What follows belongs to an exercise in optimizing a design on an open flow for small area; a production flow would make more cautious choices.
At most, simulation tests tie the RTL to the original design; equivalence was not proved.
Some runs may be left out. An edit can pass the tests and still lose a function that they never use.
Only the layout flow was run in runs 2 and 3; the RTL was not checked for function there.
Power and IR drop assume default switching activity.

--- flow/config.mk ---
export PLATFORM = sky130hd
export DESIGN_NAME = synth_top
export DESIGN_NICKNAME = synth_top
export VERILOG_FILES = /design/flow/design.v
export SDC_FILE = /design/flow/constraint.sdc
export NUM_CORES = 4
export LEC_CHECK = 0
export CAP_MARGIN = 20
export CORE_MARGIN = 2
export CORE_UTILIZATION = 40
export SLEW_MARGIN = 20
--- flow/design.v ---
module reg_file(
  input clk,
  input rst,
  input write_en,
  input [3:0] wrData, 
  input [15:0] DataIn,
  input [3:0] rdDataA,
  input [3:0] rdDataB,   
  input [3:0] rdDataC,
  output reg [15:0] A,
  output reg [15:0] B,
  output reg [15:0] C,  
  input       i2c_wr_en,
  input 		 [1:0] i2c_sts,
  input      [7:0] i2c_to_reg_file_data,      
  output reg [7:0] reg_file_to_i2c_data,      
  output reg [7:0] i2c_slave_addr,   
  output reg [8:0] i2c_addr,
  output reg [15:0] pwm_reg0,
  output reg [15:0] pwm_reg1,
  output reg [15:0] pwm_reg2,
  output reg [15:0] pwm_reg3,
  output reg [15:0] pwm_reg4,
  output reg [15:0] pwm_reg5,
  output reg [15:0] pwm_reg6,
  output reg [15:0] pwm_reg7);
  reg [15:0] reg1,  reg2,  reg3,  reg4;
  reg [15:0] reg5,  reg6,  reg7,  reg8;
  reg [15:0] reg9,  reg10, reg11, reg12;
  reg [15:0] reg13, reg14, reg15;
  always@(*)
  begin     
      i2c_addr 				= reg6[8:0];
		i2c_slave_addr 		= reg7[7:0];
		reg_file_to_i2c_data = reg7[15:8];
      pwm_reg0 = reg8;  
      pwm_reg1 = reg9;
      pwm_reg2 = reg10;
      pwm_reg3 = reg11;
      pwm_reg4 = reg12;
      pwm_reg5 = reg13;
      pwm_reg6 = reg14;
      pwm_reg7 = reg15;
      case (rdDataA)
        0  : A = 0;
  1  : A = reg1;
        2  : A = reg2;
  3  : A = reg3;
  4  : A = reg4;
  5  : A = reg5;
  6  : A = reg6;
  7  : A = reg7;
  8  : A = reg8;
  9  : A = reg9;
  10 : A = reg10;
  11 : A = reg11;
  12 : A = reg12;
  13 : A = reg13;
  14 : A = reg14;
  15 : A = reg15;
      endcase
      case (rdDataB)
  0  : B = 0;
  1  : B = reg1;
  2  : B = reg2;
  3  : B = reg3;
  4  : B = reg4;
  5  : B = reg5;
  6  : B = reg6;
  7  : B = reg7;
  8  : B = reg8;
  9  : B = reg9;
  10 : B = reg10;
  11 : B = reg11;
  12 : B = reg12;
  13 : B = reg13;
  14 : B = reg14;
  15 : B = reg15;
      endcase           
      case (rdDataC)
  0  : C = 0;
  1  : C = reg1;
  2  : C = reg2;
  3  : C = reg3;
  4  : C = reg4;
  5  : C = reg5;
  6  : C = reg6;
  7  : C = reg7;
  8  : C = reg8;
  9  : C = reg9;
  10 : C = reg10;
  11 : C = reg11;
  12 : C = reg12;
  13 : C = reg13;
  14 : C = reg14;
  15 : C = reg15;
     endcase 
  end
  always@(posedge clk)
  begin 
    if (rst == 1'b1)
		 begin
			reg1 <= 0;
			reg2 <= 0;
			reg3 <= 0;
			reg4 <= 0;
			reg5 <= 0;
			reg6 <= 0;
			reg7 <= 0;
			reg8 <= 0;
			reg9 <= 0;
			reg10 <= 0;
			reg11 <= 0;
			reg12 <= 0;
			reg13 <= 0;
			reg14 <= 0;
			reg15 <= 0;
		 end
    else 
		begin
			 if (i2c_wr_en == 1'b1)
				begin
					reg6[9:8] 	<= i2c_sts;
					reg7[15:8] 	<= i2c_to_reg_file_data;
				end
			 if (write_en)
			 case (wrData)
				 0  : begin end
				 1  : reg1 <= DataIn;
				 2  : reg2 <= DataIn;
				 3  : reg3 <= DataIn;
				 4  : reg4 <= DataIn;
				 5  : reg5 <= DataIn;
				 6  : reg6 <= DataIn;
				 7  : reg7 <= DataIn;
				 8  : reg8 <= DataIn;
				 9  : reg9 <= DataIn;
				 10 : reg10 <= DataIn;
				 11 : reg11 <= DataIn;
				 12 : reg12 <= DataIn;
				 13 : reg13 <= DataIn;
				 14 : reg14 <= DataIn;
				 15 : reg15 <= DataIn;
			 endcase	
	end
  end
endmodule
module Core(
  input             clk,
  input             rst,
  input      [15:0] mem_to_core_data,           
  output reg [15:0] core_to_mem_data,           
  output reg [9:0]  core_to_mem_address,        
  output reg        core_to_mem_write_enable,   
  input             i2c_wr_en,
  input      [1:0]  i2c_sts,
  input      [7:0]  i2c_to_core_data,      
  output      [7:0]  core_to_i2c_data,      
  output      [7:0]  i2c_reg_addr,    
  output     [8:0]  i2c_addr,
  output     [15:0] pwm_reg0,
  output     [15:0] pwm_reg1,
  output     [15:0] pwm_reg2,
  output     [15:0] pwm_reg3,
  output     [15:0] pwm_reg4,
  output     [15:0] pwm_reg5,
  output     [15:0] pwm_reg6,
  output     [15:0] pwm_reg7)
  ; 
  parameter LW  = 4'b0000;
  parameter SW  = 4'b0001;
  parameter JMP = 4'b0010;
  parameter BR  = 4'b0011;
  parameter LI  = 4'b0100;
  parameter OUI = 4'b0101;
  parameter AND = 4'b0110;
  parameter OR  = 4'b0111;
  parameter SLL = 4'b1000;
  parameter SLR = 4'b1001;
  parameter ADD = 4'b1010;
  parameter SUB = 4'b1011;
  parameter LT  = 4'b1100;
  parameter EQ  = 4'b1101;
  parameter NOT = 4'b1110;
  parameter FETCH   = 3'b000;
  parameter DECODE  = 3'b001;
  parameter EXECUTE = 3'b010;
  parameter LOAD    = 3'b011;
  parameter STORE   = 3'b100;
  parameter BRANCH  = 3'b101;
  parameter JUMP    = 3'b110;
  reg [2:0] core_state;                                            
  reg [2:0] next_state;
  reg [9:0] pc;     
  reg [9:0] next_pc;
  reg       cond;
  reg       cb;  
  reg       jal;
  reg 		flag_idx;
  reg [1:0] flag;    
  reg [3:0]  opcode;
  reg [3:0]  dest_index;  
  reg [3:0]  shift;
  reg [7:0]  immediate;
  reg        	write_enable;
  reg [3:0]  	reg_index1;
  reg [3:0] 	reg_index2;   
  reg [3:0]  	reg_index3;
  wire [15:0] 	reg_read1;
  wire [15:0] 	reg_read2;
  wire [15:0] 	reg_read3;
  reg [3:0]  	write_index;
  reg [15:0] 	write_data;   
  reg [15:0] 	reg_data1;
  reg [15:0] 	reg_data2;
  reg [15:0] 	reg_data3;
  reg_file _reg_file(
    .clk       (clk), 
	 .rst			(rst),
    .rdDataA   (reg_index1),
    .rdDataB   (reg_index2),
    .rdDataC   (reg_index3),
    .write_en  (write_enable),
    .DataIn    (write_data),
    .wrData    (write_index),
    .A	      (reg_read1),
    .B	      (reg_read2),
    .C         (reg_read3),
    .i2c_wr_en (i2c_wr_en),
    .i2c_sts   (i2c_sts),
    .i2c_addr  (i2c_addr),
    .i2c_to_reg_file_data       (i2c_to_core_data),      
    .reg_file_to_i2c_data       (core_to_i2c_data),      
    .i2c_slave_addr             (i2c_reg_addr),   
    .pwm_reg0  (pwm_reg0),
    .pwm_reg1  (pwm_reg1),
    .pwm_reg2  (pwm_reg2),
    .pwm_reg3  (pwm_reg3),
    .pwm_reg4  (pwm_reg4),
    .pwm_reg5  (pwm_reg5),
    .pwm_reg6  (pwm_reg6),
    .pwm_reg7  (pwm_reg7));	
  always@(*)
  begin
    reg_index1   = 0;
    reg_index2   = 0;    
    reg_index3   = 0;
    write_data   = 0;
    write_enable = 0;
    write_index  = 0;
	 next_pc = 0;
    core_to_mem_address      = 0;
    core_to_mem_data         = 0;
    core_to_mem_write_enable = 0;
		 case (core_state)
		  FETCH:  
				begin
					core_to_mem_address = pc;    
				end
		  DECODE:
				begin   
					core_to_mem_address = pc;
					if (mem_to_core_data[15:12] == LW || mem_to_core_data[15:12] == SW || mem_to_core_data[15:12] == OUI)
						begin
							reg_index1 = mem_to_core_data[11:8];  
							reg_index2 = mem_to_core_data[7:4];   
							reg_index3 = mem_to_core_data[3:0];   
						end
					else if (mem_to_core_data[15:12] == JMP)             
						begin  
							reg_index1 = mem_to_core_data[3:0];
						end
					else
						begin
							reg_index1 = mem_to_core_data[7:4];  
							reg_index2 = mem_to_core_data[3:0];  
						end
				end
		  EXECUTE: 
				begin 
					write_index  = dest_index;
					write_enable = 1;     
					if      (opcode == LI)
						write_data = {8'b0, immediate};
					else if (opcode == OUI)
						write_data = reg_data1 | {immediate, 8'b0};
					else if (opcode == AND)
						write_data = reg_data1 & reg_data2;						 
					else if (opcode == OR)
						write_data = reg_data1 | reg_data2;
					else if (opcode == SLL)
						write_data = reg_data1 << shift;
					else if (opcode == SLR)
						write_data = reg_data1 >> shift;
					else if (opcode == ADD)
						if (reg_data1 + reg_data2 > 16'hffff)
							write_data = 16'hffff;
						else
							write_data = reg_data1 + reg_data2;
					else if (opcode == SUB)      
						begin
							if (reg_data2 > reg_data1)
								write_data = 0;
							else
								write_data = reg_data1 - reg_data2;  
						end
					else if (opcode == LT)
						write_enable = 0;
					else if (opcode == EQ)
						write_enable = 0;
					else if (opcode == NOT)
						write_data = ~reg_data1;
				end
		  LOAD: 
				begin          
					write_index = dest_index;
					write_enable = 1;
					write_data = mem_to_core_data;
					core_to_mem_address  = reg_data1[9:0] + reg_data2[9:0];   
				end
		  STORE:   
				begin 
					core_to_mem_address      = reg_data1[9:0] + reg_data2[9:0];   
					core_to_mem_data         = reg_data3;
					core_to_mem_write_enable = 1;
				end
		  BRANCH:
					next_pc = (cb == flag[flag_idx]) ? pc + {{2{immediate[7]}}, {immediate[7:0]}} : pc;
		  JUMP:   
				begin 
					if (cond == 1'b1)
						next_pc = (cb == flag[flag_idx]) ? reg_data1[9:0] : pc;
					else
						next_pc = reg_data1[9:0];  
					if (jal == 1'b1)
						begin
							write_index  = 5;          
							write_enable = 1'b1;                   
							write_data   = pc;  
						end
				end  
		  default: begin
						end 
		 endcase
  end
  always@(*)
  begin	
	if (rst == 1'b1) 
		begin
			next_state = FETCH;
		end
	else begin 
		case (core_state)
			FETCH: next_state = DECODE;    
			DECODE: 
				begin
					if (mem_to_core_data[15:12] == LI  ||
						mem_to_core_data[15:12] == OUI ||
						mem_to_core_data[15:12] == AND ||
						mem_to_core_data[15:12] == OR  ||
						mem_to_core_data[15:12] == SLL ||
						mem_to_core_data[15:12] == SLR ||
						mem_to_core_data[15:12] == ADD ||
						mem_to_core_data[15:12] == SUB ||    
						mem_to_core_data[15:12] == LT  ||
						mem_to_core_data[15:12] == EQ  ||
						mem_to_core_data[15:12] == NOT)
							next_state = EXECUTE;
					else if (mem_to_core_data[15:12] == LW)
						next_state = LOAD;
					else if (mem_to_core_data[15:12] == SW)
						next_state = STORE;
					else if (mem_to_core_data[15:12] == BR)
						next_state = BRANCH;
					else if (mem_to_core_data[15:12] == JMP)
						next_state = JUMP;
					else
						next_state = FETCH;
				end
			EXECUTE: next_state = FETCH;   
			LOAD:    next_state = FETCH;
			STORE:   next_state = FETCH;
			BRANCH:  next_state = FETCH;
			JUMP:    next_state = FETCH;     
			default: next_state = FETCH;
		 endcase
		end
  end
  always@(posedge clk)
  begin 
    if (rst == 1'b1)
		begin
			core_state <= FETCH;
			pc         <= 0;
			flag       <= 2'b0;
		end
    else 
		begin 
			if (core_state == DECODE)
				begin	
					jal        	<= mem_to_core_data[6];
					cond       	<= mem_to_core_data[11];  
					shift      	<= mem_to_core_data[3:0];	
					immediate  	<= mem_to_core_data[7:0];  				
					opcode 		= mem_to_core_data[15:12];  
					dest_index 	<= (opcode == LW) ? mem_to_core_data[3:0] : mem_to_core_data[11:8];  				
					flag_idx 	<= (opcode == JMP) ? mem_to_core_data[7] : mem_to_core_data[8];
					cb 			<= (opcode == JMP) ? mem_to_core_data[10] : mem_to_core_data[11];			
					reg_data1 	<= reg_read1;
					reg_data2 	<= reg_read2;
					reg_data3 	<= reg_read3;
				end 
			if (core_state == EXECUTE)
				begin
					if (opcode == LT)
						flag[1] <= reg_data1 < reg_data2;
					if (opcode == EQ)
						flag[0] <= reg_data1 == reg_data2;
				end
			if (core_state == JUMP || core_state == BRANCH)
				pc <= next_pc;
			else if (core_state == DECODE)
				pc <= pc + 1'b1;
			core_state <= next_state;  
		end                       
	end 
endmodule
`timescale 1ns / 1ps
module counter(input clk, 
					input reset, 
					input [7:0] count_to,
					output reg [7:0] count
					);
	wire [7:0] next_count;
	assign next_count = (count_to == 8'd0) ? count + 1'b1 :(count < count_to) ? count + 1'b1 : 1'b0;
	always @(posedge clk)
	begin
		if(reset) begin
			count <= 0;
		end
		else count <= next_count;
	end
endmodule		
`timescale 1ns / 1ps
module pwm(	input clk, 
				input reset, 
				input [15:0] pwm_reg,
				output reg pwm_out
				);
	wire next_pwm_out;		
	wire [7:0] count;
	counter U1(.clk(clk), .reset(reset), .count_to(pwm_reg[15:8]), .count(count));
	assign next_pwm_out = (pwm_reg[7:0] >= count);
	always @(posedge clk)
	begin
		if(reset) begin
			pwm_out <= 0;
		end
		else begin
			pwm_out <= next_pwm_out;
		end
	end
endmodule
`timescale 1ns / 1ps
module I2C_state_controller(
	input				clock,
	input				reset,
	input 				req_next,
	input				ack_failed,
	input [8:0]			dev_address_s,
	input [7:0] 		reg_address_s,
	input [7:0] 		data_s,
	output reg [2:0]	send_next_state,
	output reg [7:0]	send_byte_data);
	parameter get_state		= 3'd0;
	parameter start	 		= 3'd1;
	parameter send_one	 	= 3'd2;
	parameter repeat_start	= 3'd3;
	parameter stop	 		= 3'd4;
	parameter send_byte		= 3'd5;
	parameter receive_byte	= 3'd6;
	reg [3:0] state_list;
	always@ (*)
	begin
		if (reset)
			begin
				send_byte_data = 0;
				send_next_state = 0;
			end
		else
			case (state_list)
				0 	: if (dev_address_s[8])  												 
						begin send_next_state = start;		send_byte_data = 0; 							end
					else
						begin send_next_state = get_state;	send_byte_data = 0;							end
				1 	: begin send_next_state = send_byte; 		send_byte_data = {dev_address_s[7:1], 1'b0}; 	end  
				2 	: begin send_next_state = send_byte; 		send_byte_data = reg_address_s[7:0]; 			end	 
				3 	: begin send_next_state = send_byte;		send_byte_data = data_s[7:0]; 					end	 
				4 	: begin send_next_state = repeat_start;  	send_byte_data = 0;								end	 
				5 	: begin send_next_state = send_byte; 		send_byte_data = {dev_address_s[7:1], 1'b1}; 	end  
				6	: begin send_next_state = receive_byte;		send_byte_data = 0;								end	 
				7 	: begin send_next_state = send_one;  		send_byte_data = 0;								end	 
				8 	: begin send_next_state = stop;				send_byte_data = 0;								end	 
				default : begin send_next_state = get_state; send_byte_data = 0;								end
			endcase
		end
	always@ (posedge clock)
		begin
			if (reset)
				state_list <= 4'd0;
			else
			begin
				if (ack_failed)
					state_list <= 4'd7;	
				if (req_next)
					if (state_list == 4'd2 && dev_address_s[0])				 
						state_list <= 4'd4;
					else if (state_list == 4'd3 && !dev_address_s[0])		 
						state_list <= 4'd8;
					else if (state_list == 4'd8)
						state_list <= 4'd0;
					else
						state_list <= state_list + 1'b1;
			end
		end
endmodule
`timescale 1ns / 1ps
module I2C(
	input 				clock,
	input 				reset,
	input			[8:0]	device_address,
	input			[7:0]	reg_address,
	input			[7:0]	data_in,
	input 				sda_read,
	input 				scl_read,
	output reg			sda_out,
	output reg			scl_out,	
	output reg		[7:0]	data_out,
	output reg  		[1:0] 	i2c_status,
	output reg			WE);
	parameter get_state	= 3'd0;
	parameter start_bit 	= 3'd1;
	parameter send_one	= 3'd2;
	parameter repeat_start	= 3'd3;
	parameter stop_bit 	= 3'd4;	
	parameter send_byte	= 3'd5;
	parameter receive_byte	= 3'd6;
	reg [2:0] 	state;
	reg [2:0] 	next_state;
	reg [9:0] 	counter;
	reg [5:0] 	sample_counter;
	reg		ended;
	wire [2:0] 	next_state_s;
	wire [7:0] 	send_byte_data;
	reg request_next_state;
	reg ack_failed;
	I2C_state_controller i2c_state ( 	.clock			(clock),
						.reset			(reset),
						.req_next		(request_next_state),
						.ack_failed		(ack_failed),
						.dev_address_s   	(device_address),
						.reg_address_s		(reg_address),
						.data_s			(data_in),
						.send_next_state	(next_state_s),
						.send_byte_data		(send_byte_data));
	always@ (reset, state, ended, get_state, device_address[8], next_state_s)
	begin
		if (reset)
			begin
				next_state = get_state;
				request_next_state = 0;
			end
		else
			case (state)
				get_state	: 	begin	next_state = device_address[8] ? next_state_s : get_state;		request_next_state = 0;		end
				start_bit	: 	begin	next_state = ended ? get_state : start_bit;				request_next_state = ended;	end
				send_one	:	begin	next_state = ended ? get_state : send_one;				request_next_state = ended;	end
				repeat_start	: 	begin	next_state = ended ? get_state : repeat_start;				request_next_state = ended;	end
				stop_bit	:	begin	next_state = ended ? get_state : stop_bit;				request_next_state = ended;	end
				send_byte	: 	begin	next_state = ended ? get_state : send_byte;				request_next_state = ended;	end
				receive_byte	:	begin	next_state = ended ? get_state : receive_byte;				request_next_state = ended;	end
				default		:	begin	next_state = get_state;							request_next_state = 0;		end
			endcase
	end
	always@ (posedge clock)
	begin
		state <= next_state;
		if (reset)
			begin
				sda_out		<= 1'b1;
				scl_out		<= 1'b1;
				data_out	<= 8'd0;
				i2c_status	<= 2'b0;
				WE		<= 1'b0;
				ack_failed	<= 1'b0;
				counter		<= 10'd0;
				ended		<= 1'b0;
				sample_counter	<= 6'd0;
			end
		else
		case (state)
			get_state:
				begin
					counter 	<= 10'd0;
					ended 		<= 1'b0;
					WE		<= 1'b0;
					sample_counter	<= 6'b0;
				end
			start_bit:
				begin
					sda_out <= 0;
					i2c_status[1:0] 	<= 2'b1;
					if (counter == 10'd41)   
						begin
							scl_out <= 0;
							ended 	<= 1'b1;
							counter <= 10'd0;
							data_out [7:0] <= data_in [7:0];
						end
					else
						counter <= counter + 1'b1;
				end
			send_one: 
				begin
					if (counter == 10'd1)
						sda_out <= 1;			 
					if (counter == 10'd51)   
						scl_out <= 1;
					if (counter == 10'd92)   
						scl_out <= 0;
					if (counter == 10'd101)  
						begin						 
							counter <= 10'd0;
							ended 	<= 1'b1;
						end
					else
						counter <= counter + 1'b1;
				end
			send_byte:
				begin
					case (counter)
						10'd1	: sda_out <= send_byte_data[7];	 
						10'd51	: scl_out <= 1;
						10'd95	: scl_out <= 0;			
						10'd101	: sda_out <= send_byte_data[6];	 
						10'd151	: scl_out <= 1;
						10'd195	: scl_out <= 0;	
						10'd201	: sda_out <= send_byte_data[5];	 
						10'd251	: scl_out <= 1;
						10'd295	: scl_out <= 0;	
						10'd301	: sda_out <= send_byte_data[4];	 
						10'd351	: scl_out <= 1;
						10'd395	: scl_out <= 0;	
						10'd401	: sda_out <= send_byte_data[3];	 
						10'd451	: scl_out <= 1;
						10'd495	: scl_out <= 0;	
						10'd501	: sda_out <= send_byte_data[2];	 
						10'd551	: scl_out <= 1;
						10'd595	: scl_out <= 0;	
						10'd601	: sda_out <= send_byte_data[1];	 
						10'd651	: scl_out <= 1;
						10'd695	: scl_out <= 0;	
						10'd701	: sda_out <= send_byte_data[0];	 
						10'd751	: scl_out <= 1;
						10'd795	: scl_out <= 0;			
						10'd801 : sda_out <= 1;			 
						10'd851	: begin scl_out <= 1;	sample_counter <= 6'd0;		end
						10'd895	: begin 
								scl_out <= 0;
								if (sample_counter > 30)
									begin
										ack_failed 	<= 1;
										i2c_status[1] 	<= 1'b1;							
									end
								else
									ack_failed <= 0;
							  end
						10'd900	: begin ack_failed <= 0;	ended <= 1;		end
						default : if ((!scl_out || scl_read) && sda_read) 
								sample_counter <= sample_counter + 1'b1;	
					endcase
					if (!scl_out || scl_read)	
						counter <= counter + 1'b1;
				end
			receive_byte :
				begin
					case (counter)
						10'd51	: begin scl_out <= 1;	sample_counter <= 6'd0;					end  
						10'd101	: begin	scl_out <= 0;	data_out [7] <= (sample_counter > 30) ? 1'b1 : 1'b0;	end 
						10'd151	: begin	scl_out <= 1;	sample_counter <= 6'd0;					end  
						10'd201	: begin	scl_out <= 0;	data_out [6] <= (sample_counter > 30) ? 1'b1 : 1'b0;	end 
						10'd251	: begin	scl_out <= 1;	sample_counter <= 6'd0;					end  
						10'd301	: begin	scl_out <= 0;	data_out [5] <= (sample_counter > 30) ? 1'b1 : 1'b0;	end 
						10'd351	: begin	scl_out <= 1;	sample_counter <= 6'd0;					end  
						10'd401	: begin	scl_out <= 0;	data_out [4] <= (sample_counter > 30) ? 1'b1 : 1'b0;	end 
						10'd451	: begin	scl_out <= 1;	sample_counter <= 6'd0;					end  
						10'd501	: begin	scl_out <= 0;	data_out [3] <= (sample_counter > 30) ? 1'b1 : 1'b0;	end 
						10'd551	: begin	scl_out <= 1;	sample_counter <= 6'd0;					end  
						10'd601	: begin	scl_out <= 0;	data_out [2] <= (sample_counter > 30) ? 1'b1 : 1'b0;	end 
						10'd651	: begin	scl_out <= 1;	sample_counter <= 6'd0;					end  
						10'd701	: begin	scl_out <= 0;	data_out [1] <= (sample_counter > 30) ? 1'b1 : 1'b0;	end 
						10'd751	: begin	scl_out <= 1;	sample_counter <= 6'd0;					end  
						10'd801	: begin	scl_out <= 0;	data_out [0] <= (sample_counter > 30) ? 1'b1 : 1'b0;	ended <= 1;		end	
						default : if ((!scl_out || scl_read) && sda_read) 
								sample_counter <= sample_counter + 1'b1;	
					endcase
					if (!scl_out || scl_read)	
						counter <= counter + 1'b1;
				end
			repeat_start:
				begin
					if (counter == 10'd1)
						sda_out <= 1;
					if (counter == 10'd51) 
						scl_out <= 1;
					if (counter == 10'd101) 		 
						sda_out <= 0;
					if (counter == 10'd151) 
						begin
							scl_out <= 0;
							counter <= 10'd0;
							ended <= 1'b1;
						end
					else
						counter <= counter + 1'b1;
				end
			stop_bit: 
				begin
					if (counter == 10'd1)
						sda_out <= 0;
					if (counter == 10'd51) 
						scl_out <= 1;
					if (counter == 10'd101) 		 
						begin
							i2c_status[0] <= 1'b0;
							sda_out <= 1;
						end
					if (counter == 10'd150)
						WE <= 1'b1;
					if (counter == 10'd151)			 
						begin
							counter <= 10'd0;
							WE <= 1'b0;
							i2c_status[1] <= 1'b0;
							ended <= 1'b1;
						end
					else
						counter <= counter + 1'b1;
				end
			default:
				begin
					ended <= 1'b1;
					counter <= 10'd0;
				end
		endcase
	end
endmodule
module synth_top(
 input 		  	reset_io,
 input		  	clk_io,	 
 input 	[15:0] 		data_in_io,
 output [15:0] 		data_out_io, 
 output [9:0]  		addr_out_io,
 output 		core_to_mem_enable_io,
 input		  	sda_read_io,
 input		  	scl_read_io,
 output			sda_out_io,
 output			scl_out_io,
 output 		pwm0_io,
 output 		pwm1_io,
 output 		pwm2_io,
 output 		pwm3_io,
 output 		pwm4_io,
 output 		pwm5_io,
 output 		pwm6_io,
 output 		pwm7_io
);
wire [1:0]		i2c_sts_wire;
wire [8:0]		i2c_addr_wire;
wire [15:0]		core_to_r0;
wire [15:0]		core_to_r1;
wire [15:0]		core_to_r2;
wire [15:0]		core_to_r3;
wire [15:0]		core_to_r4;
wire [15:0]		core_to_r5;
wire [15:0]		core_to_r6;
wire [15:0]		core_to_r7;
wire 			i2c_to_core_WE;
wire [7:0]		i2c_to_core_data_wire;
wire [7:0]		core_to_i2c_data_wire;
wire [7:0]		i2c_to_core_reg_addr_wire;
Core c1(
  .clk							(clk_io),
  .rst							(reset_io),
  .i2c_wr_en						(i2c_to_core_WE),
  .mem_to_core_data				(data_in_io),           
  .core_to_mem_data				(data_out_io),           
  .core_to_mem_address			(addr_out_io),       	  
  .core_to_mem_write_enable		(core_to_mem_enable_io), 		  
  .i2c_sts						(i2c_sts_wire),
  .i2c_to_core_data				(i2c_to_core_data_wire),    
  .core_to_i2c_data				(core_to_i2c_data_wire),      
  .i2c_reg_addr					(i2c_to_core_reg_addr_wire),    
  .i2c_addr						(i2c_addr_wire),
  .pwm_reg0						(core_to_r0),
  .pwm_reg1						(core_to_r1),
  .pwm_reg2						(core_to_r2),
  .pwm_reg3						(core_to_r3),
  .pwm_reg4						(core_to_r4),
  .pwm_reg5						(core_to_r5),
  .pwm_reg6						(core_to_r6),
  .pwm_reg7						(core_to_r7));
pwm p0	  (	
			.clk				(clk_io), 
			.reset				(reset_io), 
			.pwm_reg			(core_to_r0),
			.pwm_out			(pwm0_io)
		  );
pwm p1	  (	
			.clk				(clk_io), 
			.reset				(reset_io), 
			.pwm_reg			(core_to_r1),
			.pwm_out			(pwm1_io)
		  );
pwm p2	  (	
			.clk				(clk_io), 
			.reset				(reset_io), 
			.pwm_reg			(core_to_r2),
			.pwm_out			(pwm2_io)
		  );
pwm p3	  (	
			.clk				(clk_io), 
			.reset				(reset_io), 
			.pwm_reg			(core_to_r3),
			.pwm_out			(pwm3_io)
		  );
pwm p4	  (	
			.clk				(clk_io), 
			.reset				(reset_io), 
			.pwm_reg			(core_to_r4),
			.pwm_out			(pwm4_io)
		  );
pwm p5	  (	
			.clk				(clk_io), 
			.reset				(reset_io), 
			.pwm_reg			(core_to_r5),
			.pwm_out			(pwm5_io)
		  );
pwm p6	  (	
			.clk				(clk_io), 
			.reset				(reset_io), 
			.pwm_reg			(core_to_r6),
			.pwm_out			(pwm6_io)
		  );
pwm p7	  (	
			.clk				(clk_io), 
			.reset				(reset_io), 
			.pwm_reg			(core_to_r7),
			.pwm_out			(pwm7_io)
		  );
I2C i2c_1(  
			.clock				(clk_io),
			.reset				(reset_io),
			.device_address			(i2c_addr_wire),
			.reg_address			(i2c_to_core_reg_addr_wire),
			.data_in			(core_to_i2c_data_wire),
			.sda_read			(sda_read_io),
			.scl_read			(scl_read_io),
			.sda_out			(sda_out_io),
 			.scl_out			(scl_out_io),
			.data_out			(i2c_to_core_data_wire),
			.i2c_status			(i2c_sts_wire),
			.WE				    (i2c_to_core_WE)
			);
endmodule
--- flow/run.sh ---
#!/bin/bash
# synth_recipe.tcl (not shown) runs the flow's synth.tcl, then flattens the netlist and writes it again
# the make line also repeats each setting of config.mk as NAME=value (left out here)
make -C /OpenROAD-flow-scripts/flow DESIGN_CONFIG=/design/flow/config.mk WORK_HOME=/design/flow/orfs CLKGATE_MAP_FILE= SYNTH_SCRIPT=/design/flow/synth_recipe.tcl finish
--- flow/constraint.sdc ---
create_clock -name core_clock -period 10.0 [get_ports {clk_io}]
set_input_delay 2.0000 -clock core_clock [delete_from_list [all_inputs] [get_ports {clk_io}]]
set_output_delay 2.0000 -clock core_clock [all_outputs]
set_load 0.01 [all_outputs]
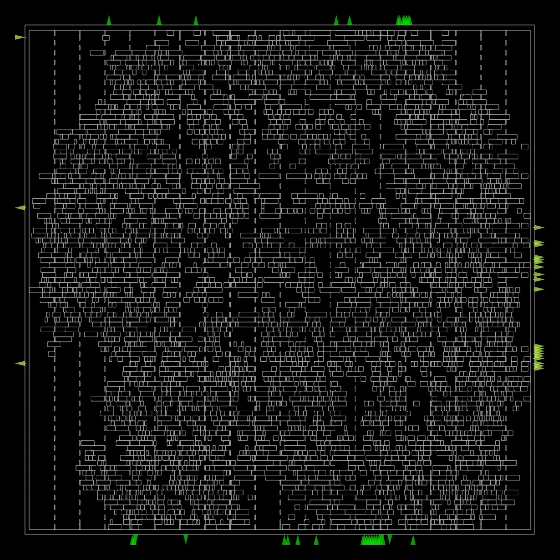
Fig. 1. Placement view (run 1).
Rows: 101
# Taps: 978
CORE AREA: 75800 µm²
Seq Cell Count: 432
Final Util: 44.6%

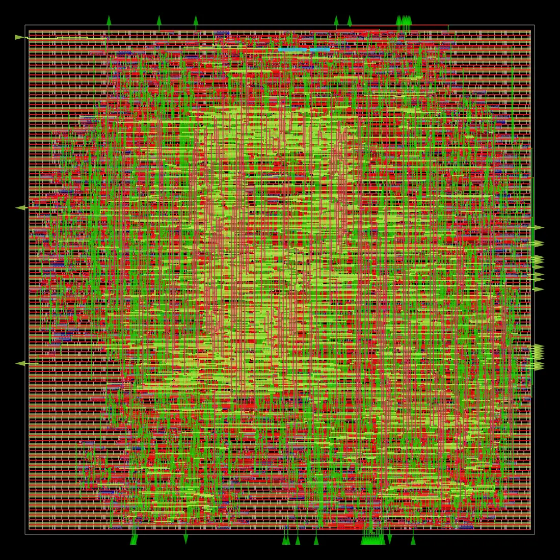
Fig. 2. Routing view (run 1).
DR WL met2: 59600 µm
via count: 32.1k

==> results.json, run 1 <==
{
  "outcome": "no timing/DRC/antenna violations",
  "hold_slack_ps": 483,
  "ys_types": 111,
  "io_buffers": 56,
  "comb_power_share_pct": 14.5,
  "crit_chain": "inv_1 > ha_1 > nand2_1 > o31ai_4 > nor2_1 > o21ai_0 > xor2_1 > a21oi_1 > o21ai_0 > clkdlybuf4s50_1",
  "synth.area.top_cells": "dfxtp_1 (24%), ha_1 (8.1%), edfxtp_1 (6.6%)",
  "antenna_found_initial": 5,
  "relSlewSlack_pct": 14.0,
  "ff_latch_area_um2": 9320,
  "critPathCaptureType": "output port",
  "rsz0062_at_grt": "false",
  "cts_buffers": 52,
  "nNetsFinal": 3860,
  "syn_inst": 3726,
  "final_common_cell": "dfxtp_1",
  "cap_violations": 0,
  "met3WireLength_um": 19200,
  "overflow": 0,
  "grt_first_pass_wirelength_um": 212000,
  "synth_compound_area_share_pct": 28.5,
  "grt_max_degree": 120,
  "antenna_cells": 2,
  "cts_resized": 0,
  "dpl_worst_slack_ps": 3930,
  "cp_num_cells": 10,
  "seqAreaFraction_pct": 27.6,
  "multi_input_area_um2": 19400,
  "clk-power_mw": 2.06,
  "setup_ws_ps": 3530,
  "first_pass_iters": 13,
  "initial_core_util_pct": 40.3,
  "place_area_um2": 31900,
  "synth_top_family_by_area": "compound AO/OA/AOI/OAI gates",
  "synthSimpleGateAreaFrac_pct": 19.7,
  "critPathLaunch": "c1.reg_data1[4]",
  "synth_edf_count": 67,
  "p_total_mw": 4.59,
  "final_cell_mix": "dfxtp_1 (365), nor2_1 (346), o21ai_0 (237)",
  "drcViolationCount": 0,
  "worst-r2r-cell-count": 10,
  "fill_cells": 7563,
  "synthXorXnorAreaFrac_pct": 2.49,
  "synth_top_cell_area_share_pct": 23.9,
  "met3_usage_pct": 13.0,
  "pwr-share-seq_pct": 40.6,
  "synthAdderAreaFrac_pct": 8.26,
  "min_path_cells": 1,
  "hold_end": "p1.U1.count[0]",
  "seq_power_mw": 1.87,
  "gr-max-usage-layer": "met2",
  "htreeDepth": 2,
  "n_clock_buffer": 75,
  "p_leak_nw": 11.8,
  "p_sw_share_pct": 29.5,
  "synth_commonest_cells": "dfxtp_1 (365), nor2_1 (361), o21ai_0 (239)",
  "clk_pin_slew_ps": 60,
  "required_ps": 8000,
  "clockPowerShare_pct": 44.9,
  "vias_per_cell": 6.87,
  "hold_viol": 0,
  "final-nonclk-buf-share_pct": 3.69,
  "n_all_inverters": 207,
  "min_from": "p1.U1.count[0]",
  "synthFlopType": "dfxtp_1",
  "io_pins": 57,
  "cp_max_fo": 12,
  "finalNonFillerCells": 4664,
  "worst_pin_slew_ps": 1280,
  "synthMuxAreaShare_pct": 3.77,
  "biggestCellCategory": "multi-input gates",
  "die_height_um": 280,
  "clk_share_pct": 5.51,
  "slowest_delay_ps": 810,
  "r2r_end": "c1._reg_file.reg6[10]",
  "clk_latency_ps": 640,
  "timing.fmax_mhz": 155,
  "hold_class": "reg -> reg",
  "p_switching_mw": 1.35,
  "cts_root_buffer": "clkbuf_16",
  "met1_length_um": 58400,
  "hold_buffers": 0,
  "post_cts_buffers": 0,
  "multi_input_area_share_pct": 57.3,
  "nNonClkBuffers": 145,
  "ctsLongestPathBuffers": 3,
  "cp-endpoint": "addr_out_io[9]",
  "syn_avg_cell_area_um2": 8.21,
  "final_cell_area_um2": 33800,
  "fin_crit_sh_pct": 64.7,
  "reg2reg_from": "c1.reg_data1[13]",
  "fin_skew_ps": 28.2,
  "crit_path_frequent_cell": "o21ai_0",
  "dp_hpwl_um": 103000,
  "syn_area_um2": 30600,
  "drive_gt1_share_pct": 8.63,
  "routed.top_layer": "met5",
  "area_growth_pct": 10.6,
  "synthMostInstantiatedCell": "dfxtp_1",
  "critPathTopFamily": "compound AO/OA/AOI/OAI gates",
  "cts_sinks": 432,
  "die_width_um": 280,
  "syn_nets": 3946,
  "powerDensity_nw_per_um2": 136,
  "cp.buffers_inverters": 2,
  "drt_iter0_drc": 5324,
  "ys_seq_elements": 432,
  "postRouteAntennaNets": 0,
  "seq_area_frac_synth_pct": 30.5,
  "fin_tns_setup_ps": 0,
  "ir_drop_v": 0.000138,
  "arrival_ps": 4470,
  "critPathLaunchType": "register",
  "slew_viol_final": 0,
  "cts_tree": "done",
  "layout_min_cycle_time_ps": 6470,
  "comb_power_mw": 0.667,
  "use_met1_pct": 46.9,
  "multi_input_gates": 2802,
  "regToRegSetupSlack_ps": 4880,
  "gp_congestion": 1.05,
  "critical_path_class": "reg -> out",
  "met2_usage_pct": 53.0,
  "yosys.area.top_type": "dfxtp_1",
  "setup_viol": 0,
  "yosys_warnings": 6,
  "grt_pass1_vias": 29800,
  "die_area_um2": 78700,
  "dpl.cell_count": 4563,
  "synthArstFlopShare_pct": 0,
  "cpMaxStageDelayCell": "edfxtp_1",
  "internal-power_mw": 3.24,
  "power-top-group": "the clock network"
}
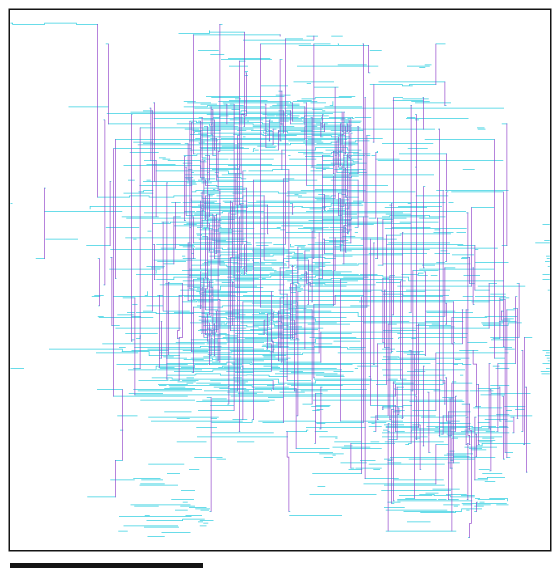
Fig. 3. Metal layers overlaid (run 1).
Scale bar: 100 µm. Only two layers are drawn.
M4 -> purple  # wire length 11100 µm
M3 -> cyan  # wire length 19200 µm
final wirelength: 148000 µm
total track usage: 36.7%
WL/cell: 31.8 µm

## Run 2: files that changed since run 1, shown whole
removed: flow/run.sh
==> flow/design.v <==
module reg_file(
  input             clk,
  input             rst,
  input             write_en,
  input      [3:0]  wrData,
  input      [15:0] DataIn,
  input      [3:0]  rdDataA,
  input      [3:0]  rdDataL,
  output     [15:0] A,
  output     [9:0]  L,
  input             hold_i2c,
  input             i2c_wr_en,
  input             i2c_ack_fail,
  input      [7:0]  i2c_to_reg_file_data,
  output     [7:0]  reg_file_to_i2c_data,
  output     [7:0]  i2c_slave_addr,
  output     [8:0]  i2c_addr,
  output     [15:0] pwm_reg0,
  output     [15:0] pwm_reg1,
  output     [15:0] pwm_reg2,
  output     [15:0] pwm_reg3,
  output     [15:0] pwm_reg4,
  output     [15:0] pwm_reg5,
  output     [15:0] pwm_reg6,
  output     [15:0] pwm_reg7);
  reg [15:0] r [1:15];
  reg        pend;
  wire        i2c_we = (i2c_wr_en & ~hold_i2c) | pend;
  wire [15:0] din    = rst ? 16'h0000 : DataIn;
  assign i2c_addr             = r[6][8:0];
  assign i2c_slave_addr       = r[7][7:0];
  assign reg_file_to_i2c_data = r[7][15:8];
  assign pwm_reg0 = r[8];
  assign pwm_reg1 = r[9];
  assign pwm_reg2 = r[10];
  assign pwm_reg3 = r[11];
  assign pwm_reg4 = r[12];
  assign pwm_reg5 = r[13];
  assign pwm_reg6 = r[14];
  assign pwm_reg7 = r[15];
  assign A = (rdDataA == 4'd0) ? 16'h0000 : r[rdDataA];
  wire [15:0] lfull = (rdDataL == 4'd0) ? 16'h0000 : r[rdDataL];
  assign L = lfull[9:0];
  integer i;
  always @(posedge clk) begin
    pend <= ~rst & i2c_wr_en & hold_i2c;
    for (i = 1; i < 16; i = i + 1) begin
      if (rst | (write_en & (wrData == i)))
        r[i] <= din;
      else if (i2c_we & (i == 6))
        r[i][9:8] <= {i2c_ack_fail, 1'b0};
      else if (i2c_we & (i == 7))
        r[i][15:8] <= i2c_to_reg_file_data;
    end
  end
endmodule
module Core(
  input             clk,
  input             rst,
  input      [15:0] mem_to_core_data,
  output     [15:0] core_to_mem_data,
  output     [9:0]  core_to_mem_address,
  output            core_to_mem_write_enable,
  input             i2c_wr_en,
  input             i2c_ack_fail,
  input      [7:0]  i2c_to_core_data,
  output     [7:0]  core_to_i2c_data,
  output     [7:0]  i2c_reg_addr,
  output     [8:0]  i2c_addr,
  output     [15:0] pwm_reg0,
  output     [15:0] pwm_reg1,
  output     [15:0] pwm_reg2,
  output     [15:0] pwm_reg3,
  output     [15:0] pwm_reg4,
  output     [15:0] pwm_reg5,
  output     [15:0] pwm_reg6,
  output     [15:0] pwm_reg7);
  wire [15:0] d = mem_to_core_data;
  reg        st_dec;
  reg        st_ex;
  reg [15:0] ir;
  reg [15:0] opr;
  reg [9:0]  pc;
  reg [1:0]  flag;
  wire st_fetch = ~st_dec & ~st_ex;
  wire [3:0] op = ir[15:12];
  wire op_lw  = op == 4'h0;
  wire op_sw  = op == 4'h1;
  wire op_jmp = op == 4'h2;
  wire op_br  = op == 4'h3;
  wire op_lt  = op == 4'hC;
  wire op_eq  = op == 4'hD;
  wire op_slr = op == 4'h9;
  wire op_ls  = op_lw | op_sw;
  wire d_sw  = d[15:12] == 4'h1;
  wire d_oui = d[15:12] == 4'h5;
  wire [3:0]  idx_a = st_dec ? (d_sw ? d[3:0] : (d_oui ? d[11:8] : d[7:4]))
                             : (op_ls ? ir[11:8] : ir[3:0]);
  wire [15:0] ra;
  wire [9:0]  rl;
  wire        sub = op_lt | op_eq | (op == 4'hB);
  wire [15:0] ax  = op_ls ? {6'b0, rl} : opr;
  wire [16:0] s   = {1'b0, ax} + {1'b0, ra ^ {16{sub}}} + {16'b0, sub};
  wire        borrow = ~s[16];
  wire        zero   = s[15:0] == 16'h0000;
  function [15:0] rev16(input [15:0] x);
    integer k;
    for (k = 0; k < 16; k = k + 1) rev16[k] = x[15-k];
  endfunction
  wire [15:0] sh_in  = op_slr ? rev16(opr) : opr;
  wire [15:0] sh_out = sh_in << ir[3:0];
  wire [15:0] shres  = op_slr ? rev16(sh_out) : sh_out;
  reg [15:0] alu;
  always @(*) begin
    case (op)
      4'h4:    alu = {8'h00, ir[7:0]};
      4'h5:    alu = opr | {ir[7:0], 8'h00};
      4'h6:    alu = opr & ra;
      4'h7:    alu = opr | ra;
      4'h8:    alu = shres;
      4'h9:    alu = shres;
      4'hA:    alu = s[15:0];
      4'hB:    alu = borrow ? 16'h0000 : s[15:0];
      default: alu = ~opr;
    endcase
  end
  wire        we   = st_ex & (op_lw | (op_jmp & ir[6]) | ~(op_sw | op_jmp | op_br | op_lt | op_eq));
  wire [3:0]  widx = op_lw ? ir[3:0] : (op_jmp ? 4'd5 : ir[11:8]);
  wire [15:0] wd   = op_lw ? d : (op_jmp ? {6'b0, pc} : alu);
  reg_file rf(
    .clk(clk), .rst(rst),
    .write_en(we), .wrData(widx), .DataIn(wd),
    .rdDataA(idx_a), .rdDataL(ir[7:4]), .A(ra), .L(rl),
    .hold_i2c(st_dec),
    .i2c_wr_en(i2c_wr_en), .i2c_ack_fail(i2c_ack_fail),
    .i2c_to_reg_file_data(i2c_to_core_data),
    .reg_file_to_i2c_data(core_to_i2c_data),
    .i2c_slave_addr(i2c_reg_addr), .i2c_addr(i2c_addr),
    .pwm_reg0(pwm_reg0), .pwm_reg1(pwm_reg1), .pwm_reg2(pwm_reg2), .pwm_reg3(pwm_reg3),
    .pwm_reg4(pwm_reg4), .pwm_reg5(pwm_reg5), .pwm_reg6(pwm_reg6), .pwm_reg7(pwm_reg7));
  wire flag_br  = ir[8] ? flag[1] : flag[0];
  wire flag_jmp = ir[7] ? flag[1] : flag[0];
  wire take_br  = st_ex & op_br & (ir[11] == flag_br);
  wire take_jmp = st_ex & op_jmp & (~ir[11] | (ir[10] == flag_jmp));
  wire [9:0] pc_sum = pc + (st_dec ? 10'd1 : {{2{ir[7]}}, ir[7:0]});
  assign core_to_mem_address      = st_ex ? (op_ls ? s[9:0] : 10'd0) : pc;
  assign core_to_mem_data         = (st_ex & op_sw) ? opr : 16'h0000;
  assign core_to_mem_write_enable = st_ex & op_sw;
  always @(posedge clk) begin
    ir  <= d;
    opr <= ra;
    st_dec <= ~rst & st_fetch;
    st_ex  <= ~rst & st_dec & (d[15:12] != 4'hF);
    if (rst | st_dec | take_br | take_jmp)
      pc <= rst ? 10'd0 : (take_jmp ? ra[9:0] : pc_sum);
    if (rst | (st_ex & op_lt))
      flag[1] <= ~rst & borrow;
    if (rst | (st_ex & op_eq))
      flag[0] <= ~rst & zero;
  end
endmodule
module counter(input clk,
               input reset,
               input [7:0] count_to,
               output reg [7:0] count);
  function ge8(input [7:0] a, input [7:0] b);
    integer k;
    reg g;
    begin
      g = 1'b1;
      for (k = 0; k < 8; k = k + 1)
        g = b[k] ? (a[k] & g) : (a[k] | g);
      ge8 = g;
    end
  endfunction
  wire wrap = (count_to != 8'd0) & ge8(count, count_to);
  always @(posedge clk)
    count <= (reset | wrap) ? 8'd0 : count + 8'd1;
endmodule
module pwm(input clk,
           input reset,
           input [15:0] pwm_reg,
           output reg pwm_out);
  function ge8(input [7:0] a, input [7:0] b);
    integer k;
    reg g;
    begin
      g = 1'b1;
      for (k = 0; k < 8; k = k + 1)
        g = b[k] ? (a[k] & g) : (a[k] | g);
      ge8 = g;
    end
  endfunction
  wire [7:0] count;
  counter U1(.clk(clk), .reset(reset), .count_to(pwm_reg[15:8]), .count(count));
  always @(posedge clk)
    pwm_out <= ~reset & ge8(pwm_reg[7:0], count);
endmodule
module I2C(
  input            clock,
  input            reset,
  input      [8:0] device_address,
  input      [7:0] reg_address,
  input      [7:0] data_in,
  input            sda_read,
  input            scl_read,
  output reg       sda_out,
  output reg       scl_out,
  output reg [7:0] data_out,
  output reg       ack_fail,     
  output           WE);
  reg       active;     
  reg [3:0] step;       
  reg [6:0] p;          
  reg [3:0] b;          
  reg [5:0] sample;     
  reg       ended;      
  wire ph_start = step == 4'd0;
  wire ph_send  = (step == 4'd1) | (step == 4'd2) | (step == 4'd3) | (step == 4'd5);
  wire ph_rep   = step == 4'd4;
  wire ph_recv  = step == 4'd6;
  wire ph_one   = step == 4'd7;
  wire ph_stop  = step == 4'd8;
  wire p0  = p == 7'd0;
  wire p1  = p == 7'd1;
  wire p41 = p == 7'd41;
  wire p51 = p == 7'd51;
  wire p92 = p == 7'd92;
  wire p95 = p == 7'd95;
  wire p99 = p == 7'd99;
  wire b0  = b == 4'd0;
  wire b1  = b == 4'd1;
  wire b8  = b == 4'd8;
  wire b9  = b == 4'd9;
  reg [7:0] byte_s;
  always @(*) begin
    case (step)
      4'd1:    byte_s = {device_address[7:1], 1'b0};
      4'd2:    byte_s = reg_address;
      4'd3:    byte_s = data_in;
      default: byte_s = {device_address[7:1], 1'b1};
    endcase
  end
  wire bit_s = byte_s[~b[2:0]];
  wire seq  = ph_send | ph_recv;
  wire adv  = ~(active & seq) | ~scl_out | scl_read;
  wire high = sample[5];
  assign WE = active & ph_stop & b1 & p51;
  wire fin = (ph_start & p41) | (ph_one & b1 & p1) | (ph_send & b9 & p0) |
             (ph_recv & b8 & p1) | ((ph_rep | ph_stop) & b1 & p51);
  reg [3:0] step_next;
  always @(*) begin
    if (ph_stop)                         step_next = 4'd0;
    else if (ack_fail)                   step_next = 4'd8;
    else if ((step == 4'd2) & device_address[0])  step_next = 4'd4;
    else if ((step == 4'd3) & ~device_address[0]) step_next = 4'd8;
    else                                 step_next = step + 4'd1;
  end
  always @(posedge clock) begin
    if (reset) begin
      active  <= 1'b0;
      step    <= 4'd0;
      sda_out <= 1'b1;
      scl_out <= 1'b1;
    end else if (~active) begin
      active <= device_address[8];
    end else begin
      if (ended) begin
        active <= 1'b0;
        step   <= step_next;
      end
      if (ph_start) begin
        sda_out <= 1'b0;
        if (p41) scl_out <= 1'b0;
      end
      if (ph_send) begin
        if (p1 & ~b9) sda_out <= b8 | bit_s;
        if (p51) scl_out <= 1'b1;
        if (p95) scl_out <= 1'b0;
      end
      if (ph_recv) begin
        if (p51) scl_out <= 1'b1;
        if (p1 & ~b0) scl_out <= 1'b0;
      end
      if (ph_one) begin
        if (b0 & p1)  sda_out <= 1'b1;
        if (b0 & p51) scl_out <= 1'b1;
        if (b0 & p92) scl_out <= 1'b0;
      end
      if (ph_rep) begin
        if (b0 & p1)  sda_out <= 1'b1;
        if (b0 & p51) scl_out <= 1'b1;
        if (b1 & p1)  sda_out <= 1'b0;
        if (b1 & p51) scl_out <= 1'b0;
      end
      if (ph_stop) begin
        if (b0 & p1)  sda_out <= 1'b0;
        if (b0 & p51) scl_out <= 1'b1;
        if (b1 & p1)  sda_out <= 1'b1;
      end
    end
  end
  always @(posedge clock) begin
    if (~active) begin
      p     <= 7'd0;
      b     <= 4'd0;
      ended <= 1'b0;
    end else begin
      if (adv) begin
        p <= p99 ? 7'd0 : p + 7'd1;
        if (p99) b <= b + 4'd1;
      end
      if (fin) ended <= 1'b1;
    end
    if (p51)
      sample <= 6'd1;
    else if (adv & sda_read)
      sample <= sample + 6'd1;
    if (active & ph_start & p41)
      data_out <= data_in;
    else if (active & ph_recv & p1 & ~b0 & scl_out)
      data_out <= {data_out[6:0], high};
    if (active & ph_start)
      ack_fail <= 1'b0;
    else if (active & ph_send & b8 & p95 & high)
      ack_fail <= 1'b1;
  end
endmodule
module synth_top(
 input 		  	reset_io,
 input		  	clk_io,	 
 input 	[15:0] 		data_in_io,
 output [15:0] 		data_out_io, 
 output [9:0]  		addr_out_io,
 output 		core_to_mem_enable_io,
 input		  	sda_read_io,
 input		  	scl_read_io,
 output			sda_out_io,
 output			scl_out_io,
 output 		pwm0_io,
 output 		pwm1_io,
 output 		pwm2_io,
 output 		pwm3_io,
 output 		pwm4_io,
 output 		pwm5_io,
 output 		pwm6_io,
 output 		pwm7_io
);
wire 			i2c_ack_fail;
wire [8:0]		i2c_addr_wire;
wire [15:0]		core_to_r0;
wire [15:0]		core_to_r1;
wire [15:0]		core_to_r2;
wire [15:0]		core_to_r3;
wire [15:0]		core_to_r4;
wire [15:0]		core_to_r5;
wire [15:0]		core_to_r6;
wire [15:0]		core_to_r7;
wire 			i2c_to_core_WE;
wire [7:0]		i2c_to_core_data_wire;
wire [7:0]		core_to_i2c_data_wire;
wire [7:0]		i2c_to_core_reg_addr_wire;
Core c1(
  .clk							(clk_io),
  .rst							(reset_io),
  .i2c_wr_en						(i2c_to_core_WE),
  .mem_to_core_data				(data_in_io),           
  .core_to_mem_data				(data_out_io),           
  .core_to_mem_address			(addr_out_io),       	  
  .core_to_mem_write_enable		(core_to_mem_enable_io), 		  
  .i2c_ack_fail					(i2c_ack_fail),
  .i2c_to_core_data				(i2c_to_core_data_wire),    
  .core_to_i2c_data				(core_to_i2c_data_wire),      
  .i2c_reg_addr					(i2c_to_core_reg_addr_wire),    
  .i2c_addr						(i2c_addr_wire),
  .pwm_reg0						(core_to_r0),
  .pwm_reg1						(core_to_r1),
  .pwm_reg2						(core_to_r2),
  .pwm_reg3						(core_to_r3),
  .pwm_reg4						(core_to_r4),
  .pwm_reg5						(core_to_r5),
  .pwm_reg6						(core_to_r6),
  .pwm_reg7						(core_to_r7));
pwm p0	  (	
			.clk				(clk_io), 
			.reset				(reset_io), 
			.pwm_reg			(core_to_r0),
			.pwm_out			(pwm0_io)
		  );
pwm p1	  (	
			.clk				(clk_io), 
			.reset				(reset_io), 
			.pwm_reg			(core_to_r1),
			.pwm_out			(pwm1_io)
		  );
pwm p2	  (	
			.clk				(clk_io), 
			.reset				(reset_io), 
			.pwm_reg			(core_to_r2),
			.pwm_out			(pwm2_io)
		  );
pwm p3	  (	
			.clk				(clk_io), 
			.reset				(reset_io), 
			.pwm_reg			(core_to_r3),
			.pwm_out			(pwm3_io)
		  );
pwm p4	  (	
			.clk				(clk_io), 
			.reset				(reset_io), 
			.pwm_reg			(core_to_r4),
			.pwm_out			(pwm4_io)
		  );
pwm p5	  (	
			.clk				(clk_io), 
			.reset				(reset_io), 
			.pwm_reg			(core_to_r5),
			.pwm_out			(pwm5_io)
		  );
pwm p6	  (	
			.clk				(clk_io), 
			.reset				(reset_io), 
			.pwm_reg			(core_to_r6),
			.pwm_out			(pwm6_io)
		  );
pwm p7	  (	
			.clk				(clk_io), 
			.reset				(reset_io), 
			.pwm_reg			(core_to_r7),
			.pwm_out			(pwm7_io)
		  );
I2C i2c_1(  
			.clock				(clk_io),
			.reset				(reset_io),
			.device_address			(i2c_addr_wire),
			.reg_address			(i2c_to_core_reg_addr_wire),
			.data_in			(core_to_i2c_data_wire),
			.sda_read			(sda_read_io),
			.scl_read			(scl_read_io),
			.sda_out			(sda_out_io),
 			.scl_out			(scl_out_io),
			.data_out			(i2c_to_core_data_wire),
			.ack_fail			(i2c_ack_fail),
			.WE				    (i2c_to_core_WE)
			);
endmodule
==> flow/flow/run.sh <==
#!/bin/bash
# Own flow: the standard layout, except that Yosys's ABC mapping step uses
# an area-oriented script (flow/abc_area.script) in place of ORFS's speed
# script. Everything else, registers included, is the standard synthesis and
# the standard ORFS steps.
set -euo pipefail
W=$(pwd)
rm -rf "$W/scripts_area"
cp -r "$FLOW_HOME/scripts" "$W/scripts_area"
cp "$W/flow/abc_area.script" "$W/scripts_area/abc_speed.script"
bash "$W/standard.sh" SCRIPTS_DIR="$W/scripts_area" synth > "$W/log_synth.txt" 2>&1
bash "$W/standard.sh" SCRIPTS_DIR="$W/scripts_area" finish > "$W/log_layout.txt" 2>&1
==> flow/flow/abc_area.script <==
strash
&get -n
&st
&deepsyn -T 20
&dch -f
&nf -p -R 1000
&put
==> flow/standard.sh <==
#!/bin/bash
# synth_recipe.tcl (not shown) runs the flow's synth.tcl, then flattens the netlist and writes it again
# the make line also repeats each setting of config.mk as NAME=value (left out here)
make -C /OpenROAD-flow-scripts/flow DESIGN_CONFIG=/design/flow/config.mk WORK_HOME=/design/flow/orfs CLKGATE_MAP_FILE= SYNTH_SCRIPT=/design/flow/synth_recipe.tcl "${@:-finish}"
==> flow/config.mk <==
export PLATFORM = sky130hd
export DESIGN_NAME = synth_top
export DESIGN_NICKNAME = synth_top
export VERILOG_FILES = /design/flow/design.v
export SDC_FILE = /design/flow/constraint.sdc
export NUM_CORES = 4
export LEC_CHECK = 0
export CAP_MARGIN = 20
export CORE_MARGIN = 2
export CORE_UTILIZATION = 60
export CTS_BUF_LIST = sky130_fd_sc_hd__clkbuf_4
export SLEW_MARGIN = 20
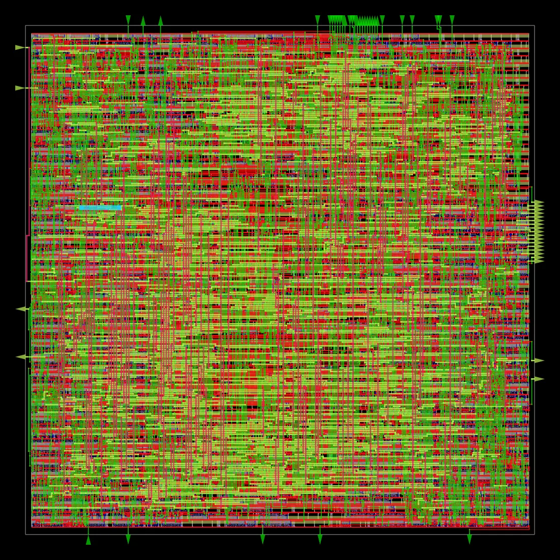
Fig. 4. Routing view (run 2).
WL/cell: 31.0 µm
final wirelength: 86400 µm

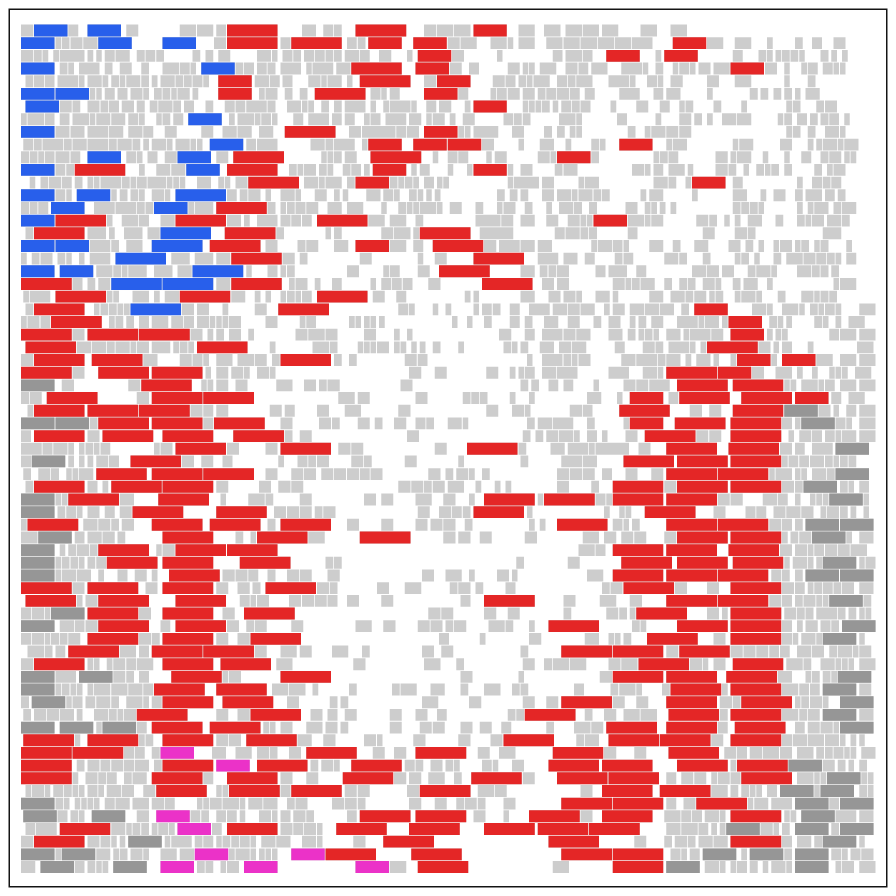
Fig. 5. Flops by top-level scope (run 2).
Other sequential cells in the stronger grey, the rest of the logic in the fainter grey.
i2c_1 -> blue  # sequential cells 34, where top left
p2 -> magenta  # sequential cells 9, where bottom left
c1 -> red  # sequential cells 287, where spread over the die
not coloured = 63

==> results.json, run 2 <==
{
  "timing.fmax_mhz": 103,
  "clk-power_mw": 1.38,
  "syn_nets": 2082,
  "regToRegSetupSlack_ps": 1540,
  "final_cell_mix": "edfxtp_1 (260), nor2_1 (184), clkinv_1 (164), nand2_1 (164), a22oi_1 (147)",
  "critical_path_class": "in -> out",
  "hold_buffers": 0,
  "design.seq.count": 393,
  "cap_violations": 0,
  "vias": 20300,
  "synth.area.top_cells": "edfxtp_1 (38%), dfxtp_1 (13%), a22oi_1 (5.4%)",
  "cp_num_cells": 24,
  "min_path_cells": 1,
  "clk_share_pct": 5.34,
  "clk_latency_ps": 840,
  "syn_avg_cell_area_um2": 10.1,
  "final-nonclk-buf-share_pct": 5.04,
  "ys_types": 60,
  "critPathLaunch": "data_in_io[13]",
  "synthMostInstantiatedCell": "edfxtp_1",
  "hold_viol": 0,
  "multi_input_gates": 1480,
  "use_met1_pct": 63.7,
  "cp.buffers_inverters": 4,
  "grt_first_pass_wirelength_um": 125000,
  "seq_power_mw": 2.27,
  "fin_crit_sh_pct": 96.9,
  "place_area_um2": 22100,
  "yosys.area.top_type": "edfxtp_1",
  "worst-r2r-cell-count": 37,
  "gp_congestion": 1.12,
  "synth_compound_area_share_pct": 22.5,
  "outcome": "no timing/DRC/antenna violations",
  "hold_end": "p2.pwm_out",
  "synthArstFlopShare_pct": 0,
  "final_common_cell": "edfxtp_1",
  "multi_input_area_share_pct": 40.1,
  "gr-usage-all-layers_pct": 48.4,
  "synthMuxAreaShare_pct": 0.998,
  "initial_core_util_pct": 60.7,
  "biggestCellCategory": "sequential cells",
  "drive_gt1_share_pct": 10.7,
  "nWellTaps": 448,
  "rsz0062_at_grt": "false",
  "drt_iter0_drc": 3970,
  "critPathLaunchType": "input pin",
  "gr-max-usage-layer": "met2",
  "overflow": 0,
  "post_cts_buffers": 0,
  "dpl.cell_count": 2598,
  "met1_length_um": 30500,
  "dp_hpwl_um": 62200,
  "finish.utilization_pct": 69.8,
  "n_clock_buffer": 142,
  "synthFlopType": "edfxtp_1",
  "ir_drop_v": 0.000160,
  "crit_chain": "clkdlybuf4s50_1 > nor3b_1 > buf_4 > nor2_1 > a222oi_1 > nand3_1 > nand2b_1 > nor2_1 > buf_4 > a22oi_1 > nand4_1 > o21ai_0 > xnor2_1 > ha_1 > a21o_1 > a21o_1 > a21o_1 > a21o_1 > a21o_1 > a21o_1 > a21o_1 > xnor2_1 > o22ai_1 > clkdlybuf4s50_1",
  "setup_ws_ps": 313,
  "crit_path_frequent_cell": "a21o_1",
  "cts_buffers": 96,
  "htreeDepth": 3,
  "area_growth_pct": 15.0,
  "powerDensity_nw_per_um2": 210,
  "clk_pin_slew_ps": 70,
  "synthSimpleGateAreaFrac_pct": 15.7,
  "nNonClkBuffers": 137,
  "io_pins": 57,
  "multi_input_area_um2": 9370,
  "synthAdderAreaFrac_pct": 3.93,
  "drcViolationCount": 0,
  "synthXorXnorAreaFrac_pct": 2.80,
  "hold_class": "reg -> reg",
  "final_cell_area_um2": 23400,
  "clockPowerShare_pct": 28.2,
  "cts_root_buffer": "clkbuf_4",
  "synth_edf_count": 260,
  "fin_tns_setup_ps": 0,
  "fill_cells": 2439,
  "cpMaxStageDelayCell": "clkdlybuf4s50_1",
  "yosys_warnings": 22,
  "critPathTopFamily": "compound AO/OA/AOI/OAI gates",
  "grt_pass1_vias": 19200,
  "core-area_um2": 33400,
  "first_pass_iters": 11,
  "met2WireLength_um": 35500,
  "synth_commonest_cells": "edfxtp_1 (260), nor2_1 (184), nand2_1 (164)",
  "syn_area_um2": 20300,
  "arrival_ps": 7690,
  "p_leak_nw": 8.38,
  "ys_seq_elements": 393,
  "critPathCaptureType": "output port",
  "antenna_found_initial": 6,
  "ctsLongestPathBuffers": 3,
  "hold_slack_ps": 474,
  "grt_max_degree": 40,
  "met3_usage_pct": 17.1,
  "cp-endpoint": "addr_out_io[9]",
  "die_height_um": 188,
  "slew_viol_final": 0,
  "comb_power_mw": 1.25,
  "setup_viol": 0,
  "cts_tree": "done",
  "syn_inst": 2013,
  "synth_top_family_by_area": "compound AO/OA/AOI/OAI gates",
  "finalNonFillerCells": 2785,
  "comb_power_share_pct": 25.5,
  "pwr-share-seq_pct": 46.3,
  "postRouteAntennaNets": 0,
  "nNetsFinal": 2317,
  "routed.top_layer": "met5",
  "vias_per_cell": 7.28,
  "met2_usage_pct": 68.0,
  "seqAreaFraction_pct": 44.8,
  "met3WireLength_um": 14100,
  "die_width_um": 188,
  "slowest_delay_ps": 510,
  "cts_sinks": 393,
  "reg2reg_from": "c1.ir[14]",
  "die_area_um2": 35300,
  "min_from": "p2.U1.count[7]",
  "antenna_cells": 5
}
--- run 3 (diff from run 2) ---
==> flow/run.sh (new file) <==
#!/bin/bash
# synth_recipe.tcl (not shown) runs the flow's synth.tcl, then flattens the netlist and writes it again
# the make line also repeats each setting of config.mk as NAME=value (left out here)
make -C /OpenROAD-flow-scripts/flow DESIGN_CONFIG=/design/flow/config.mk WORK_HOME=/design/flow/orfs CLKGATE_MAP_FILE= SYNTH_SCRIPT=/design/flow/synth_recipe.tcl finish
removed: flow/flow/run.sh
removed: flow/flow/abc_area.script
removed: flow/standard.sh
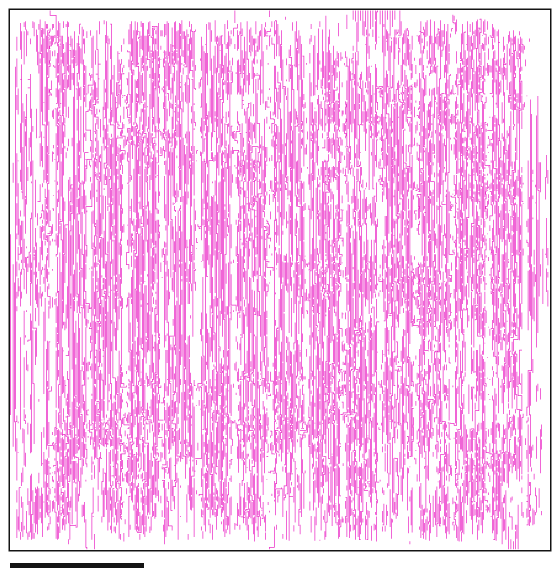
Fig. 6. Met2 routing (run 3).
Scale bar: 50 µm.
wire length on this layer = 42.4 mm
nets with wire on the layer = 2289
share of all routed wire = 41%
main direction = vertical
longest straight run = 128 µm

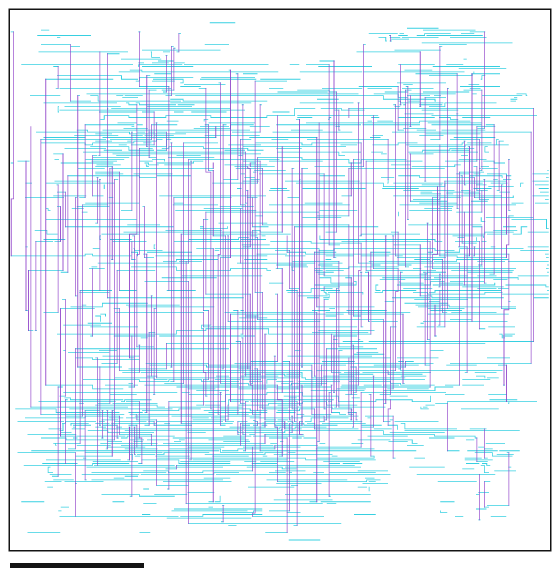
Fig. 7. Metal layers overlaid (run 3).
Scale bar: 50 µm. Only two layers are drawn.
M4 -> purple  # wire length 9880 µm
M3 -> cyan  # wire length 15500 µm
final wirelength: 103000 µm
total track usage: 50.2%
via count: 22.8k
WL/cell: 32.6 µm

==> results.json, run 3 <==
{
  "outcome": "no timing/DRC/antenna violations",
  "critical_path_class": "in -> out",
  "hold_viol": 0,
  "final_cell_area_um2": 26300,
  "p_leak_nw": 9.98,
  "gp_congestion": 1.13,
  "final_common_cell": "edfxtp_1",
  "reg_top3": "c1.rf.r (240), c1.ir (16), c1.opr (16)",
  "final_cell_mix": "edfxtp_1 (260), nor2_1 (223), nand2_1 (205)",
  "multi_input_area_share_pct": 45.3,
  "synthXorXnorAreaFrac_pct": 3.74,
  "cts_buffers": 100,
  "finish.utilization_pct": 68.1,
  "finalNonFillerCells": 3164,
  "clockPowerShare_pct": 26.4,
  "dp_hpwl_um": 74700,
  "worst-r2r-cell-count": 25,
  "cp-endpoint": "addr_out_io[8]",
  "syn_nets": 2492,
  "critPathLaunch": "data_in_io[14]",
  "first_pass_iters": 9,
  "rsz0062_at_grt": "false",
  "cts_tree": "done",
  "synthSimpleGateAreaFrac_pct": 16.2,
  "cp.buffers_inverters": 4,
  "timing.fmax_mhz": 103,
  "antenna_cells": 7,
  "cpMaxStageDelayCell": "clkdlybuf4s50_1",
  "synthMuxAreaShare_pct": 5.17,
  "met2WireLength_um": 42400,
  "setup_ws_ps": 250,
  "ir_drop_v": 0.000185,
  "cts_resized": 0,
  "ys_types": 97,
  "grt_first_pass_wirelength_um": 147000,
  "die_width_um": 202,
  "vias_per_cell": 7.19,
  "powerDensity_nw_per_um2": 207,
  "nNetsFinal": 2623,
  "met2_usage_pct": 71.6,
  "die_height_um": 202,
  "setup_viol": 0,
  "comb_power_mw": 1.73,
  "synth_commonest_cells": "edfxtp_1 (260), nor2_1 (226), nand2_1 (206)",
  "met3_usage_pct": 19.8,
  "drt_iter0_drc": 4177,
  "gr-max-usage-layer": "met2",
  "met1_length_um": 35200,
  "overflow": 0,
  "n_clock_buffer": 148,
  "grt_pass1_vias": 21600,
  "cts_root_buffer": "clkbuf_4",
  "pwr-share-seq_pct": 41.7,
  "cp_num_cells": 22,
  "ctsLongestPathBuffers": 3,
  "synthMostInstantiatedCell": "edfxtp_1",
  "routed.top_layer": "met5",
  "use_met1_pct": 60.9,
  "fin_tns_setup_ps": 0,
  "min_path_cells": 1,
  "min_from": "p0.U1.count[0]",
  "core-area_um2": 38600,
  "synthArstFlopShare_pct": 0,
  "multi_input_area_um2": 11900,
  "dpl.cell_count": 2969,
  "nWellTaps": 518,
  "critPathLaunchType": "input pin",
  "nNonClkBuffers": 153,
  "hold_class": "reg -> reg",
  "slew_viol_final": 0,
  "cts_sinks": 393,
  "synthAdderAreaFrac_pct": 6.53,
  "fin_crit_sh_pct": 97.5,
  "seq_area_frac_synth_pct": 44.7,
  "hold_end": "p0.U1.count[0]",
  "multi_input_gates": 1743,
  "hold_slack_ps": 509,
  "design.seq.count": 393,
  "cap_violations": 0,
  "htreeDepth": 3,
  "synth_edf_count": 260,
  "yosys.area.top_type": "edfxtp_1",
  "hold_buffers": 0,
  "seq_power_mw": 2.26,
  "grt_max_degree": 73,
  "antenna_found_initial": 11,
  "initial_core_util_pct": 60.8,
  "clk_pin_slew_ps": 70,
  "biggestCellCategory": "multi-input gates",
  "slowest_delay_ps": 780,
  "arrival_ps": 7750,
  "synth.area.top_cells": "edfxtp_1 (33%), dfxtp_1 (11%), nor2_1 (3.6%)",
  "synth_compound_area_share_pct": 18.8,
  "seqAreaFraction_pct": 39.9,
  "syn_area_um2": 23400,
  "clk_share_pct": 4.96,
  "drive_gt1_share_pct": 14.1,
  "syn_inst": 2423,
  "clk_latency_ps": 900,
  "fill_cells": 2948,
  "synthFlopType": "edfxtp_1",
  "crit_chain": "clkdlybuf4s50_1 > mux2i_1 > a22o_1 > nor2_2 > buf_4 > nand3_1 > nor2_1 > a221o_1 > a2111oi_0 > a22o_1 > xnor2_1 > ha_1 > nand2_1 > a21oi_1 > o21a_1 > o21ai_0 > nand2b_1 > a21oi_1 > xnor2_1 > inv_1 > o22ai_1 > clkdlybuf4s50_1",
  "drcViolationCount": 0,
  "reg2reg_from": "c1.ir[15]",
  "post_cts_buffers": 0,
  "critPathTopFamily": "compound AO/OA/AOI/OAI gates",
  "syn_avg_cell_area_um2": 9.67,
  "synth_top_family_by_area": "compound AO/OA/AOI/OAI gates",
  "met3WireLength_um": 15500,
  "die_area_um2": 40700,
  "area_growth_pct": 12.0,
  "regToRegSetupSlack_ps": 2170,
  "place_area_um2": 24900,
  "comb_power_share_pct": 31.9,
  "io_pins": 57
}
--- run 4 (diff from run 3) ---
--- a/flow/design.v
+++ b/flow/design.v
@@ -38,9 +38,19 @@
   assign pwm_reg5 = r[13];
   assign pwm_reg6 = r[14];
   assign pwm_reg7 = r[15];
-  assign A = (rdDataA == 4'd0) ? 16'h0000 : r[rdDataA];
-  wire [15:0] lfull = (rdDataL == 4'd0) ? 16'h0000 : r[rdDataL];
-  assign L = lfull[9:0];
+  reg [15:0] a_or;
+  reg [9:0]  l_or;
+  integer j;
+  always @(*) begin
+    a_or = 16'h0000;
+    l_or = 10'h000;
+    for (j = 1; j < 16; j = j + 1) begin
+      a_or = a_or | ({16{rdDataA == j}} & r[j]);
+      l_or = l_or | ({10{rdDataL == j}} & r[j][9:0]);
+    end
+  end
+  assign A = a_or;
+  assign L = l_or;
   integer i;
   always @(posedge clk) begin
     pend <= ~rst & i2c_wr_en & hold_i2c;
@@ -92,15 +102,13 @@
   wire op_eq  = op == 4'hD;
   wire op_slr = op == 4'h9;
   wire op_ls  = op_lw | op_sw;
-  wire d_sw  = d[15:12] == 4'h1;
-  wire d_oui = d[15:12] == 4'h5;
-  wire [3:0]  idx_a = st_dec ? (d_sw ? d[3:0] : (d_oui ? d[11:8] : d[7:4]))
-                             : (op_ls ? ir[11:8] : ir[3:0]);
+  wire d_hi = (d[15:12] == 4'h0) | (d[15:12] == 4'h1) | (d[15:12] == 4'h5);
+  wire [3:0]  idx_a = st_dec ? (d_hi ? d[11:8] : d[7:4]) : ir[3:0];
   wire [15:0] ra;
   wire [9:0]  rl;
+  wire [9:0]  addr = opr[9:0] + rl;
   wire        sub = op_lt | op_eq | (op == 4'hB);
-  wire [15:0] ax  = op_ls ? {6'b0, rl} : opr;
-  wire [16:0] s   = {1'b0, ax} + {1'b0, ra ^ {16{sub}}} + {16'b0, sub};
+  wire [16:0] s   = {1'b0, opr} + {1'b0, ra ^ {16{sub}}} + {16'b0, sub};
   wire        borrow = ~s[16];
   wire        zero   = s[15:0] == 16'h0000;
   function [15:0] rev16(input [15:0] x);
@@ -143,8 +151,8 @@
   wire take_br  = st_ex & op_br & (ir[11] == flag_br);
   wire take_jmp = st_ex & op_jmp & (~ir[11] | (ir[10] == flag_jmp));
   wire [9:0] pc_sum = pc + (st_dec ? 10'd1 : {{2{ir[7]}}, ir[7:0]});
-  assign core_to_mem_address      = st_ex ? (op_ls ? s[9:0] : 10'd0) : pc;
-  assign core_to_mem_data         = (st_ex & op_sw) ? opr : 16'h0000;
+  assign core_to_mem_address      = st_ex ? (op_ls ? addr : 10'd0) : pc;
+  assign core_to_mem_data         = (st_ex & op_sw) ? ra : 16'h0000;
   assign core_to_mem_write_enable = st_ex & op_sw;
   always @(posedge clk) begin
     ir  <= d;
==> flow/flow/run.sh (new file) <==
#!/bin/bash
# Own flow: the standard layout (standard.sh) with these changes:
#  - synthesis: Yosys's ABC mapping step uses an area-oriented script
#    (flow/abc_area.script) in place of ORFS's speed script; everything else,
#    registers included, is the standard synthesis;
#  - port buffers are sky130_fd_sc_hd__buf_1 (every port still gets one);
#  - clock tree: clkbuf_8 buffers, sinks clustered by 16 within 60 um, no
#    dummy loads;
#  - after global routing, gates on paths with slack are downsized
#    (ORFS's RECOVER_POWER step).
# Each make run writes its full output to a log file here; ORFS's per-step
# logs are under orfs/logs/.
set -euo pipefail
W=$(pwd)
rm -rf "$W/scripts_area"
cp -r "$FLOW_HOME/scripts" "$W/scripts_area"
cp "$W/flow/abc_area.script" "$W/scripts_area/abc_speed.script"
VARS=(
  "SCRIPTS_DIR=$W/scripts_area"
  "BUFFER_PORTS_ARGS=-buffer_cell sky130_fd_sc_hd__buf_1"
  "CTS_ARGS=-sink_clustering_enable -repair_clock_nets -dont_use_dummy_load -buf_list sky130_fd_sc_hd__clkbuf_8 -sink_clustering_size 16 -sink_clustering_max_diameter 60"
  "RECOVER_POWER=100"
)
bash "$W/standard.sh" "${VARS[@]}" synth > "$W/log_synth.txt" 2>&1
bash "$W/standard.sh" "${VARS[@]}" finish > "$W/log_layout.txt" 2>&1
==> flow/flow/abc_area.script (new file) <==
strash
&get -n
&st
&deepsyn -T 20
&dch -f
&nf -p -R 1000
&put
==> flow/standard.sh (new file) <==
#!/bin/bash
# synth_recipe.tcl (not shown) runs the flow's synth.tcl, then flattens the netlist and writes it again
# the make line also repeats each setting of config.mk as NAME=value (left out here)
make -C /OpenROAD-flow-scripts/flow DESIGN_CONFIG=/design/flow/config.mk WORK_HOME=/design/flow/orfs CLKGATE_MAP_FILE= SYNTH_SCRIPT=/design/flow/synth_recipe.tcl "${@:-finish}"
--- a/flow/config.mk
+++ b/flow/config.mk
@@ -8,5 +8,4 @@
 export CAP_MARGIN = 20
 export CORE_MARGIN = 2
 export CORE_UTILIZATION = 60
-export CTS_BUF_LIST = sky130_fd_sc_hd__clkbuf_4
 export SLEW_MARGIN = 20
removed: flow/run.sh
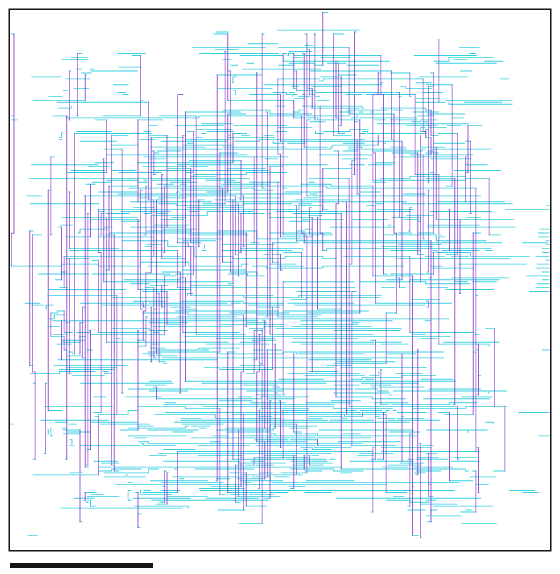
Fig. 8. Metal layers overlaid (run 4).
Scale bar: 50 µm. Only two layers are drawn.
M4 -> purple  # wire length 7560 µm
M3 -> cyan  # wire length 12600 µm

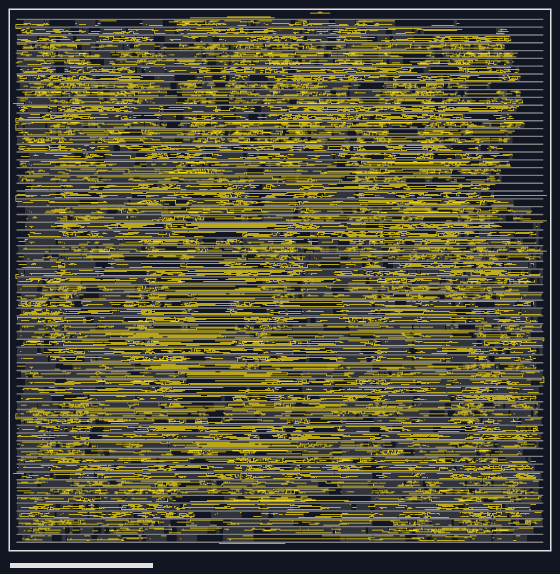
Fig. 9. M1 wires (run 4).
Scale bar: 50 µm. Supply wires on this layer in grey. Cells faint in the background.
main direction = horizontal
wire length on this layer = 29.1 mm

==> results.json, run 4 <==
{
  "cts_resized": 0,
  "slew_viol_final": 136,
  "reg2reg_from": "c1.ir[2]",
  "htreeDepth": 2,
  "timing.fmax_mhz": 106,
  "fin_tns_setup_ps": 0,
  "cts_root_buffer": "clkbuf_8",
  "synthAdderAreaFrac_pct": 5.04,
  "min_from": "p6.U1.count[7]",
  "critPathTopFamily": "compound AO/OA/AOI/OAI gates",
  "die_area_um2": 35400,
  "synth_top_family_by_area": "compound AO/OA/AOI/OAI gates",
  "hold_class": "reg -> reg",
  "core-area_um2": 33400,
  "p_leak_nw": 7.52,
  "outcome": "failed layout checks",
  "dp_hpwl_um": 61600,
  "setup_viol": 0,
  "ys_types": 63,
  "fin_crit_sh_pct": 94.6,
  "use_met1_pct": 59.4,
  "multi_input_area_share_pct": 42.6,
  "antenna_found_initial": 4,
  "violations": "max-capacitance violations, max-slew violations",
  "clk_pin_slew_ps": 100,
  "reg_top3": "c1.rf.r (240), c1.ir (16), c1.opr (16)",
  "finish.utilization_pct": 66.0,
  "hold_buffers": 0,
  "io_pins": 57,
  "place_area_um2": 21700,
  "routedWlPerCell_um": 32.4,
  "critPathLaunch": "data_in_io[14]",
  "yosys.area.top_type": "edfxtp_1",
  "initial_core_util_pct": 60.9,
  "nNetsFinal": 2206,
  "vias_per_cell": 7.52,
  "synthMuxAreaShare_pct": 1.87,
  "cpMaxStageDelayCell": "o21ai_1",
  "vias": 19300,
  "grt_max_degree": 52,
  "cts_tree": "done",
  "synth_compound_area_share_pct": 21.4,
  "first_pass_iters": 9,
  "area_growth_pct": 8.39,
  "met2_usage_pct": 66.9,
  "cap_violations": 7,
  "cp.buffers_inverters": 6,
  "multi_input_area_um2": 9400,
  "seq_area_frac_synth_pct": 51.4,
  "cts_sinks": 393,
  "rsz0062_at_grt": "false",
  "routed.top_layer": "met5",
  "synth_commonest_cells": "edfxtp_1 (260), nor2_1 (202), clkinv_1 (136)",
  "regToRegSetupSlack_ps": 1510,
  "wl_um": 83400,
  "dpl.cell_count": 2537,
  "syn_area_um2": 20400,
  "gr-usage-all-layers_pct": 46.7,
  "clk_share_pct": 2.12,
  "grt_first_pass_wirelength_um": 120000,
  "met1_length_um": 29100,
  "slowest_delay_ps": 830
}
--- run 5 (diff from run 4) ---
--- a/flow/design.v
+++ b/flow/design.v
@@ -182,8 +182,12 @@
     end
   endfunction
   wire wrap = (count_to != 8'd0) & ge8(count, count_to);
+  wire [7:0] inc = {count[7] ^ (&count[6:0]), count[6] ^ (&count[5:0]),
+                    count[5] ^ (&count[4:0]), count[4] ^ (&count[3:0]),
+                    count[3] ^ (&count[2:0]), count[2] ^ (&count[1:0]),
+                    count[1] ^ count[0], ~count[0]};
   always @(posedge clk)
-    count <= (reset | wrap) ? 8'd0 : count + 8'd1;
+    count <= (reset | wrap) ? 8'd0 : inc;
 endmodule
 module pwm(input clk,
            input reset,
@@ -220,6 +224,17 @@
   reg       active;     
   reg [3:0] step;       
   reg [6:0] p;          
+  function [6:0] lf(input integer n);
+    integer i;
+    reg [6:0] x;
+    begin
+      x = 7'd1;
+      for (i = 0; i < n; i = i + 1) x = {x[5:0], x[6] ^ x[5]};
+      lf = x;
+    end
+  endfunction
+  localparam [6:0] L0 = lf(0), L1 = lf(1), L41 = lf(41), L51 = lf(51),
+                   L92 = lf(92), L95 = lf(95), L99 = lf(99);
   reg [3:0] b;          
   reg [5:0] sample;     
   reg       ended;      
@@ -229,13 +244,13 @@
   wire ph_recv  = step == 4'd6;
   wire ph_one   = step == 4'd7;
   wire ph_stop  = step == 4'd8;
-  wire p0  = p == 7'd0;
-  wire p1  = p == 7'd1;
-  wire p41 = p == 7'd41;
-  wire p51 = p == 7'd51;
-  wire p92 = p == 7'd92;
-  wire p95 = p == 7'd95;
-  wire p99 = p == 7'd99;
+  wire p0  = p == L0;
+  wire p1  = p == L1;
+  wire p41 = p == L41;
+  wire p51 = p == L51;
+  wire p92 = p == L92;
+  wire p95 = p == L95;
+  wire p99 = p == L99;
   wire b0  = b == 4'd0;
   wire b1  = b == 4'd1;
   wire b8  = b == 4'd8;
@@ -310,12 +325,12 @@
   end
   always @(posedge clock) begin
     if (~active) begin
-      p     <= 7'd0;
+      p     <= L0;
       b     <= 4'd0;
       ended <= 1'b0;
     end else begin
       if (adv) begin
-        p <= p99 ? 7'd0 : p + 7'd1;
+        p <= p99 ? L0 : {p[5:0], p[6] ^ p[5]};
         if (p99) b <= b + 4'd1;
       end
       if (fin) ended <= 1'b1;
--- a/flow/flow/run.sh
+++ b/flow/flow/run.sh
@@ -6,8 +6,6 @@
 #  - port buffers are sky130_fd_sc_hd__buf_1 (every port still gets one);
 #  - clock tree: clkbuf_8 buffers, sinks clustered by 16 within 60 um, no
 #    dummy loads;
-#  - after global routing, gates on paths with slack are downsized
-#    (ORFS's RECOVER_POWER step).
 # Each make run writes its full output to a log file here; ORFS's per-step
 # logs are under orfs/logs/.
 set -euo pipefail
@@ -19,7 +17,6 @@
   "SCRIPTS_DIR=$W/scripts_area"
   "BUFFER_PORTS_ARGS=-buffer_cell sky130_fd_sc_hd__buf_1"
   "CTS_ARGS=-sink_clustering_enable -repair_clock_nets -dont_use_dummy_load -buf_list sky130_fd_sc_hd__clkbuf_8 -sink_clustering_size 16 -sink_clustering_max_diameter 60"
-  "RECOVER_POWER=100"
 )
 bash "$W/standard.sh" "${VARS[@]}" synth > "$W/log_synth.txt" 2>&1
 bash "$W/standard.sh" "${VARS[@]}" finish > "$W/log_layout.txt" 2>&1
==> flow/flow/abc_area.script (replaced) <==
strash
&get -n
&st
&deepsyn -T 60
&dch -f
&nf -p -R 1000
&put
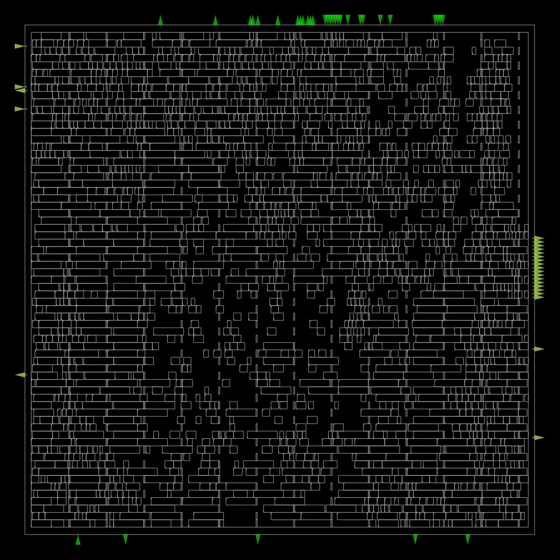
Fig. 10. Placement view (run 5).
Final Non-Filler Cells: 2535
fillers: 2540

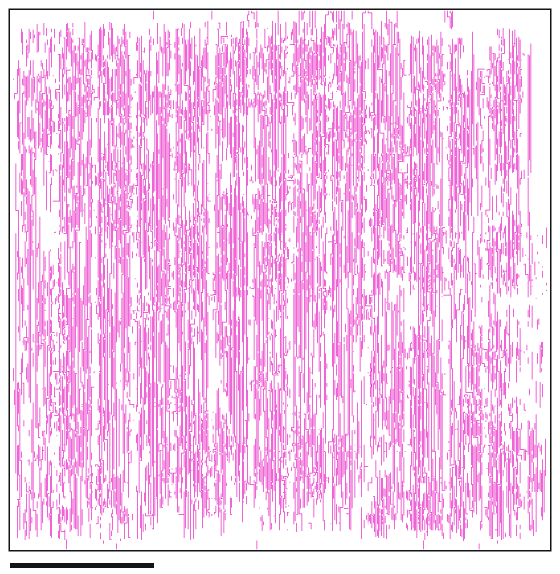
Fig. 11. Met2 routing (run 5).
Scale bar: 50 µm.
share of all routed wire = 42%
longest straight run = 112 µm
main direction = vertical
wire length on this layer = 35.0 mm

==> results.json, run 5 <==
{
  "min_from": "p5.U1.count[0]",
  "hold_buffers": 0,
  "critPathCaptureType": "register",
  "met1_length_um": 29100,
  "vias": 19000,
  "setup_ws_ps": 923,
  "n_clock_buffer": 34,
  "ctsLongestPathBuffers": 3,
  "timing.fmax_mhz": 110,
  "ys_types": 62,
  "synth_commonest_cells": "edfxtp_1 (260), nor2_1 (186), clkinv_1 (142)",
  "worst-r2r-cell-count": 30,
  "cts_sinks": 393,
  "syn_avg_cell_area_um2": 10.5,
  "multi_input_area_share_pct": 42.2,
  "fin_skew_ps": 71.0,
  "seq_power_mw": 2.26,
  "die_height_um": 188,
  "regToRegSetupSlack_ps": 1650,
  "die_width_um": 188,
  "final_cell_area_um2": 22100,
  "ys_seq_elements": 393,
  "fin_crit_sh_pct": 90.8,
  "clk_pin_slew_ps": 90,
  "first_pass_iters": 13,
  "reg2reg_from": "c1.st_dec",
  "syn_area_um2": 20200,
  "slowest_delay_ps": 850,
  "design.seq.count": 393,
  "clk-power_mw": 0.827,
  "synth_compound_area_share_pct": 21.6,
  "arrival_ps": 9450,
  "hold_slack_ps": 455,
  "final-nonclk-buf-share_pct": 3.24,
  "io_pins": 57,
  "antenna_found_initial": 2,
  "reg_top3": "c1.rf.r (240), c1.ir (16), c1.opr (16)",
  "initial_core_util_pct": 60.7,
  "critical_path_class": "in -> reg",
  "seq_area_frac_synth_pct": 51.7,
  "synthXorXnorAreaFrac_pct": 2.60,
  "core-area_um2": 33400,
  "synthMuxAreaShare_pct": 1.21,
  "routed.top_layer": "met4",
  "setup_viol": 0,
  "cts_tree": "done",
  "outcome": "no timing/DRC/antenna violations",
  "dpl_worst_slack_ps": 627,
  "p_total_mw": 4.19,
  "hold_viol": 0,
  "synth_top_family_by_area": "compound AO/OA/AOI/OAI gates",
  "cp-endpoint": "c1.rf.r[7][11]",
  "comb_power_mw": 1.10,
  "top_register": "c1.rf.r",
  "n_all_inverters": 142,
  "yosys.area.top_type": "edfxtp_1",
  "area_growth_pct": 9.10,
  "cts_buffers": 34,
  "cts_resized": 0,
  "nNetsFinal": 2178,
  "met3WireLength_um": 11800,
  "seqAreaFraction_pct": 47.4,
  "vias_per_cell": 7.49,
  "htreeDepth": 2,
  "io_buffers": 56,
  "cp.buffers_inverters": 3,
  "synthMostInstantiatedCell": "edfxtp_1",
  "die_area_um2": 35200,
  "synthArstFlopShare_pct": 0,
  "comb_power_share_pct": 26.2,
  "grt_first_pass_wirelength_um": 119000,
  "rsz0062_at_grt": "false",
  "gr-usage-all-layers_pct": 46.7,
  "p_leak_nw": 7.85,
  "hold_class": "reg -> reg",
  "multi_input_gates": 1390,
  "grt_max_degree": 49,
  "dpl.cell_count": 2495,
  "cp_num_cells": 32,
  "internal-power_mw": 2.64,
  "met3_usage_pct": 13.3,
  "final_cell_mix": "edfxtp_1 (260), nor2_1 (186), clkinv_1 (142)",
  "biggestCellCategory": "sequential cells",
  "cts_root_buffer": "clkbuf_8",
  "critPathTopFamily": "compound AO/OA/AOI/OAI gates",
  "dp_hpwl_um": 61000,
  "slew_viol_final": 0,
  "syn_nets": 2019,
  "final_common_cell": "edfxtp_1",
  "multi_input_area_um2": 9330,
  "use_met1_pct": 59.5,
  "synthFlopType": "edfxtp_1",
  "min_path_cells": 1,
  "post_cts_buffers": 0,
  "synthAdderAreaFrac_pct": 5.62,
  "clk_share_pct": 2.12,
  "placementRows": 67,
  "r2r_end": "c1.rf.r[7][11]",
  "cap_violations": 0,
  "place_area_um2": 21600,
  "layout_min_cycle_time_ps": 9080,
  "met2_usage_pct": 69.7,
  "powerDensity_nw_per_um2": 190,
  "cpMaxStageDelayCell": "nor2_1",
  "synthSimpleGateAreaFrac_pct": 14.6,
  "fin_tns_setup_ps": 0,
  "wl_um": 83100,
  "routedWlPerCell_um": 32.8,
  "finish.utilization_pct": 66.2,
  "critPathLaunch": "data_in_io[14]"
}
--- run 6 (diff from run 5) ---
==> flow/run.sh (new file) <==
#!/bin/bash
# synth_recipe.tcl (not shown) runs the flow's synth.tcl, then flattens the netlist and writes it again
# the make line also repeats each setting of config.mk as NAME=value (left out here)
make -C /OpenROAD-flow-scripts/flow DESIGN_CONFIG=/design/flow/config.mk WORK_HOME=/design/flow/orfs CLKGATE_MAP_FILE= SYNTH_SCRIPT=/design/flow/synth_recipe.tcl finish
--- a/flow/config.mk
+++ b/flow/config.mk
@@ -8,4 +8,7 @@
 export CAP_MARGIN = 20
 export CORE_MARGIN = 2
 export CORE_UTILIZATION = 60
+export CTS_BUF_LIST = sky130_fd_sc_hd__clkbuf_8
+export CTS_CLUSTER_DIAMETER = 60
+export CTS_CLUSTER_SIZE = 16
 export SLEW_MARGIN = 20
removed: flow/flow/run.sh
removed: flow/flow/abc_area.script
removed: flow/standard.sh
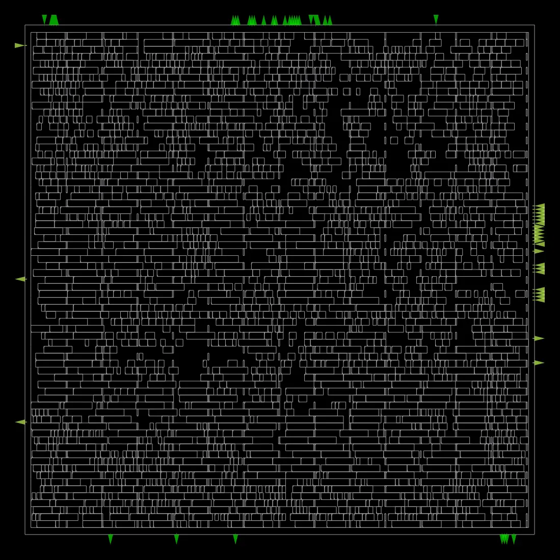
Fig. 12. Placement view (run 6).
CORE AREA: 37500 µm²
# Taps: 511
fillers: 2982
Seq Cell Count: 393
Final Util: 66.9%

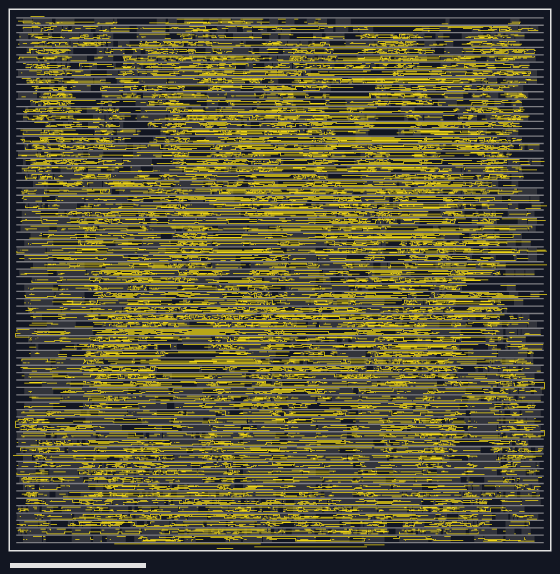
Fig. 13. M1 wires (run 6).
Scale bar: 50 µm. Supply wires on this layer in grey. Cells faint in the background.
wire length on this layer = 33.3 mm
main direction = horizontal
share of all routed wire = 37%
longest straight run = 83.7 µm
via count: 20.8k
final wirelength: 91100 µm
met1 GRT Util: 60.6%

==> results.json, run 6 <==
{
  "cts_resized": 0,
  "hold_end": "p1.U1.count[0]",
  "ys_types": 92,
  "initial_core_util_pct": 60.7,
  "cap_violations": 0,
  "die_height_um": 199,
  "synthAdderAreaFrac_pct": 7.69,
  "gr-usage-all-layers_pct": 45.9,
  "p_leak_nw": 9.43,
  "clk_share_pct": 3.49,
  "outcome": "no timing/DRC/antenna violations",
  "clk_latency_ps": 680,
  "routedWlPerCell_um": 31.5,
  "reg_top3": "c1.rf.r (240), c1.ir (16), c1.opr (16)",
  "syn_area_um2": 22800,
  "met1_length_um": 33300,
  "clk-power_mw": 1.14,
  "r2r_end": "c1.rf.r[7][11]",
  "crit_path_frequent_cell": "a21oi_1",
  "timing.fmax_mhz": 112,
  "synth_compound_area_share_pct": 18.8,
  "seq_area_frac_synth_pct": 46.0,
  "rsz0062_at_grt": "false",
  "placementRows": 71,
  "n_clock_buffer": 40,
  "routed.top_layer": "met5",
  "multi_input_area_share_pct": 45.5,
  "top_register": "c1.rf.r",
  "cts_buffers": 39,
  "final_cell_mix": "edfxtp_1 (260), nor2_1 (219), inv_1 (177)",
  "vias_per_cell": 7.21,
  "synthMuxAreaShare_pct": 4.17,
  "dpl_worst_slack_ps": 707,
  "internal-power_mw": 2.90,
  "synthMostInstantiatedCell": "edfxtp_1",
  "arrival_ps": 9400,
  "seqAreaFraction_pct": 41.8,
  "n_all_inverters": 171,
  "setup_ws_ps": 1040,
  "fin_crit_sh_pct": 89.6,
  "syn_nets": 2381,
  "final_common_cell": "edfxtp_1",
  "yosys.area.top_type": "edfxtp_1",
  "dpl.cell_count": 2815,
  "die_area_um2": 39500,
  "synth_commonest_cells": "edfxtp_1 (260), nor2_1 (219), inv_1 (167)",
  "critPathTopFamily": "simple AND/OR/NAND/NOR gates",
  "biggestCellCategory": "multi-input gates",
  "synthFlopType": "edfxtp_1",
  "grt_first_pass_wirelength_um": 130000,
  "gp_congestion": 1.17,
  "min_from": "p1.U1.count[0]",
  "antenna_found_initial": 5,
  "met3_usage_pct": 20.6,
  "multi_input_gates": 1621,
  "hold_viol": 0,
  "worst-r2r-cell-count": 21,
  "synth.area.top_cells": "edfxtp_1 (34%), dfxtp_1 (12%), ha_1 (3.9%)",
  "slew_viol_final": 0,
  "drt_iter0_drc": 3958,
  "synthSimpleGateAreaFrac_pct": 15.1,
  "fin_skew_ps": 36.7,
  "final_cell_area_um2": 25100,
  "regToRegSetupSlack_ps": 2180,
  "antenna_cells": 1,
  "cts_root_buffer": "clkbuf_8",
  "hold_class": "reg -> reg",
  "cp-endpoint": "c1.rf.r[7][11]",
  "synthXorXnorAreaFrac_pct": 3.43,
  "hold_buffers": 0,
  "critPathCaptureType": "register",
  "nNetsFinal": 2440,
  "pwr-share-seq_pct": 47.4,
  "critical_path_class": "in -> reg",
  "dp_hpwl_um": 67500,
  "setup_viol": 0,
  "final-nonclk-buf-share_pct": 4.13,
  "fin_tns_setup_ps": 0,
  "io_buffers": 56,
  "syn_avg_cell_area_um2": 9.95,
  "place_area_um2": 24200,
  "post_cts_buffers": 0,
  "powerDensity_nw_per_um2": 186,
  "cp_num_cells": 22,
  "die_width_um": 199,
  "finalNonFillerCells": 2888,
  "htreeDepth": 2,
  "seq_power_mw": 2.21,
  "met2_usage_pct": 63.8,
  "synth_top_family_by_area": "compound AO/OA/AOI/OAI gates",
  "comb_power_mw": 1.31,
  "cpMaxStageDelayCell": "nand3_1",
  "first_pass_iters": 13,
  "area_growth_pct": 10.2,
  "comb_power_share_pct": 28.1,
  "synthArstFlopShare_pct": 0,
  "multi_input_area_um2": 11400,
  "hold_slack_ps": 482,
  "p_total_mw": 4.66,
  "io_pins": 57,
  "cp.buffers_inverters": 2,
  "grt_max_degree": 50,
  "critPathLaunch": "data_in_io[15]",
  "cts_sinks": 393,
  "met3WireLength_um": 15800,
  "ctsLongestPathBuffers": 3,
  "layout_min_cycle_time_ps": 8960,
  "slowest_delay_ps": 830,
  "ys_seq_elements": 393,
  "min_path_cells": 1,
  "p_sw_share_pct": 37.8,
  "reg2reg_from": "c1.ir[3]",
  "cts_tree": "done",
  "clk_pin_slew_ps": 100
}
--- run 7 (diff from run 6) ---
--- a/flow/design.v
+++ b/flow/design.v
@@ -170,43 +170,44 @@
 module counter(input clk,
                input reset,
                input [7:0] count_to,
-               output reg [7:0] count);
-  function ge8(input [7:0] a, input [7:0] b);
+               output reg [7:0] ncount);
+  function cout8(input [7:0] a, input [7:0] b, input cin);
     integer k;
-    reg g;
+    reg c;
     begin
-      g = 1'b1;
+      c = cin;
       for (k = 0; k < 8; k = k + 1)
-        g = b[k] ? (a[k] & g) : (a[k] | g);
-      ge8 = g;
+        c = (a[k] & b[k]) | (c & (a[k] | b[k]));
+      cout8 = c;
     end
   endfunction
-  wire wrap = (count_to != 8'd0) & ge8(count, count_to);
-  wire [7:0] inc = {count[7] ^ (&count[6:0]), count[6] ^ (&count[5:0]),
-                    count[5] ^ (&count[4:0]), count[4] ^ (&count[3:0]),
-                    count[3] ^ (&count[2:0]), count[2] ^ (&count[1:0]),
-                    count[1] ^ count[0], ~count[0]};
+  wire lt   = cout8(count_to, ncount, 1'b0);
+  wire wrap = (count_to != 8'd0) & ~lt;
+  wire [7:0] dec = {ncount[7] ^ ~(|ncount[6:0]), ncount[6] ^ ~(|ncount[5:0]),
+                    ncount[5] ^ ~(|ncount[4:0]), ncount[4] ^ ~(|ncount[3:0]),
+                    ncount[3] ^ ~(|ncount[2:0]), ncount[2] ^ ~(|ncount[1:0]),
+                    ncount[1] ^ ~ncount[0], ~ncount[0]};
   always @(posedge clk)
-    count <= (reset | wrap) ? 8'd0 : inc;
+    ncount <= (reset | wrap) ? 8'hFF : dec;
 endmodule
 module pwm(input clk,
            input reset,
            input [15:0] pwm_reg,
            output reg pwm_out);
-  function ge8(input [7:0] a, input [7:0] b);
+  function cout8(input [7:0] a, input [7:0] b, input cin);
     integer k;
-    reg g;
+    reg c;
     begin
-      g = 1'b1;
+      c = cin;
       for (k = 0; k < 8; k = k + 1)
-        g = b[k] ? (a[k] & g) : (a[k] | g);
-      ge8 = g;
+        c = (a[k] & b[k]) | (c & (a[k] | b[k]));
+      cout8 = c;
     end
   endfunction
-  wire [7:0] count;
-  counter U1(.clk(clk), .reset(reset), .count_to(pwm_reg[15:8]), .count(count));
+  wire [7:0] ncount;
+  counter U1(.clk(clk), .reset(reset), .count_to(pwm_reg[15:8]), .ncount(ncount));
   always @(posedge clk)
-    pwm_out <= ~reset & ge8(pwm_reg[7:0], count);
+    pwm_out <= ~reset & cout8(pwm_reg[7:0], ncount, 1'b1);
 endmodule
 module I2C(
   input            clock,
@@ -238,12 +239,15 @@
   reg [3:0] b;          
   reg [5:0] sample;     
   reg       ended;      
-  wire ph_start = step == 4'd0;
-  wire ph_send  = (step == 4'd1) | (step == 4'd2) | (step == 4'd3) | (step == 4'd5);
-  wire ph_rep   = step == 4'd4;
-  wire ph_recv  = step == 4'd6;
-  wire ph_one   = step == 4'd7;
-  wire ph_stop  = step == 4'd8;
+  localparam [3:0] S_START = 4'b0000, S_DEVW = 4'b0001, S_REG = 4'b0011,
+                   S_DATA = 4'b0111, S_REP = 4'b0110, S_DEVR = 4'b0101,
+                   S_RECV = 4'b0100, S_ONE = 4'b1100, S_STOP = 4'b1000;
+  wire ph_start = step == S_START;
+  wire ph_send  = ~step[3] & step[0];
+  wire ph_rep   = step == S_REP;
+  wire ph_recv  = step == S_RECV;
+  wire ph_one   = step == S_ONE;
+  wire ph_stop  = step == S_STOP;
   wire p0  = p == L0;
   wire p1  = p == L1;
   wire p41 = p == L41;
@@ -257,10 +261,10 @@
   wire b9  = b == 4'd9;
   reg [7:0] byte_s;
   always @(*) begin
-    case (step)
-      4'd1:    byte_s = {device_address[7:1], 1'b0};
-      4'd2:    byte_s = reg_address;
-      4'd3:    byte_s = data_in;
+    case (step[2:1])
+      2'b00:   byte_s = {device_address[7:1], 1'b0};
+      2'b01:   byte_s = reg_address;
+      2'b11:   byte_s = data_in;
       default: byte_s = {device_address[7:1], 1'b1};
     endcase
   end
@@ -273,16 +277,25 @@
              (ph_recv & b8 & p1) | ((ph_rep | ph_stop) & b1 & p51);
   reg [3:0] step_next;
   always @(*) begin
-    if (ph_stop)                         step_next = 4'd0;
-    else if (ack_fail)                   step_next = 4'd8;
-    else if ((step == 4'd2) & device_address[0])  step_next = 4'd4;
-    else if ((step == 4'd3) & ~device_address[0]) step_next = 4'd8;
-    else                                 step_next = step + 4'd1;
+    if (ph_stop)       step_next = S_START;
+    else if (ack_fail) step_next = S_STOP;
+    else begin
+      case (step)
+        S_START: step_next = S_DEVW;
+        S_DEVW:  step_next = S_REG;
+        S_REG:   step_next = device_address[0] ? S_REP : S_DATA;
+        S_DATA:  step_next = device_address[0] ? S_REP : S_STOP;
+        S_REP:   step_next = S_DEVR;
+        S_DEVR:  step_next = S_RECV;
+        S_RECV:  step_next = S_ONE;
+        default: step_next = S_STOP;
+      endcase
+    end
   end
   always @(posedge clock) begin
     if (reset) begin
       active  <= 1'b0;
-      step    <= 4'd0;
+      step    <= S_START;
       sda_out <= 1'b1;
       scl_out <= 1'b1;
     end else if (~active) begin
==> flow/flow/run.sh (new file) <==
#!/bin/bash
# Own flow: the standard layout (standard.sh) with these changes:
#  - synthesis: Yosys's ABC mapping step uses an area-oriented script
#    (flow/abc_area.script) in place of ORFS's speed script; everything else,
#    registers included, is the standard synthesis;
#  - port buffers are sky130_fd_sc_hd__buf_1 (every port still gets one);
#  - clock tree: clkbuf_8 buffers, sinks clustered by 16 within 60 um, no
#    dummy loads;
# Each make run writes its full output to a log file here; ORFS's per-step
# logs are under orfs/logs/.
set -euo pipefail
W=$(pwd)
rm -rf "$W/scripts_area"
cp -r "$FLOW_HOME/scripts" "$W/scripts_area"
cp "$W/flow/abc_area.script" "$W/scripts_area/abc_speed.script"
VARS=(
  "SCRIPTS_DIR=$W/scripts_area"
  "BUFFER_PORTS_ARGS=-buffer_cell sky130_fd_sc_hd__buf_1"
  "CTS_ARGS=-sink_clustering_enable -repair_clock_nets -dont_use_dummy_load -buf_list sky130_fd_sc_hd__clkbuf_8 -sink_clustering_size 16 -sink_clustering_max_diameter 60"
)
bash "$W/standard.sh" "${VARS[@]}" synth > "$W/log_synth.txt" 2>&1
bash "$W/standard.sh" "${VARS[@]}" finish > "$W/log_layout.txt" 2>&1
==> flow/flow/abc_area.script (new file) <==
strash
&get -n
&st
&deepsyn -T 60
&dch -f
&nf -p -R 1000
&put
==> flow/standard.sh (new file) <==
#!/bin/bash
# synth_recipe.tcl (not shown) runs the flow's synth.tcl, then flattens the netlist and writes it again
# the make line also repeats each setting of config.mk as NAME=value (left out here)
make -C /OpenROAD-flow-scripts/flow DESIGN_CONFIG=/design/flow/config.mk WORK_HOME=/design/flow/orfs CLKGATE_MAP_FILE= SYNTH_SCRIPT=/design/flow/synth_recipe.tcl "${@:-finish}"
--- a/flow/config.mk
+++ b/flow/config.mk
@@ -8,7 +8,4 @@
 export CAP_MARGIN = 20
 export CORE_MARGIN = 2
 export CORE_UTILIZATION = 60
-export CTS_BUF_LIST = sky130_fd_sc_hd__clkbuf_8
-export CTS_CLUSTER_DIAMETER = 60
-export CTS_CLUSTER_SIZE = 16
 export SLEW_MARGIN = 20
removed: flow/run.sh
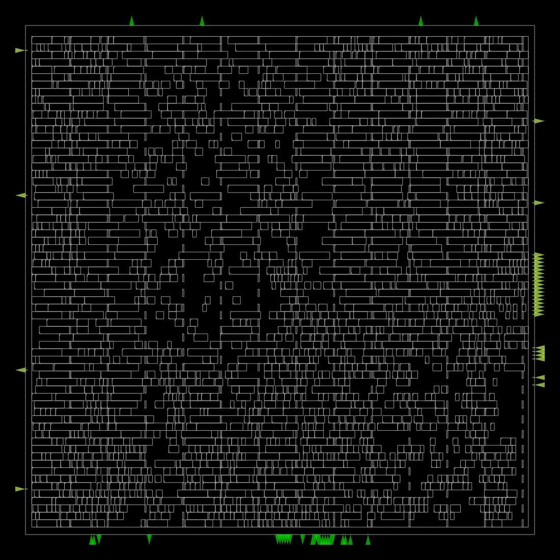
Fig. 14. Placement view (run 7).
CORE AREA: 32600 µm²
Final Non-Filler Cells: 2493

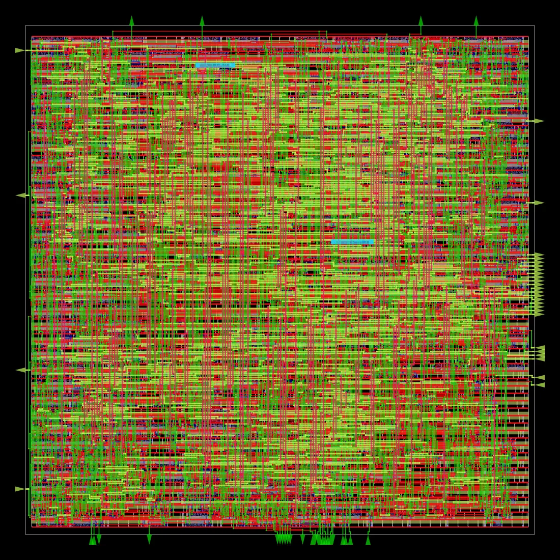
Fig. 15. Routing view (run 7).
Top Layer Used: met5
final wirelength: 85200 µm
WL/cell: 34.2 µm

==> results.json, run 7 <==
{
  "ys_seq_elements": 393,
  "regToRegSetupSlack_ps": 1380,
  "biggestCellCategory": "sequential cells",
  "rsz0062_at_grt": "false",
  "slew_viol_final": 0,
  "cp_num_cells": 33,
  "vias_per_cell": 7.76,
  "top_register": "c1.rf.r",
  "syn_area_um2": 19900,
  "dpl_worst_slack_ps": 499,
  "cts_resized": 0,
  "cp-endpoint": "c1.rf.r[7][12]",
  "nWellTaps": 442,
  "cts_sinks": 393,
  "cts_buffers": 34,
  "antenna_cells": 1,
  "met3WireLength_um": 14100,
  "syn_nets": 1968,
  "hold_end": "p6.U1.ncount[0]",
  "design.seq.count": 393,
  "die_width_um": 186,
  "final_common_cell": "edfxtp_1",
  "multi_input_area_um2": 9180,
  "crit_path_frequent_cell": "a21oi_1",
  "dpl.cell_count": 2458,
  "synthArstFlopShare_pct": 0,
  "place_area_um2": 21400,
  "seqAreaFraction_pct": 47.8,
  "yosys.area.top_type": "edfxtp_1",
  "fin_crit_sh_pct": 93.6,
  "hold_class": "reg -> reg",
  "arrival_ps": 9660,
  "final-nonclk-buf-share_pct": 3.78,
  "nNetsFinal": 2142,
  "p_total_mw": 4.21,
  "htreeDepth": 2,
  "use_met1_pct": 62.4,
  "r2r_end": "c1.rf.r[7][12]",
  "synthMuxAreaShare_pct": 1.56,
  "final_cell_mix": "edfxtp_1 (260), nor2_1 (166), nand2_1 (164)",
  "vias": 19300,
  "timing.fmax_mhz": 107,
  "met1_length_um": 29300,
  "critPathCaptureType": "register",
  "outcome": "no timing/DRC/antenna violations",
  "critPathLaunch": "data_in_io[12]",
  "slowest_delay_ps": 960,
  "seq_area_frac_synth_pct": 52.5,
  "io_pins": 57,
  "syn_avg_cell_area_um2": 10.6,
  "layout_min_cycle_time_ps": 9360,
  "min_path_cells": 1,
  "fin_skew_ps": 94.2,
  "first_pass_iters": 12,
  "critical_path_class": "in -> reg",
  "synth_compound_area_share_pct": 22.5,
  "cap_violations": 0,
  "hold_viol": 0,
  "io_buffers": 56,
  "met2_usage_pct": 70.7,
  "pwr-share-seq_pct": 53.9
}
--- run 8 (diff from run 7) ---
--- a/flow/flow/run.sh
+++ b/flow/flow/run.sh
@@ -6,6 +6,9 @@
 #  - port buffers are sky130_fd_sc_hd__buf_1 (every port still gets one);
 #  - clock tree: clkbuf_8 buffers, sinks clustered by 16 within 60 um, no
 #    dummy loads;
+#  - after global routing, gates on paths with slack are downsized (ORFS's
+#    RECOVER_POWER step), then flow/post_grt.tcl repairs slew and
+#    capacitance again.
 # Each make run writes its full output to a log file here; ORFS's per-step
 # logs are under orfs/logs/.
 set -euo pipefail
@@ -16,6 +19,8 @@
 VARS=(
   "SCRIPTS_DIR=$W/scripts_area"
   "BUFFER_PORTS_ARGS=-buffer_cell sky130_fd_sc_hd__buf_1"
+  "RECOVER_POWER=100"
+  "POST_GLOBAL_ROUTE_TCL=$W/flow/post_grt.tcl"
   "CTS_ARGS=-sink_clustering_enable -repair_clock_nets -dont_use_dummy_load -buf_list sky130_fd_sc_hd__clkbuf_8 -sink_clustering_size 16 -sink_clustering_max_diameter 60"
 )
 bash "$W/standard.sh" "${VARS[@]}" synth > "$W/log_synth.txt" 2>&1
==> flow/flow/post_grt.tcl (new file) <==
# After ORFS's power recovery (which downsizes gates on paths with slack),
# repair any slew or capacitance violation it left, then legalize and
# re-route the nets that changed.
log_cmd global_route -start_incremental
log_cmd estimate_parasitics -global_routing
repair_design_helper
log_cmd detailed_placement
log_cmd global_route -end_incremental
log_cmd estimate_parasitics -global_routing
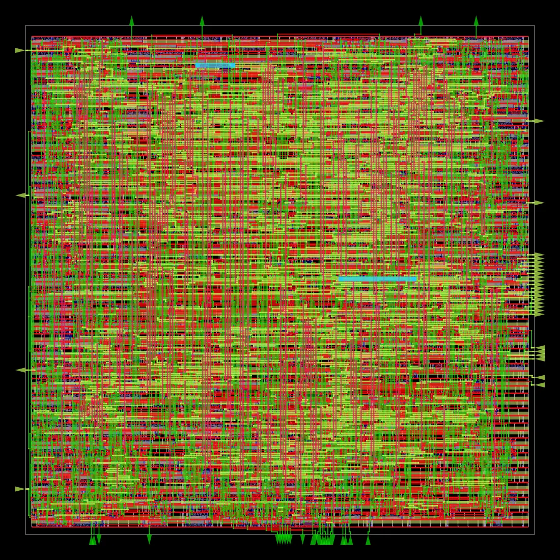
Fig. 16. Routing view (run 8).
WL/cell: 34.4 µm
via count: 19.4k

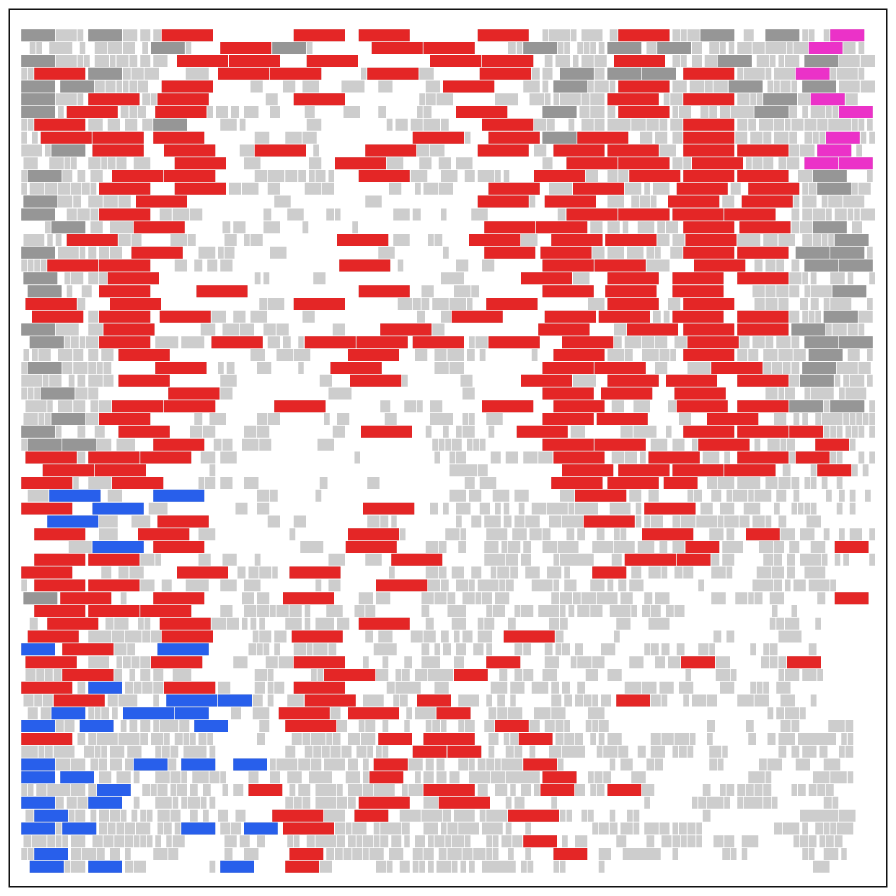
Fig. 17. Flops by top-level scope (run 8).
Other sequential cells in the stronger grey, the rest of the logic in the fainter grey.
c1 -> red  # sequential cells 287, where spread over the die
i2c_1 -> blue  # sequential cells 34, where bottom left
p2 -> magenta  # sequential cells 9, where top right
not coloured = 63
Final Util: 66.5%
die area: 34700 µm²

==> results.json, run 8 <==
{
  "fin_tns_setup_ps": 0,
  "synthMuxAreaShare_pct": 1.56,
  "clockPowerShare_pct": 20.0,
  "dpl_worst_slack_ps": 499,
  "seqAreaFraction_pct": 48.2,
  "syn_avg_cell_area_um2": 10.6,
  "cp_num_cells": 33,
  "n_clock_buffer": 34,
  "pwr-share-seq_pct": 54.2,
  "hold_end": "p6.U1.ncount[0]",
  "drt_iter0_drc": 3831,
  "core-area_um2": 32600,
  "cts_sinks": 393,
  "syn_area_um2": 19900,
  "ir_drop_v": 0.000153,
  "hold_viol": 0,
  "vias_per_cell": 7.77,
  "required_ps": 10350,
  "htreeDepth": 2,
  "die_width_um": 186,
  "synth_compound_area_share_pct": 22.5,
  "final_common_cell": "edfxtp_1",
  "nWellTaps": 442,
  "layout_min_cycle_time_ps": 9490,
  "crit_path_frequent_cell": "a21oi_1",
  "synth_top_family_by_area": "compound AO/OA/AOI/OAI gates",
  "met3_usage_pct": 19.1,
  "internal-power_mw": 2.63,
  "synth_top_cell_area_share_pct": 39.2,
  "timing.fmax_mhz": 105,
  "wl_um": 85800,
  "yosys.area.top_type": "edfxtp_1",
  "regToRegSetupSlack_ps": 1210,
  "hold_class": "reg -> reg",
  "min_path_cells": 1,
  "placementRows": 66,
  "met2_usage_pct": 70.7,
  "io_pins": 57,
  "final_cell_mix": "edfxtp_1 (260), nor2_1 (166), nand2_1 (164)",
  "outcome": "no timing/DRC/antenna violations",
  "synthXorXnorAreaFrac_pct": 2.68,
  "ys_seq_elements": 393,
  "syn_nets": 1968,
  "antenna_cells": 1,
  "dpl.cell_count": 2458,
  "p_switching_mw": 1.56,
  "p_total_mw": 4.19,
  "gp_congestion": 1.07,
  "seq_area_frac_synth_pct": 52.5,
  "dp_hpwl_um": 61900,
  "first_pass_iters": 15,
  "cts_resized": 0,
  "biggestCellCategory": "sequential cells",
  "critical_path_class": "in -> reg",
  "place_area_um2": 21400,
  "nNetsFinal": 2142,
  "powerDensity_nw_per_um2": 193,
  "arrival_ps": 9840,
  "slew_viol_final": 0,
  "top_register": "c1.rf.r",
  "cts_buffers": 34,
  "use_met1_pct": 62.4,
  "design.seq.count": 393,
  "comb_power_mw": 1.08,
  "r2r_end": "c1.rf.r[7][11]",
  "slowest_delay_ps": 620,
  "cap_violations": 0,
  "drive_gt1_share_pct": 5.17,
  "grt_pass1_vias": 18100,
  "met3WireLength_um": 14200,
  "routed.top_layer": "met5",
  "critPathLaunch": "data_in_io[12]",
  "fin_crit_sh_pct": 94.9,
  "met1_length_um": 29400,
  "worst_pin_slew_ps": 1160,
  "largest_reg_flops": 240,
  "critPathCaptureType": "register",
  "clk_latency_ps": 620,
  "cp.buffers_inverters": 5,
  "fin_skew_ps": 100,
  "io_buffers": 56,
  "multi_input_area_um2": 9130,
  "critPathLaunchType": "input pin",
  "relSlewSlack_pct": 20.5,
  "antenna_found_initial": 4,
  "finalNonFillerCells": 2493,
  "synthArstFlopShare_pct": 0,
  "cp-endpoint": "c1.rf.r[7][11]",
  "final-nonclk-buf-share_pct": 3.18
}
--- run 9 (diff from run 8) ---
--- a/flow/design.v
+++ b/flow/design.v
@@ -118,18 +118,31 @@
   wire [15:0] sh_in  = op_slr ? rev16(opr) : opr;
   wire [15:0] sh_out = sh_in << ir[3:0];
   wire [15:0] shres  = op_slr ? rev16(sh_out) : sh_out;
+  wire        op_li  = op == 4'h4;
+  wire        op_oui = op == 4'h5;
+  wire [15:0] y  = op_li ? {8'h00, ir[7:0]} : (op_oui ? {ir[7:0], 8'h00} : ra);
+  reg  [3:0]  tt;
+  always @(*) begin
+    case (op)
+      4'h4:    tt = 4'b1010;
+      4'h5:    tt = 4'b1110;
+      4'h6:    tt = 4'b1000;
+      4'h7:    tt = 4'b1110;
+      default: tt = 4'b0011;
+    endcase
+  end
+  reg [15:0] lres;
+  integer m;
+  always @(*)
+    for (m = 0; m < 16; m = m + 1)
+      lres[m] = tt[{opr[m], y[m]}];
   reg [15:0] alu;
   always @(*) begin
     case (op)
-      4'h4:    alu = {8'h00, ir[7:0]};
-      4'h5:    alu = opr | {ir[7:0], 8'h00};
-      4'h6:    alu = opr & ra;
-      4'h7:    alu = opr | ra;
-      4'h8:    alu = shres;
-      4'h9:    alu = shres;
-      4'hA:    alu = s[15:0];
-      4'hB:    alu = borrow ? 16'h0000 : s[15:0];
-      default: alu = ~opr;
+      4'h8, 4'h9: alu = shres;
+      4'hA:       alu = s[15:0];
+      4'hB:       alu = borrow ? 16'h0000 : s[15:0];
+      default:    alu = lres;
     endcase
   end
   wire        we   = st_ex & (op_lw | (op_jmp & ir[6]) | ~(op_sw | op_jmp | op_br | op_lt | op_eq));
==> flow/flow/abc_area.script (replaced) <==
strash
&get -n
&st
&deepsyn -T 60
&dch -f
&nf -p -R 1000 -C 32
&put
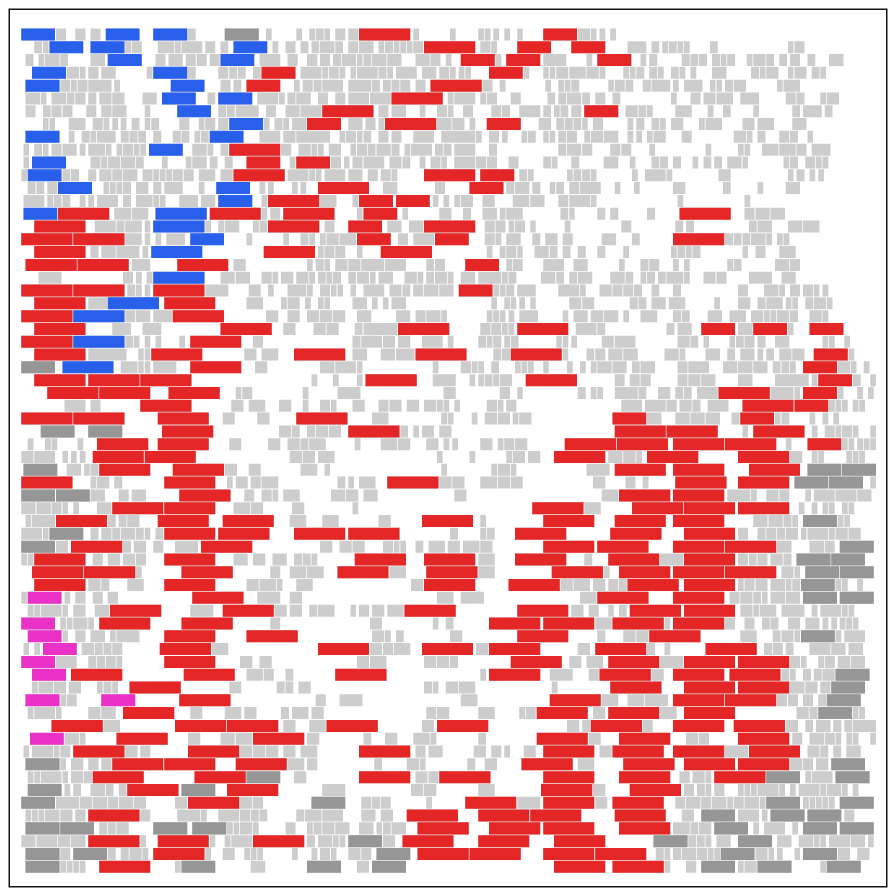
Fig. 18. Flops by top-level scope (run 9).
Other sequential cells in the stronger grey, the rest of the logic in the fainter grey.
p2 -> magenta  # sequential cells 9, where bottom left
c1 -> red  # sequential cells 287, where spread over the die
i2c_1 -> blue  # sequential cells 34, where top left
not coloured = 63

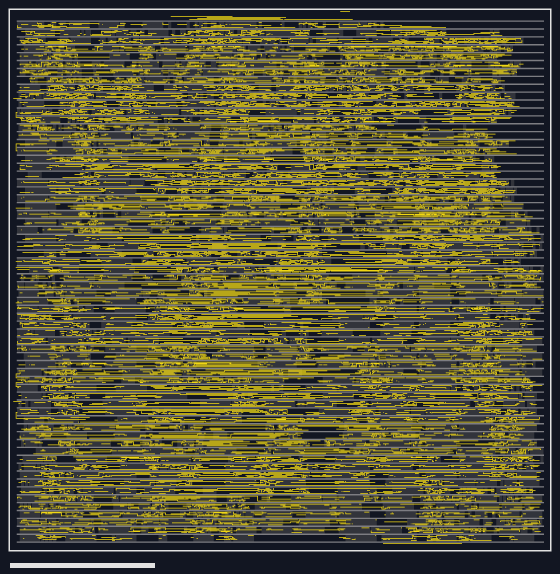
Fig. 19. M1 wires (run 9).
Scale bar: 50 µm. Supply wires on this layer in grey. Cells faint in the background.
wire length on this layer = 28.7 mm
longest straight run = 76.6 µm
met1 GRT Util: 60.4%
final wirelength: 81400 µm

==> results.json, run 9 <==
{
  "outcome": "no timing/DRC/antenna violations",
  "required_ps": 10330,
  "critPathLaunch": "data_in_io[14]",
  "io_pins": 57,
  "dp_hpwl_um": 58600,
  "cp.buffers_inverters": 4,
  "vias": 19000,
  "antenna_found_initial": 4,
  "internal-power_mw": 2.68,
  "core-area_um2": 32600,
  "cap_violations": 0,
  "critPathCaptureType": "register",
  "top_register": "c1.rf.r",
  "post_cts_buffers": 0,
  "synthArstFlopShare_pct": 0,
  "final_cell_mix": "edfxtp_1 (260), nand2_1 (214), nor2_1 (166)",
  "first_pass_iters": 12,
  "n_clock_buffer": 35,
  "hold_slack_ps": 429,
  "antenna_cells": 4,
  "fin_crit_sh_pct": 93.8,
  "cp-endpoint": "c1.rf.r[7][14]",
  "ys_types": 59,
  "design.seq.count": 393,
  "largest_reg_flops": 240,
  "slowest_delay_ps": 910,
  "io_buffers": 56,
  "hold_class": "reg -> reg",
  "cts_resized": 0,
  "critPathLaunchType": "input pin",
  "fin_tns_setup_ps": 0,
  "setup_ws_ps": 621,
  "worst_pin_slew_ps": 1240,
  "cts_buffers": 35,
  "synth_compound_area_share_pct": 21.8,
  "clockPowerShare_pct": 19.7,
  "final_common_cell": "edfxtp_1",
  "r2r_end": "c1.rf.r[7][14]",
  "cts_root_buffer": "clkbuf_8",
  "powerDensity_nw_per_um2": 199,
  "gp_congestion": 1.08,
  "met1_length_um": 28700,
  "routed.top_layer": "met5",
  "clk_latency_ps": 620,
  "fin_skew_ps": 71.3,
  "synth_top_family_by_area": "compound AO/OA/AOI/OAI gates",
  "timing.fmax_mhz": 107,
  "place_area_um2": 21200,
  "dpl.cell_count": 2463,
  "ir_drop_v": 0.000152,
  "cp_num_cells": 34,
  "seq_area_frac_synth_pct": 52.6,
  "vias_per_cell": 7.57,
  "crit_path_frequent_cell": "nor2_1",
  "p_total_mw": 4.28,
  "p_switching_mw": 1.60,
  "synthMuxAreaShare_pct": 1.63,
  "synth_top_cell_area_share_pct": 39.3,
  "critical_path_class": "in -> reg",
  "syn_avg_cell_area_um2": 10.4,
  "drt_iter0_drc": 3576,
  "dpl_worst_slack_ps": 692,
  "syn_nets": 1990,
  "placementRows": 66,
  "htreeDepth": 2,
  "p_leak_nw": 7.64,
  "ys_seq_elements": 393,
  "die_area_um2": 34600,
  "finish.utilization_pct": 66.1,
  "pwr-share-seq_pct": 53.8,
  "met2_usage_pct": 65.9,
  "nWellTaps": 442,
  "nNetsFinal": 2143,
  "yosys.area.top_type": "edfxtp_1",
  "comb_power_mw": 1.13,
  "routedWlPerCell_um": 32.5,
  "drive_gt1_share_pct": 4.28,
  "met3_usage_pct": 18.9,
  "seqAreaFraction_pct": 48.5,
  "min_path_cells": 1,
  "layout_min_cycle_time_ps": 9380,
  "met3WireLength_um": 13700
}
--- run 10 (diff from run 9) ---
--- a/flow/config.mk
+++ b/flow/config.mk
@@ -7,5 +7,5 @@
 export LEC_CHECK = 0
 export CAP_MARGIN = 20
 export CORE_MARGIN = 2
-export CORE_UTILIZATION = 60
+export CORE_UTILIZATION = 66
 export SLEW_MARGIN = 20
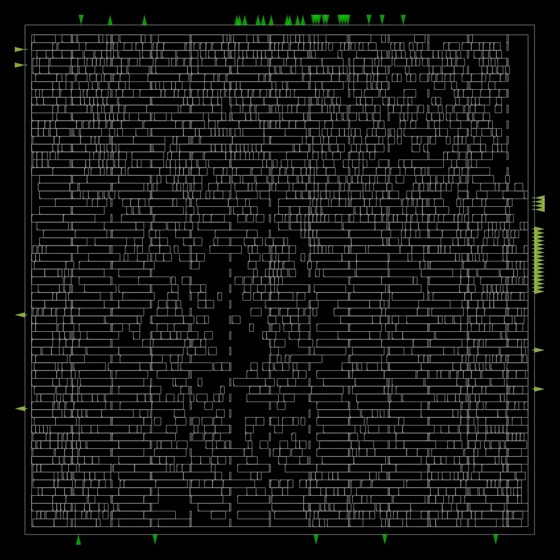
Fig. 20. Placement view (run 10).
fillers: 2031
# Taps: 390
Final Non-Filler Cells: 2443
CORE AREA: 29600 µm²
Final Util: 72.7%

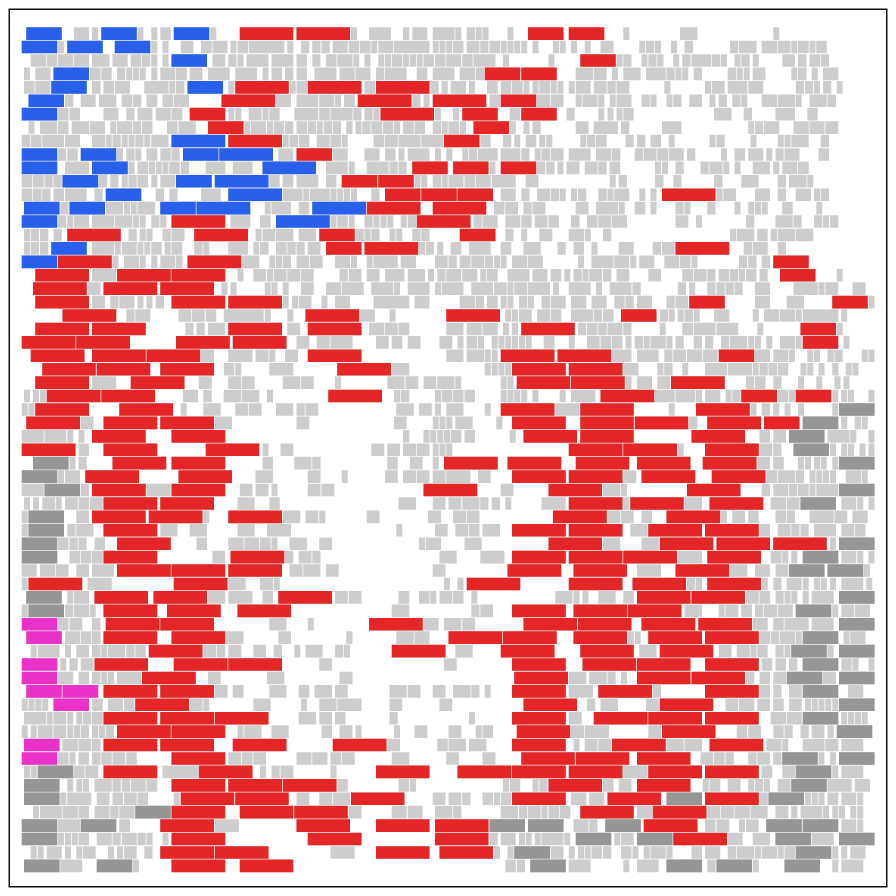
Fig. 21. Flops by top-level scope (run 10).
Other sequential cells in the stronger grey, the rest of the logic in the fainter grey.
i2c_1 -> blue  # sequential cells 34, where top left
p2 -> magenta  # sequential cells 9, where bottom left
c1 -> red  # sequential cells 287, where spread over the die

==> results.json, run 10 <==
{
  "critPathCaptureType": "register",
  "grt_pass1_vias": 17700,
  "cap_violations": 0,
  "place_area_um2": 21200,
  "synth_edf_count": 260,
  "antenna_cells": 2,
  "seq_area_frac_synth_pct": 52.7,
  "yosys.area.top_type": "edfxtp_1",
  "seqAreaFraction_pct": 48.6,
  "hold_slack_ps": 428,
  "slowest_delay_ps": 810,
  "dpl_worst_slack_ps": 758,
  "setup_ws_ps": 835,
  "io_buffers": 56,
  "fin_crit_sh_pct": 91.7,
  "ys_seq_elements": 393,
  "nNetsFinal": 2137,
  "critPathTopFamily": "compound AO/OA/AOI/OAI gates",
  "met3_usage_pct": 20.6,
  "comb_power_mw": 1.14,
  "critPathLaunch": "data_in_io[12]",
  "ys_types": 65,
  "final_cell_mix": "edfxtp_1 (260), nand2_1 (212), nor2_1 (164)",
  "grt_max_degree": 47,
  "drt_iter0_drc": 4382,
  "first_pass_iters": 12,
  "critPathLaunchType": "input pin",
  "outcome": "no timing/DRC/antenna violations",
  "cp-endpoint": "c1.rf.r[11][8]",
  "biggestCellCategory": "sequential cells",
  "antenna_found_initial": 5,
  "synthMuxAreaShare_pct": 1.69,
  "dp_hpwl_um": 59500,
  "routed.top_layer": "met5",
  "gp_congestion": 1.14,
  "syn_nets": 1974,
  "p_switching_mw": 1.60,
  "layout_min_cycle_time_ps": 9170,
  "cts_root_buffer": "clkbuf_8",
  "multi_input_area_um2": 9080,
  "drive_gt1_share_pct": 4.53,
  "hold_end": "p5.U1.ncount[0]",
  "gr-max-usage-layer": "met2",
  "multi_input_area_share_pct": 42.1,
  "ir_drop_v": 0.000183,
  "synthXorXnorAreaFrac_pct": 2.69,
  "post_cts_buffers": 0,
  "fin_tns_setup_ps": 0,
  "required_ps": 10150,
  "fin_skew_ps": 83.9,
  "cp_num_cells": 33,
  "timing.fmax_mhz": 109,
  "hold_buffers": 0,
  "arrival_ps": 9320,
  "final-nonclk-buf-share_pct": 3.08,
  "synth_top_family_by_area": "compound AO/OA/AOI/OAI gates",
  "dpl.cell_count": 2405,
  "syn_avg_cell_area_um2": 10.5,
  "final_cell_area_um2": 21500,
  "powerDensity_nw_per_um2": 199,
  "hold_class": "reg -> reg",
  "vias": 19600,
  "vias_per_cell": 8.02,
  "synth_top_cell_area_share_pct": 39.3,
  "internal-power_mw": 2.68,
  "use_met1_pct": 65.5,
  "routedWlPerCell_um": 33.4,
  "r2r_end": "c1.rf.r[11][8]",
  "cp.buffers_inverters": 4,
  "p_leak_nw": 7.62,
  "n_clock_buffer": 34,
  "met3WireLength_um": 15100,
  "worst_pin_slew_ps": 1230,
  "met2_usage_pct": 72.0,
  "clk_latency_ps": 590,
  "top_register": "c1.rf.r",
  "pwr-share-seq_pct": 54.1,
  "cts_sinks": 393,
  "met1_length_um": 27000,
  "synthAdderAreaFrac_pct": 4.24,
  "clockPowerShare_pct": 19.3,
  "placementRows": 63,
  "grt_first_pass_wirelength_um": 116000,
  "p_total_mw": 4.28,
  "cts_buffers": 34,
  "final_common_cell": "edfxtp_1",
  "min_path_cells": 1,
  "synth_compound_area_share_pct": 21.8,
  "cts_resized": 0,
  "design.seq.count": 393,
  "hold_viol": 0,
  "die_area_um2": 31500,
  "htreeDepth": 2,
  "n_all_inverters": 100,
  "largest_reg_flops": 240,
  "wl_um": 81500,
  "synthArstFlopShare_pct": 0,
  "io_pins": 57,
  "regToRegSetupSlack_ps": 1380,
  "critical_path_class": "in -> reg"
}

[re-timing with driven ports]
The flow's constraints put no driver on any port. The routed layouts listed below were extracted and timed again, unchanged, in two steps. Step 1 (the two cells are an assumption about what drives the block):
set clk [get_ports {clk_io}]
set_driving_cell -lib_cell sky130_fd_sc_hd__clkbuf_16 $clk
set_driving_cell -lib_cell sky130_fd_sc_hd__buf_2 [delete_from_list [all_inputs] $clk]
Step 2 also shifts input and output timing later by t, the mid clock arrival at the registers, as if the neighbouring blocks saw the same clock. Slacks: ideal ports / drivers / drivers and shift; pairs: ideal ports / drivers.
run | t, ns | setup slack, ns | worst register clock-pin slew, ns
run 1 | 0.700 | 3.531 / 3.459 / 3.617 | 0.08 / 0.08
run 2 | 0.862 | 0.313 / 0.285 / -0.143 | 0.09 / 0.09
run 3 | 0.899 | 0.250 / 0.218 / 0.218 | 0.09 / 0.09
run 4 | 0.641 | 0.537 / 0.563 / -0.078 | 0.11 / 0.11
run 5 | 0.676 | 0.923 / 0.949 / 0.272 | 0.10 / 0.10
run 6 | 0.716 | 1.042 / 1.073 / 0.357 | 0.12 / 0.12
run 7 | 0.621 | 0.645 / 0.662 / 0.041 | 0.11 / 0.11
run 8 | 0.619 | 0.508 / 0.527 / -0.092 | 0.11 / 0.11
run 9 | 0.634 | 0.621 / 0.647 / 0.013 | 0.12 / 0.12
run 10 | 0.602 | 0.835 / 0.859 / 0.257 | 0.11 / 0.11
For run 6, which loses most, drivers alone change the setup slack by +0.031 ns; drivers and shift together by -0.685 ns.
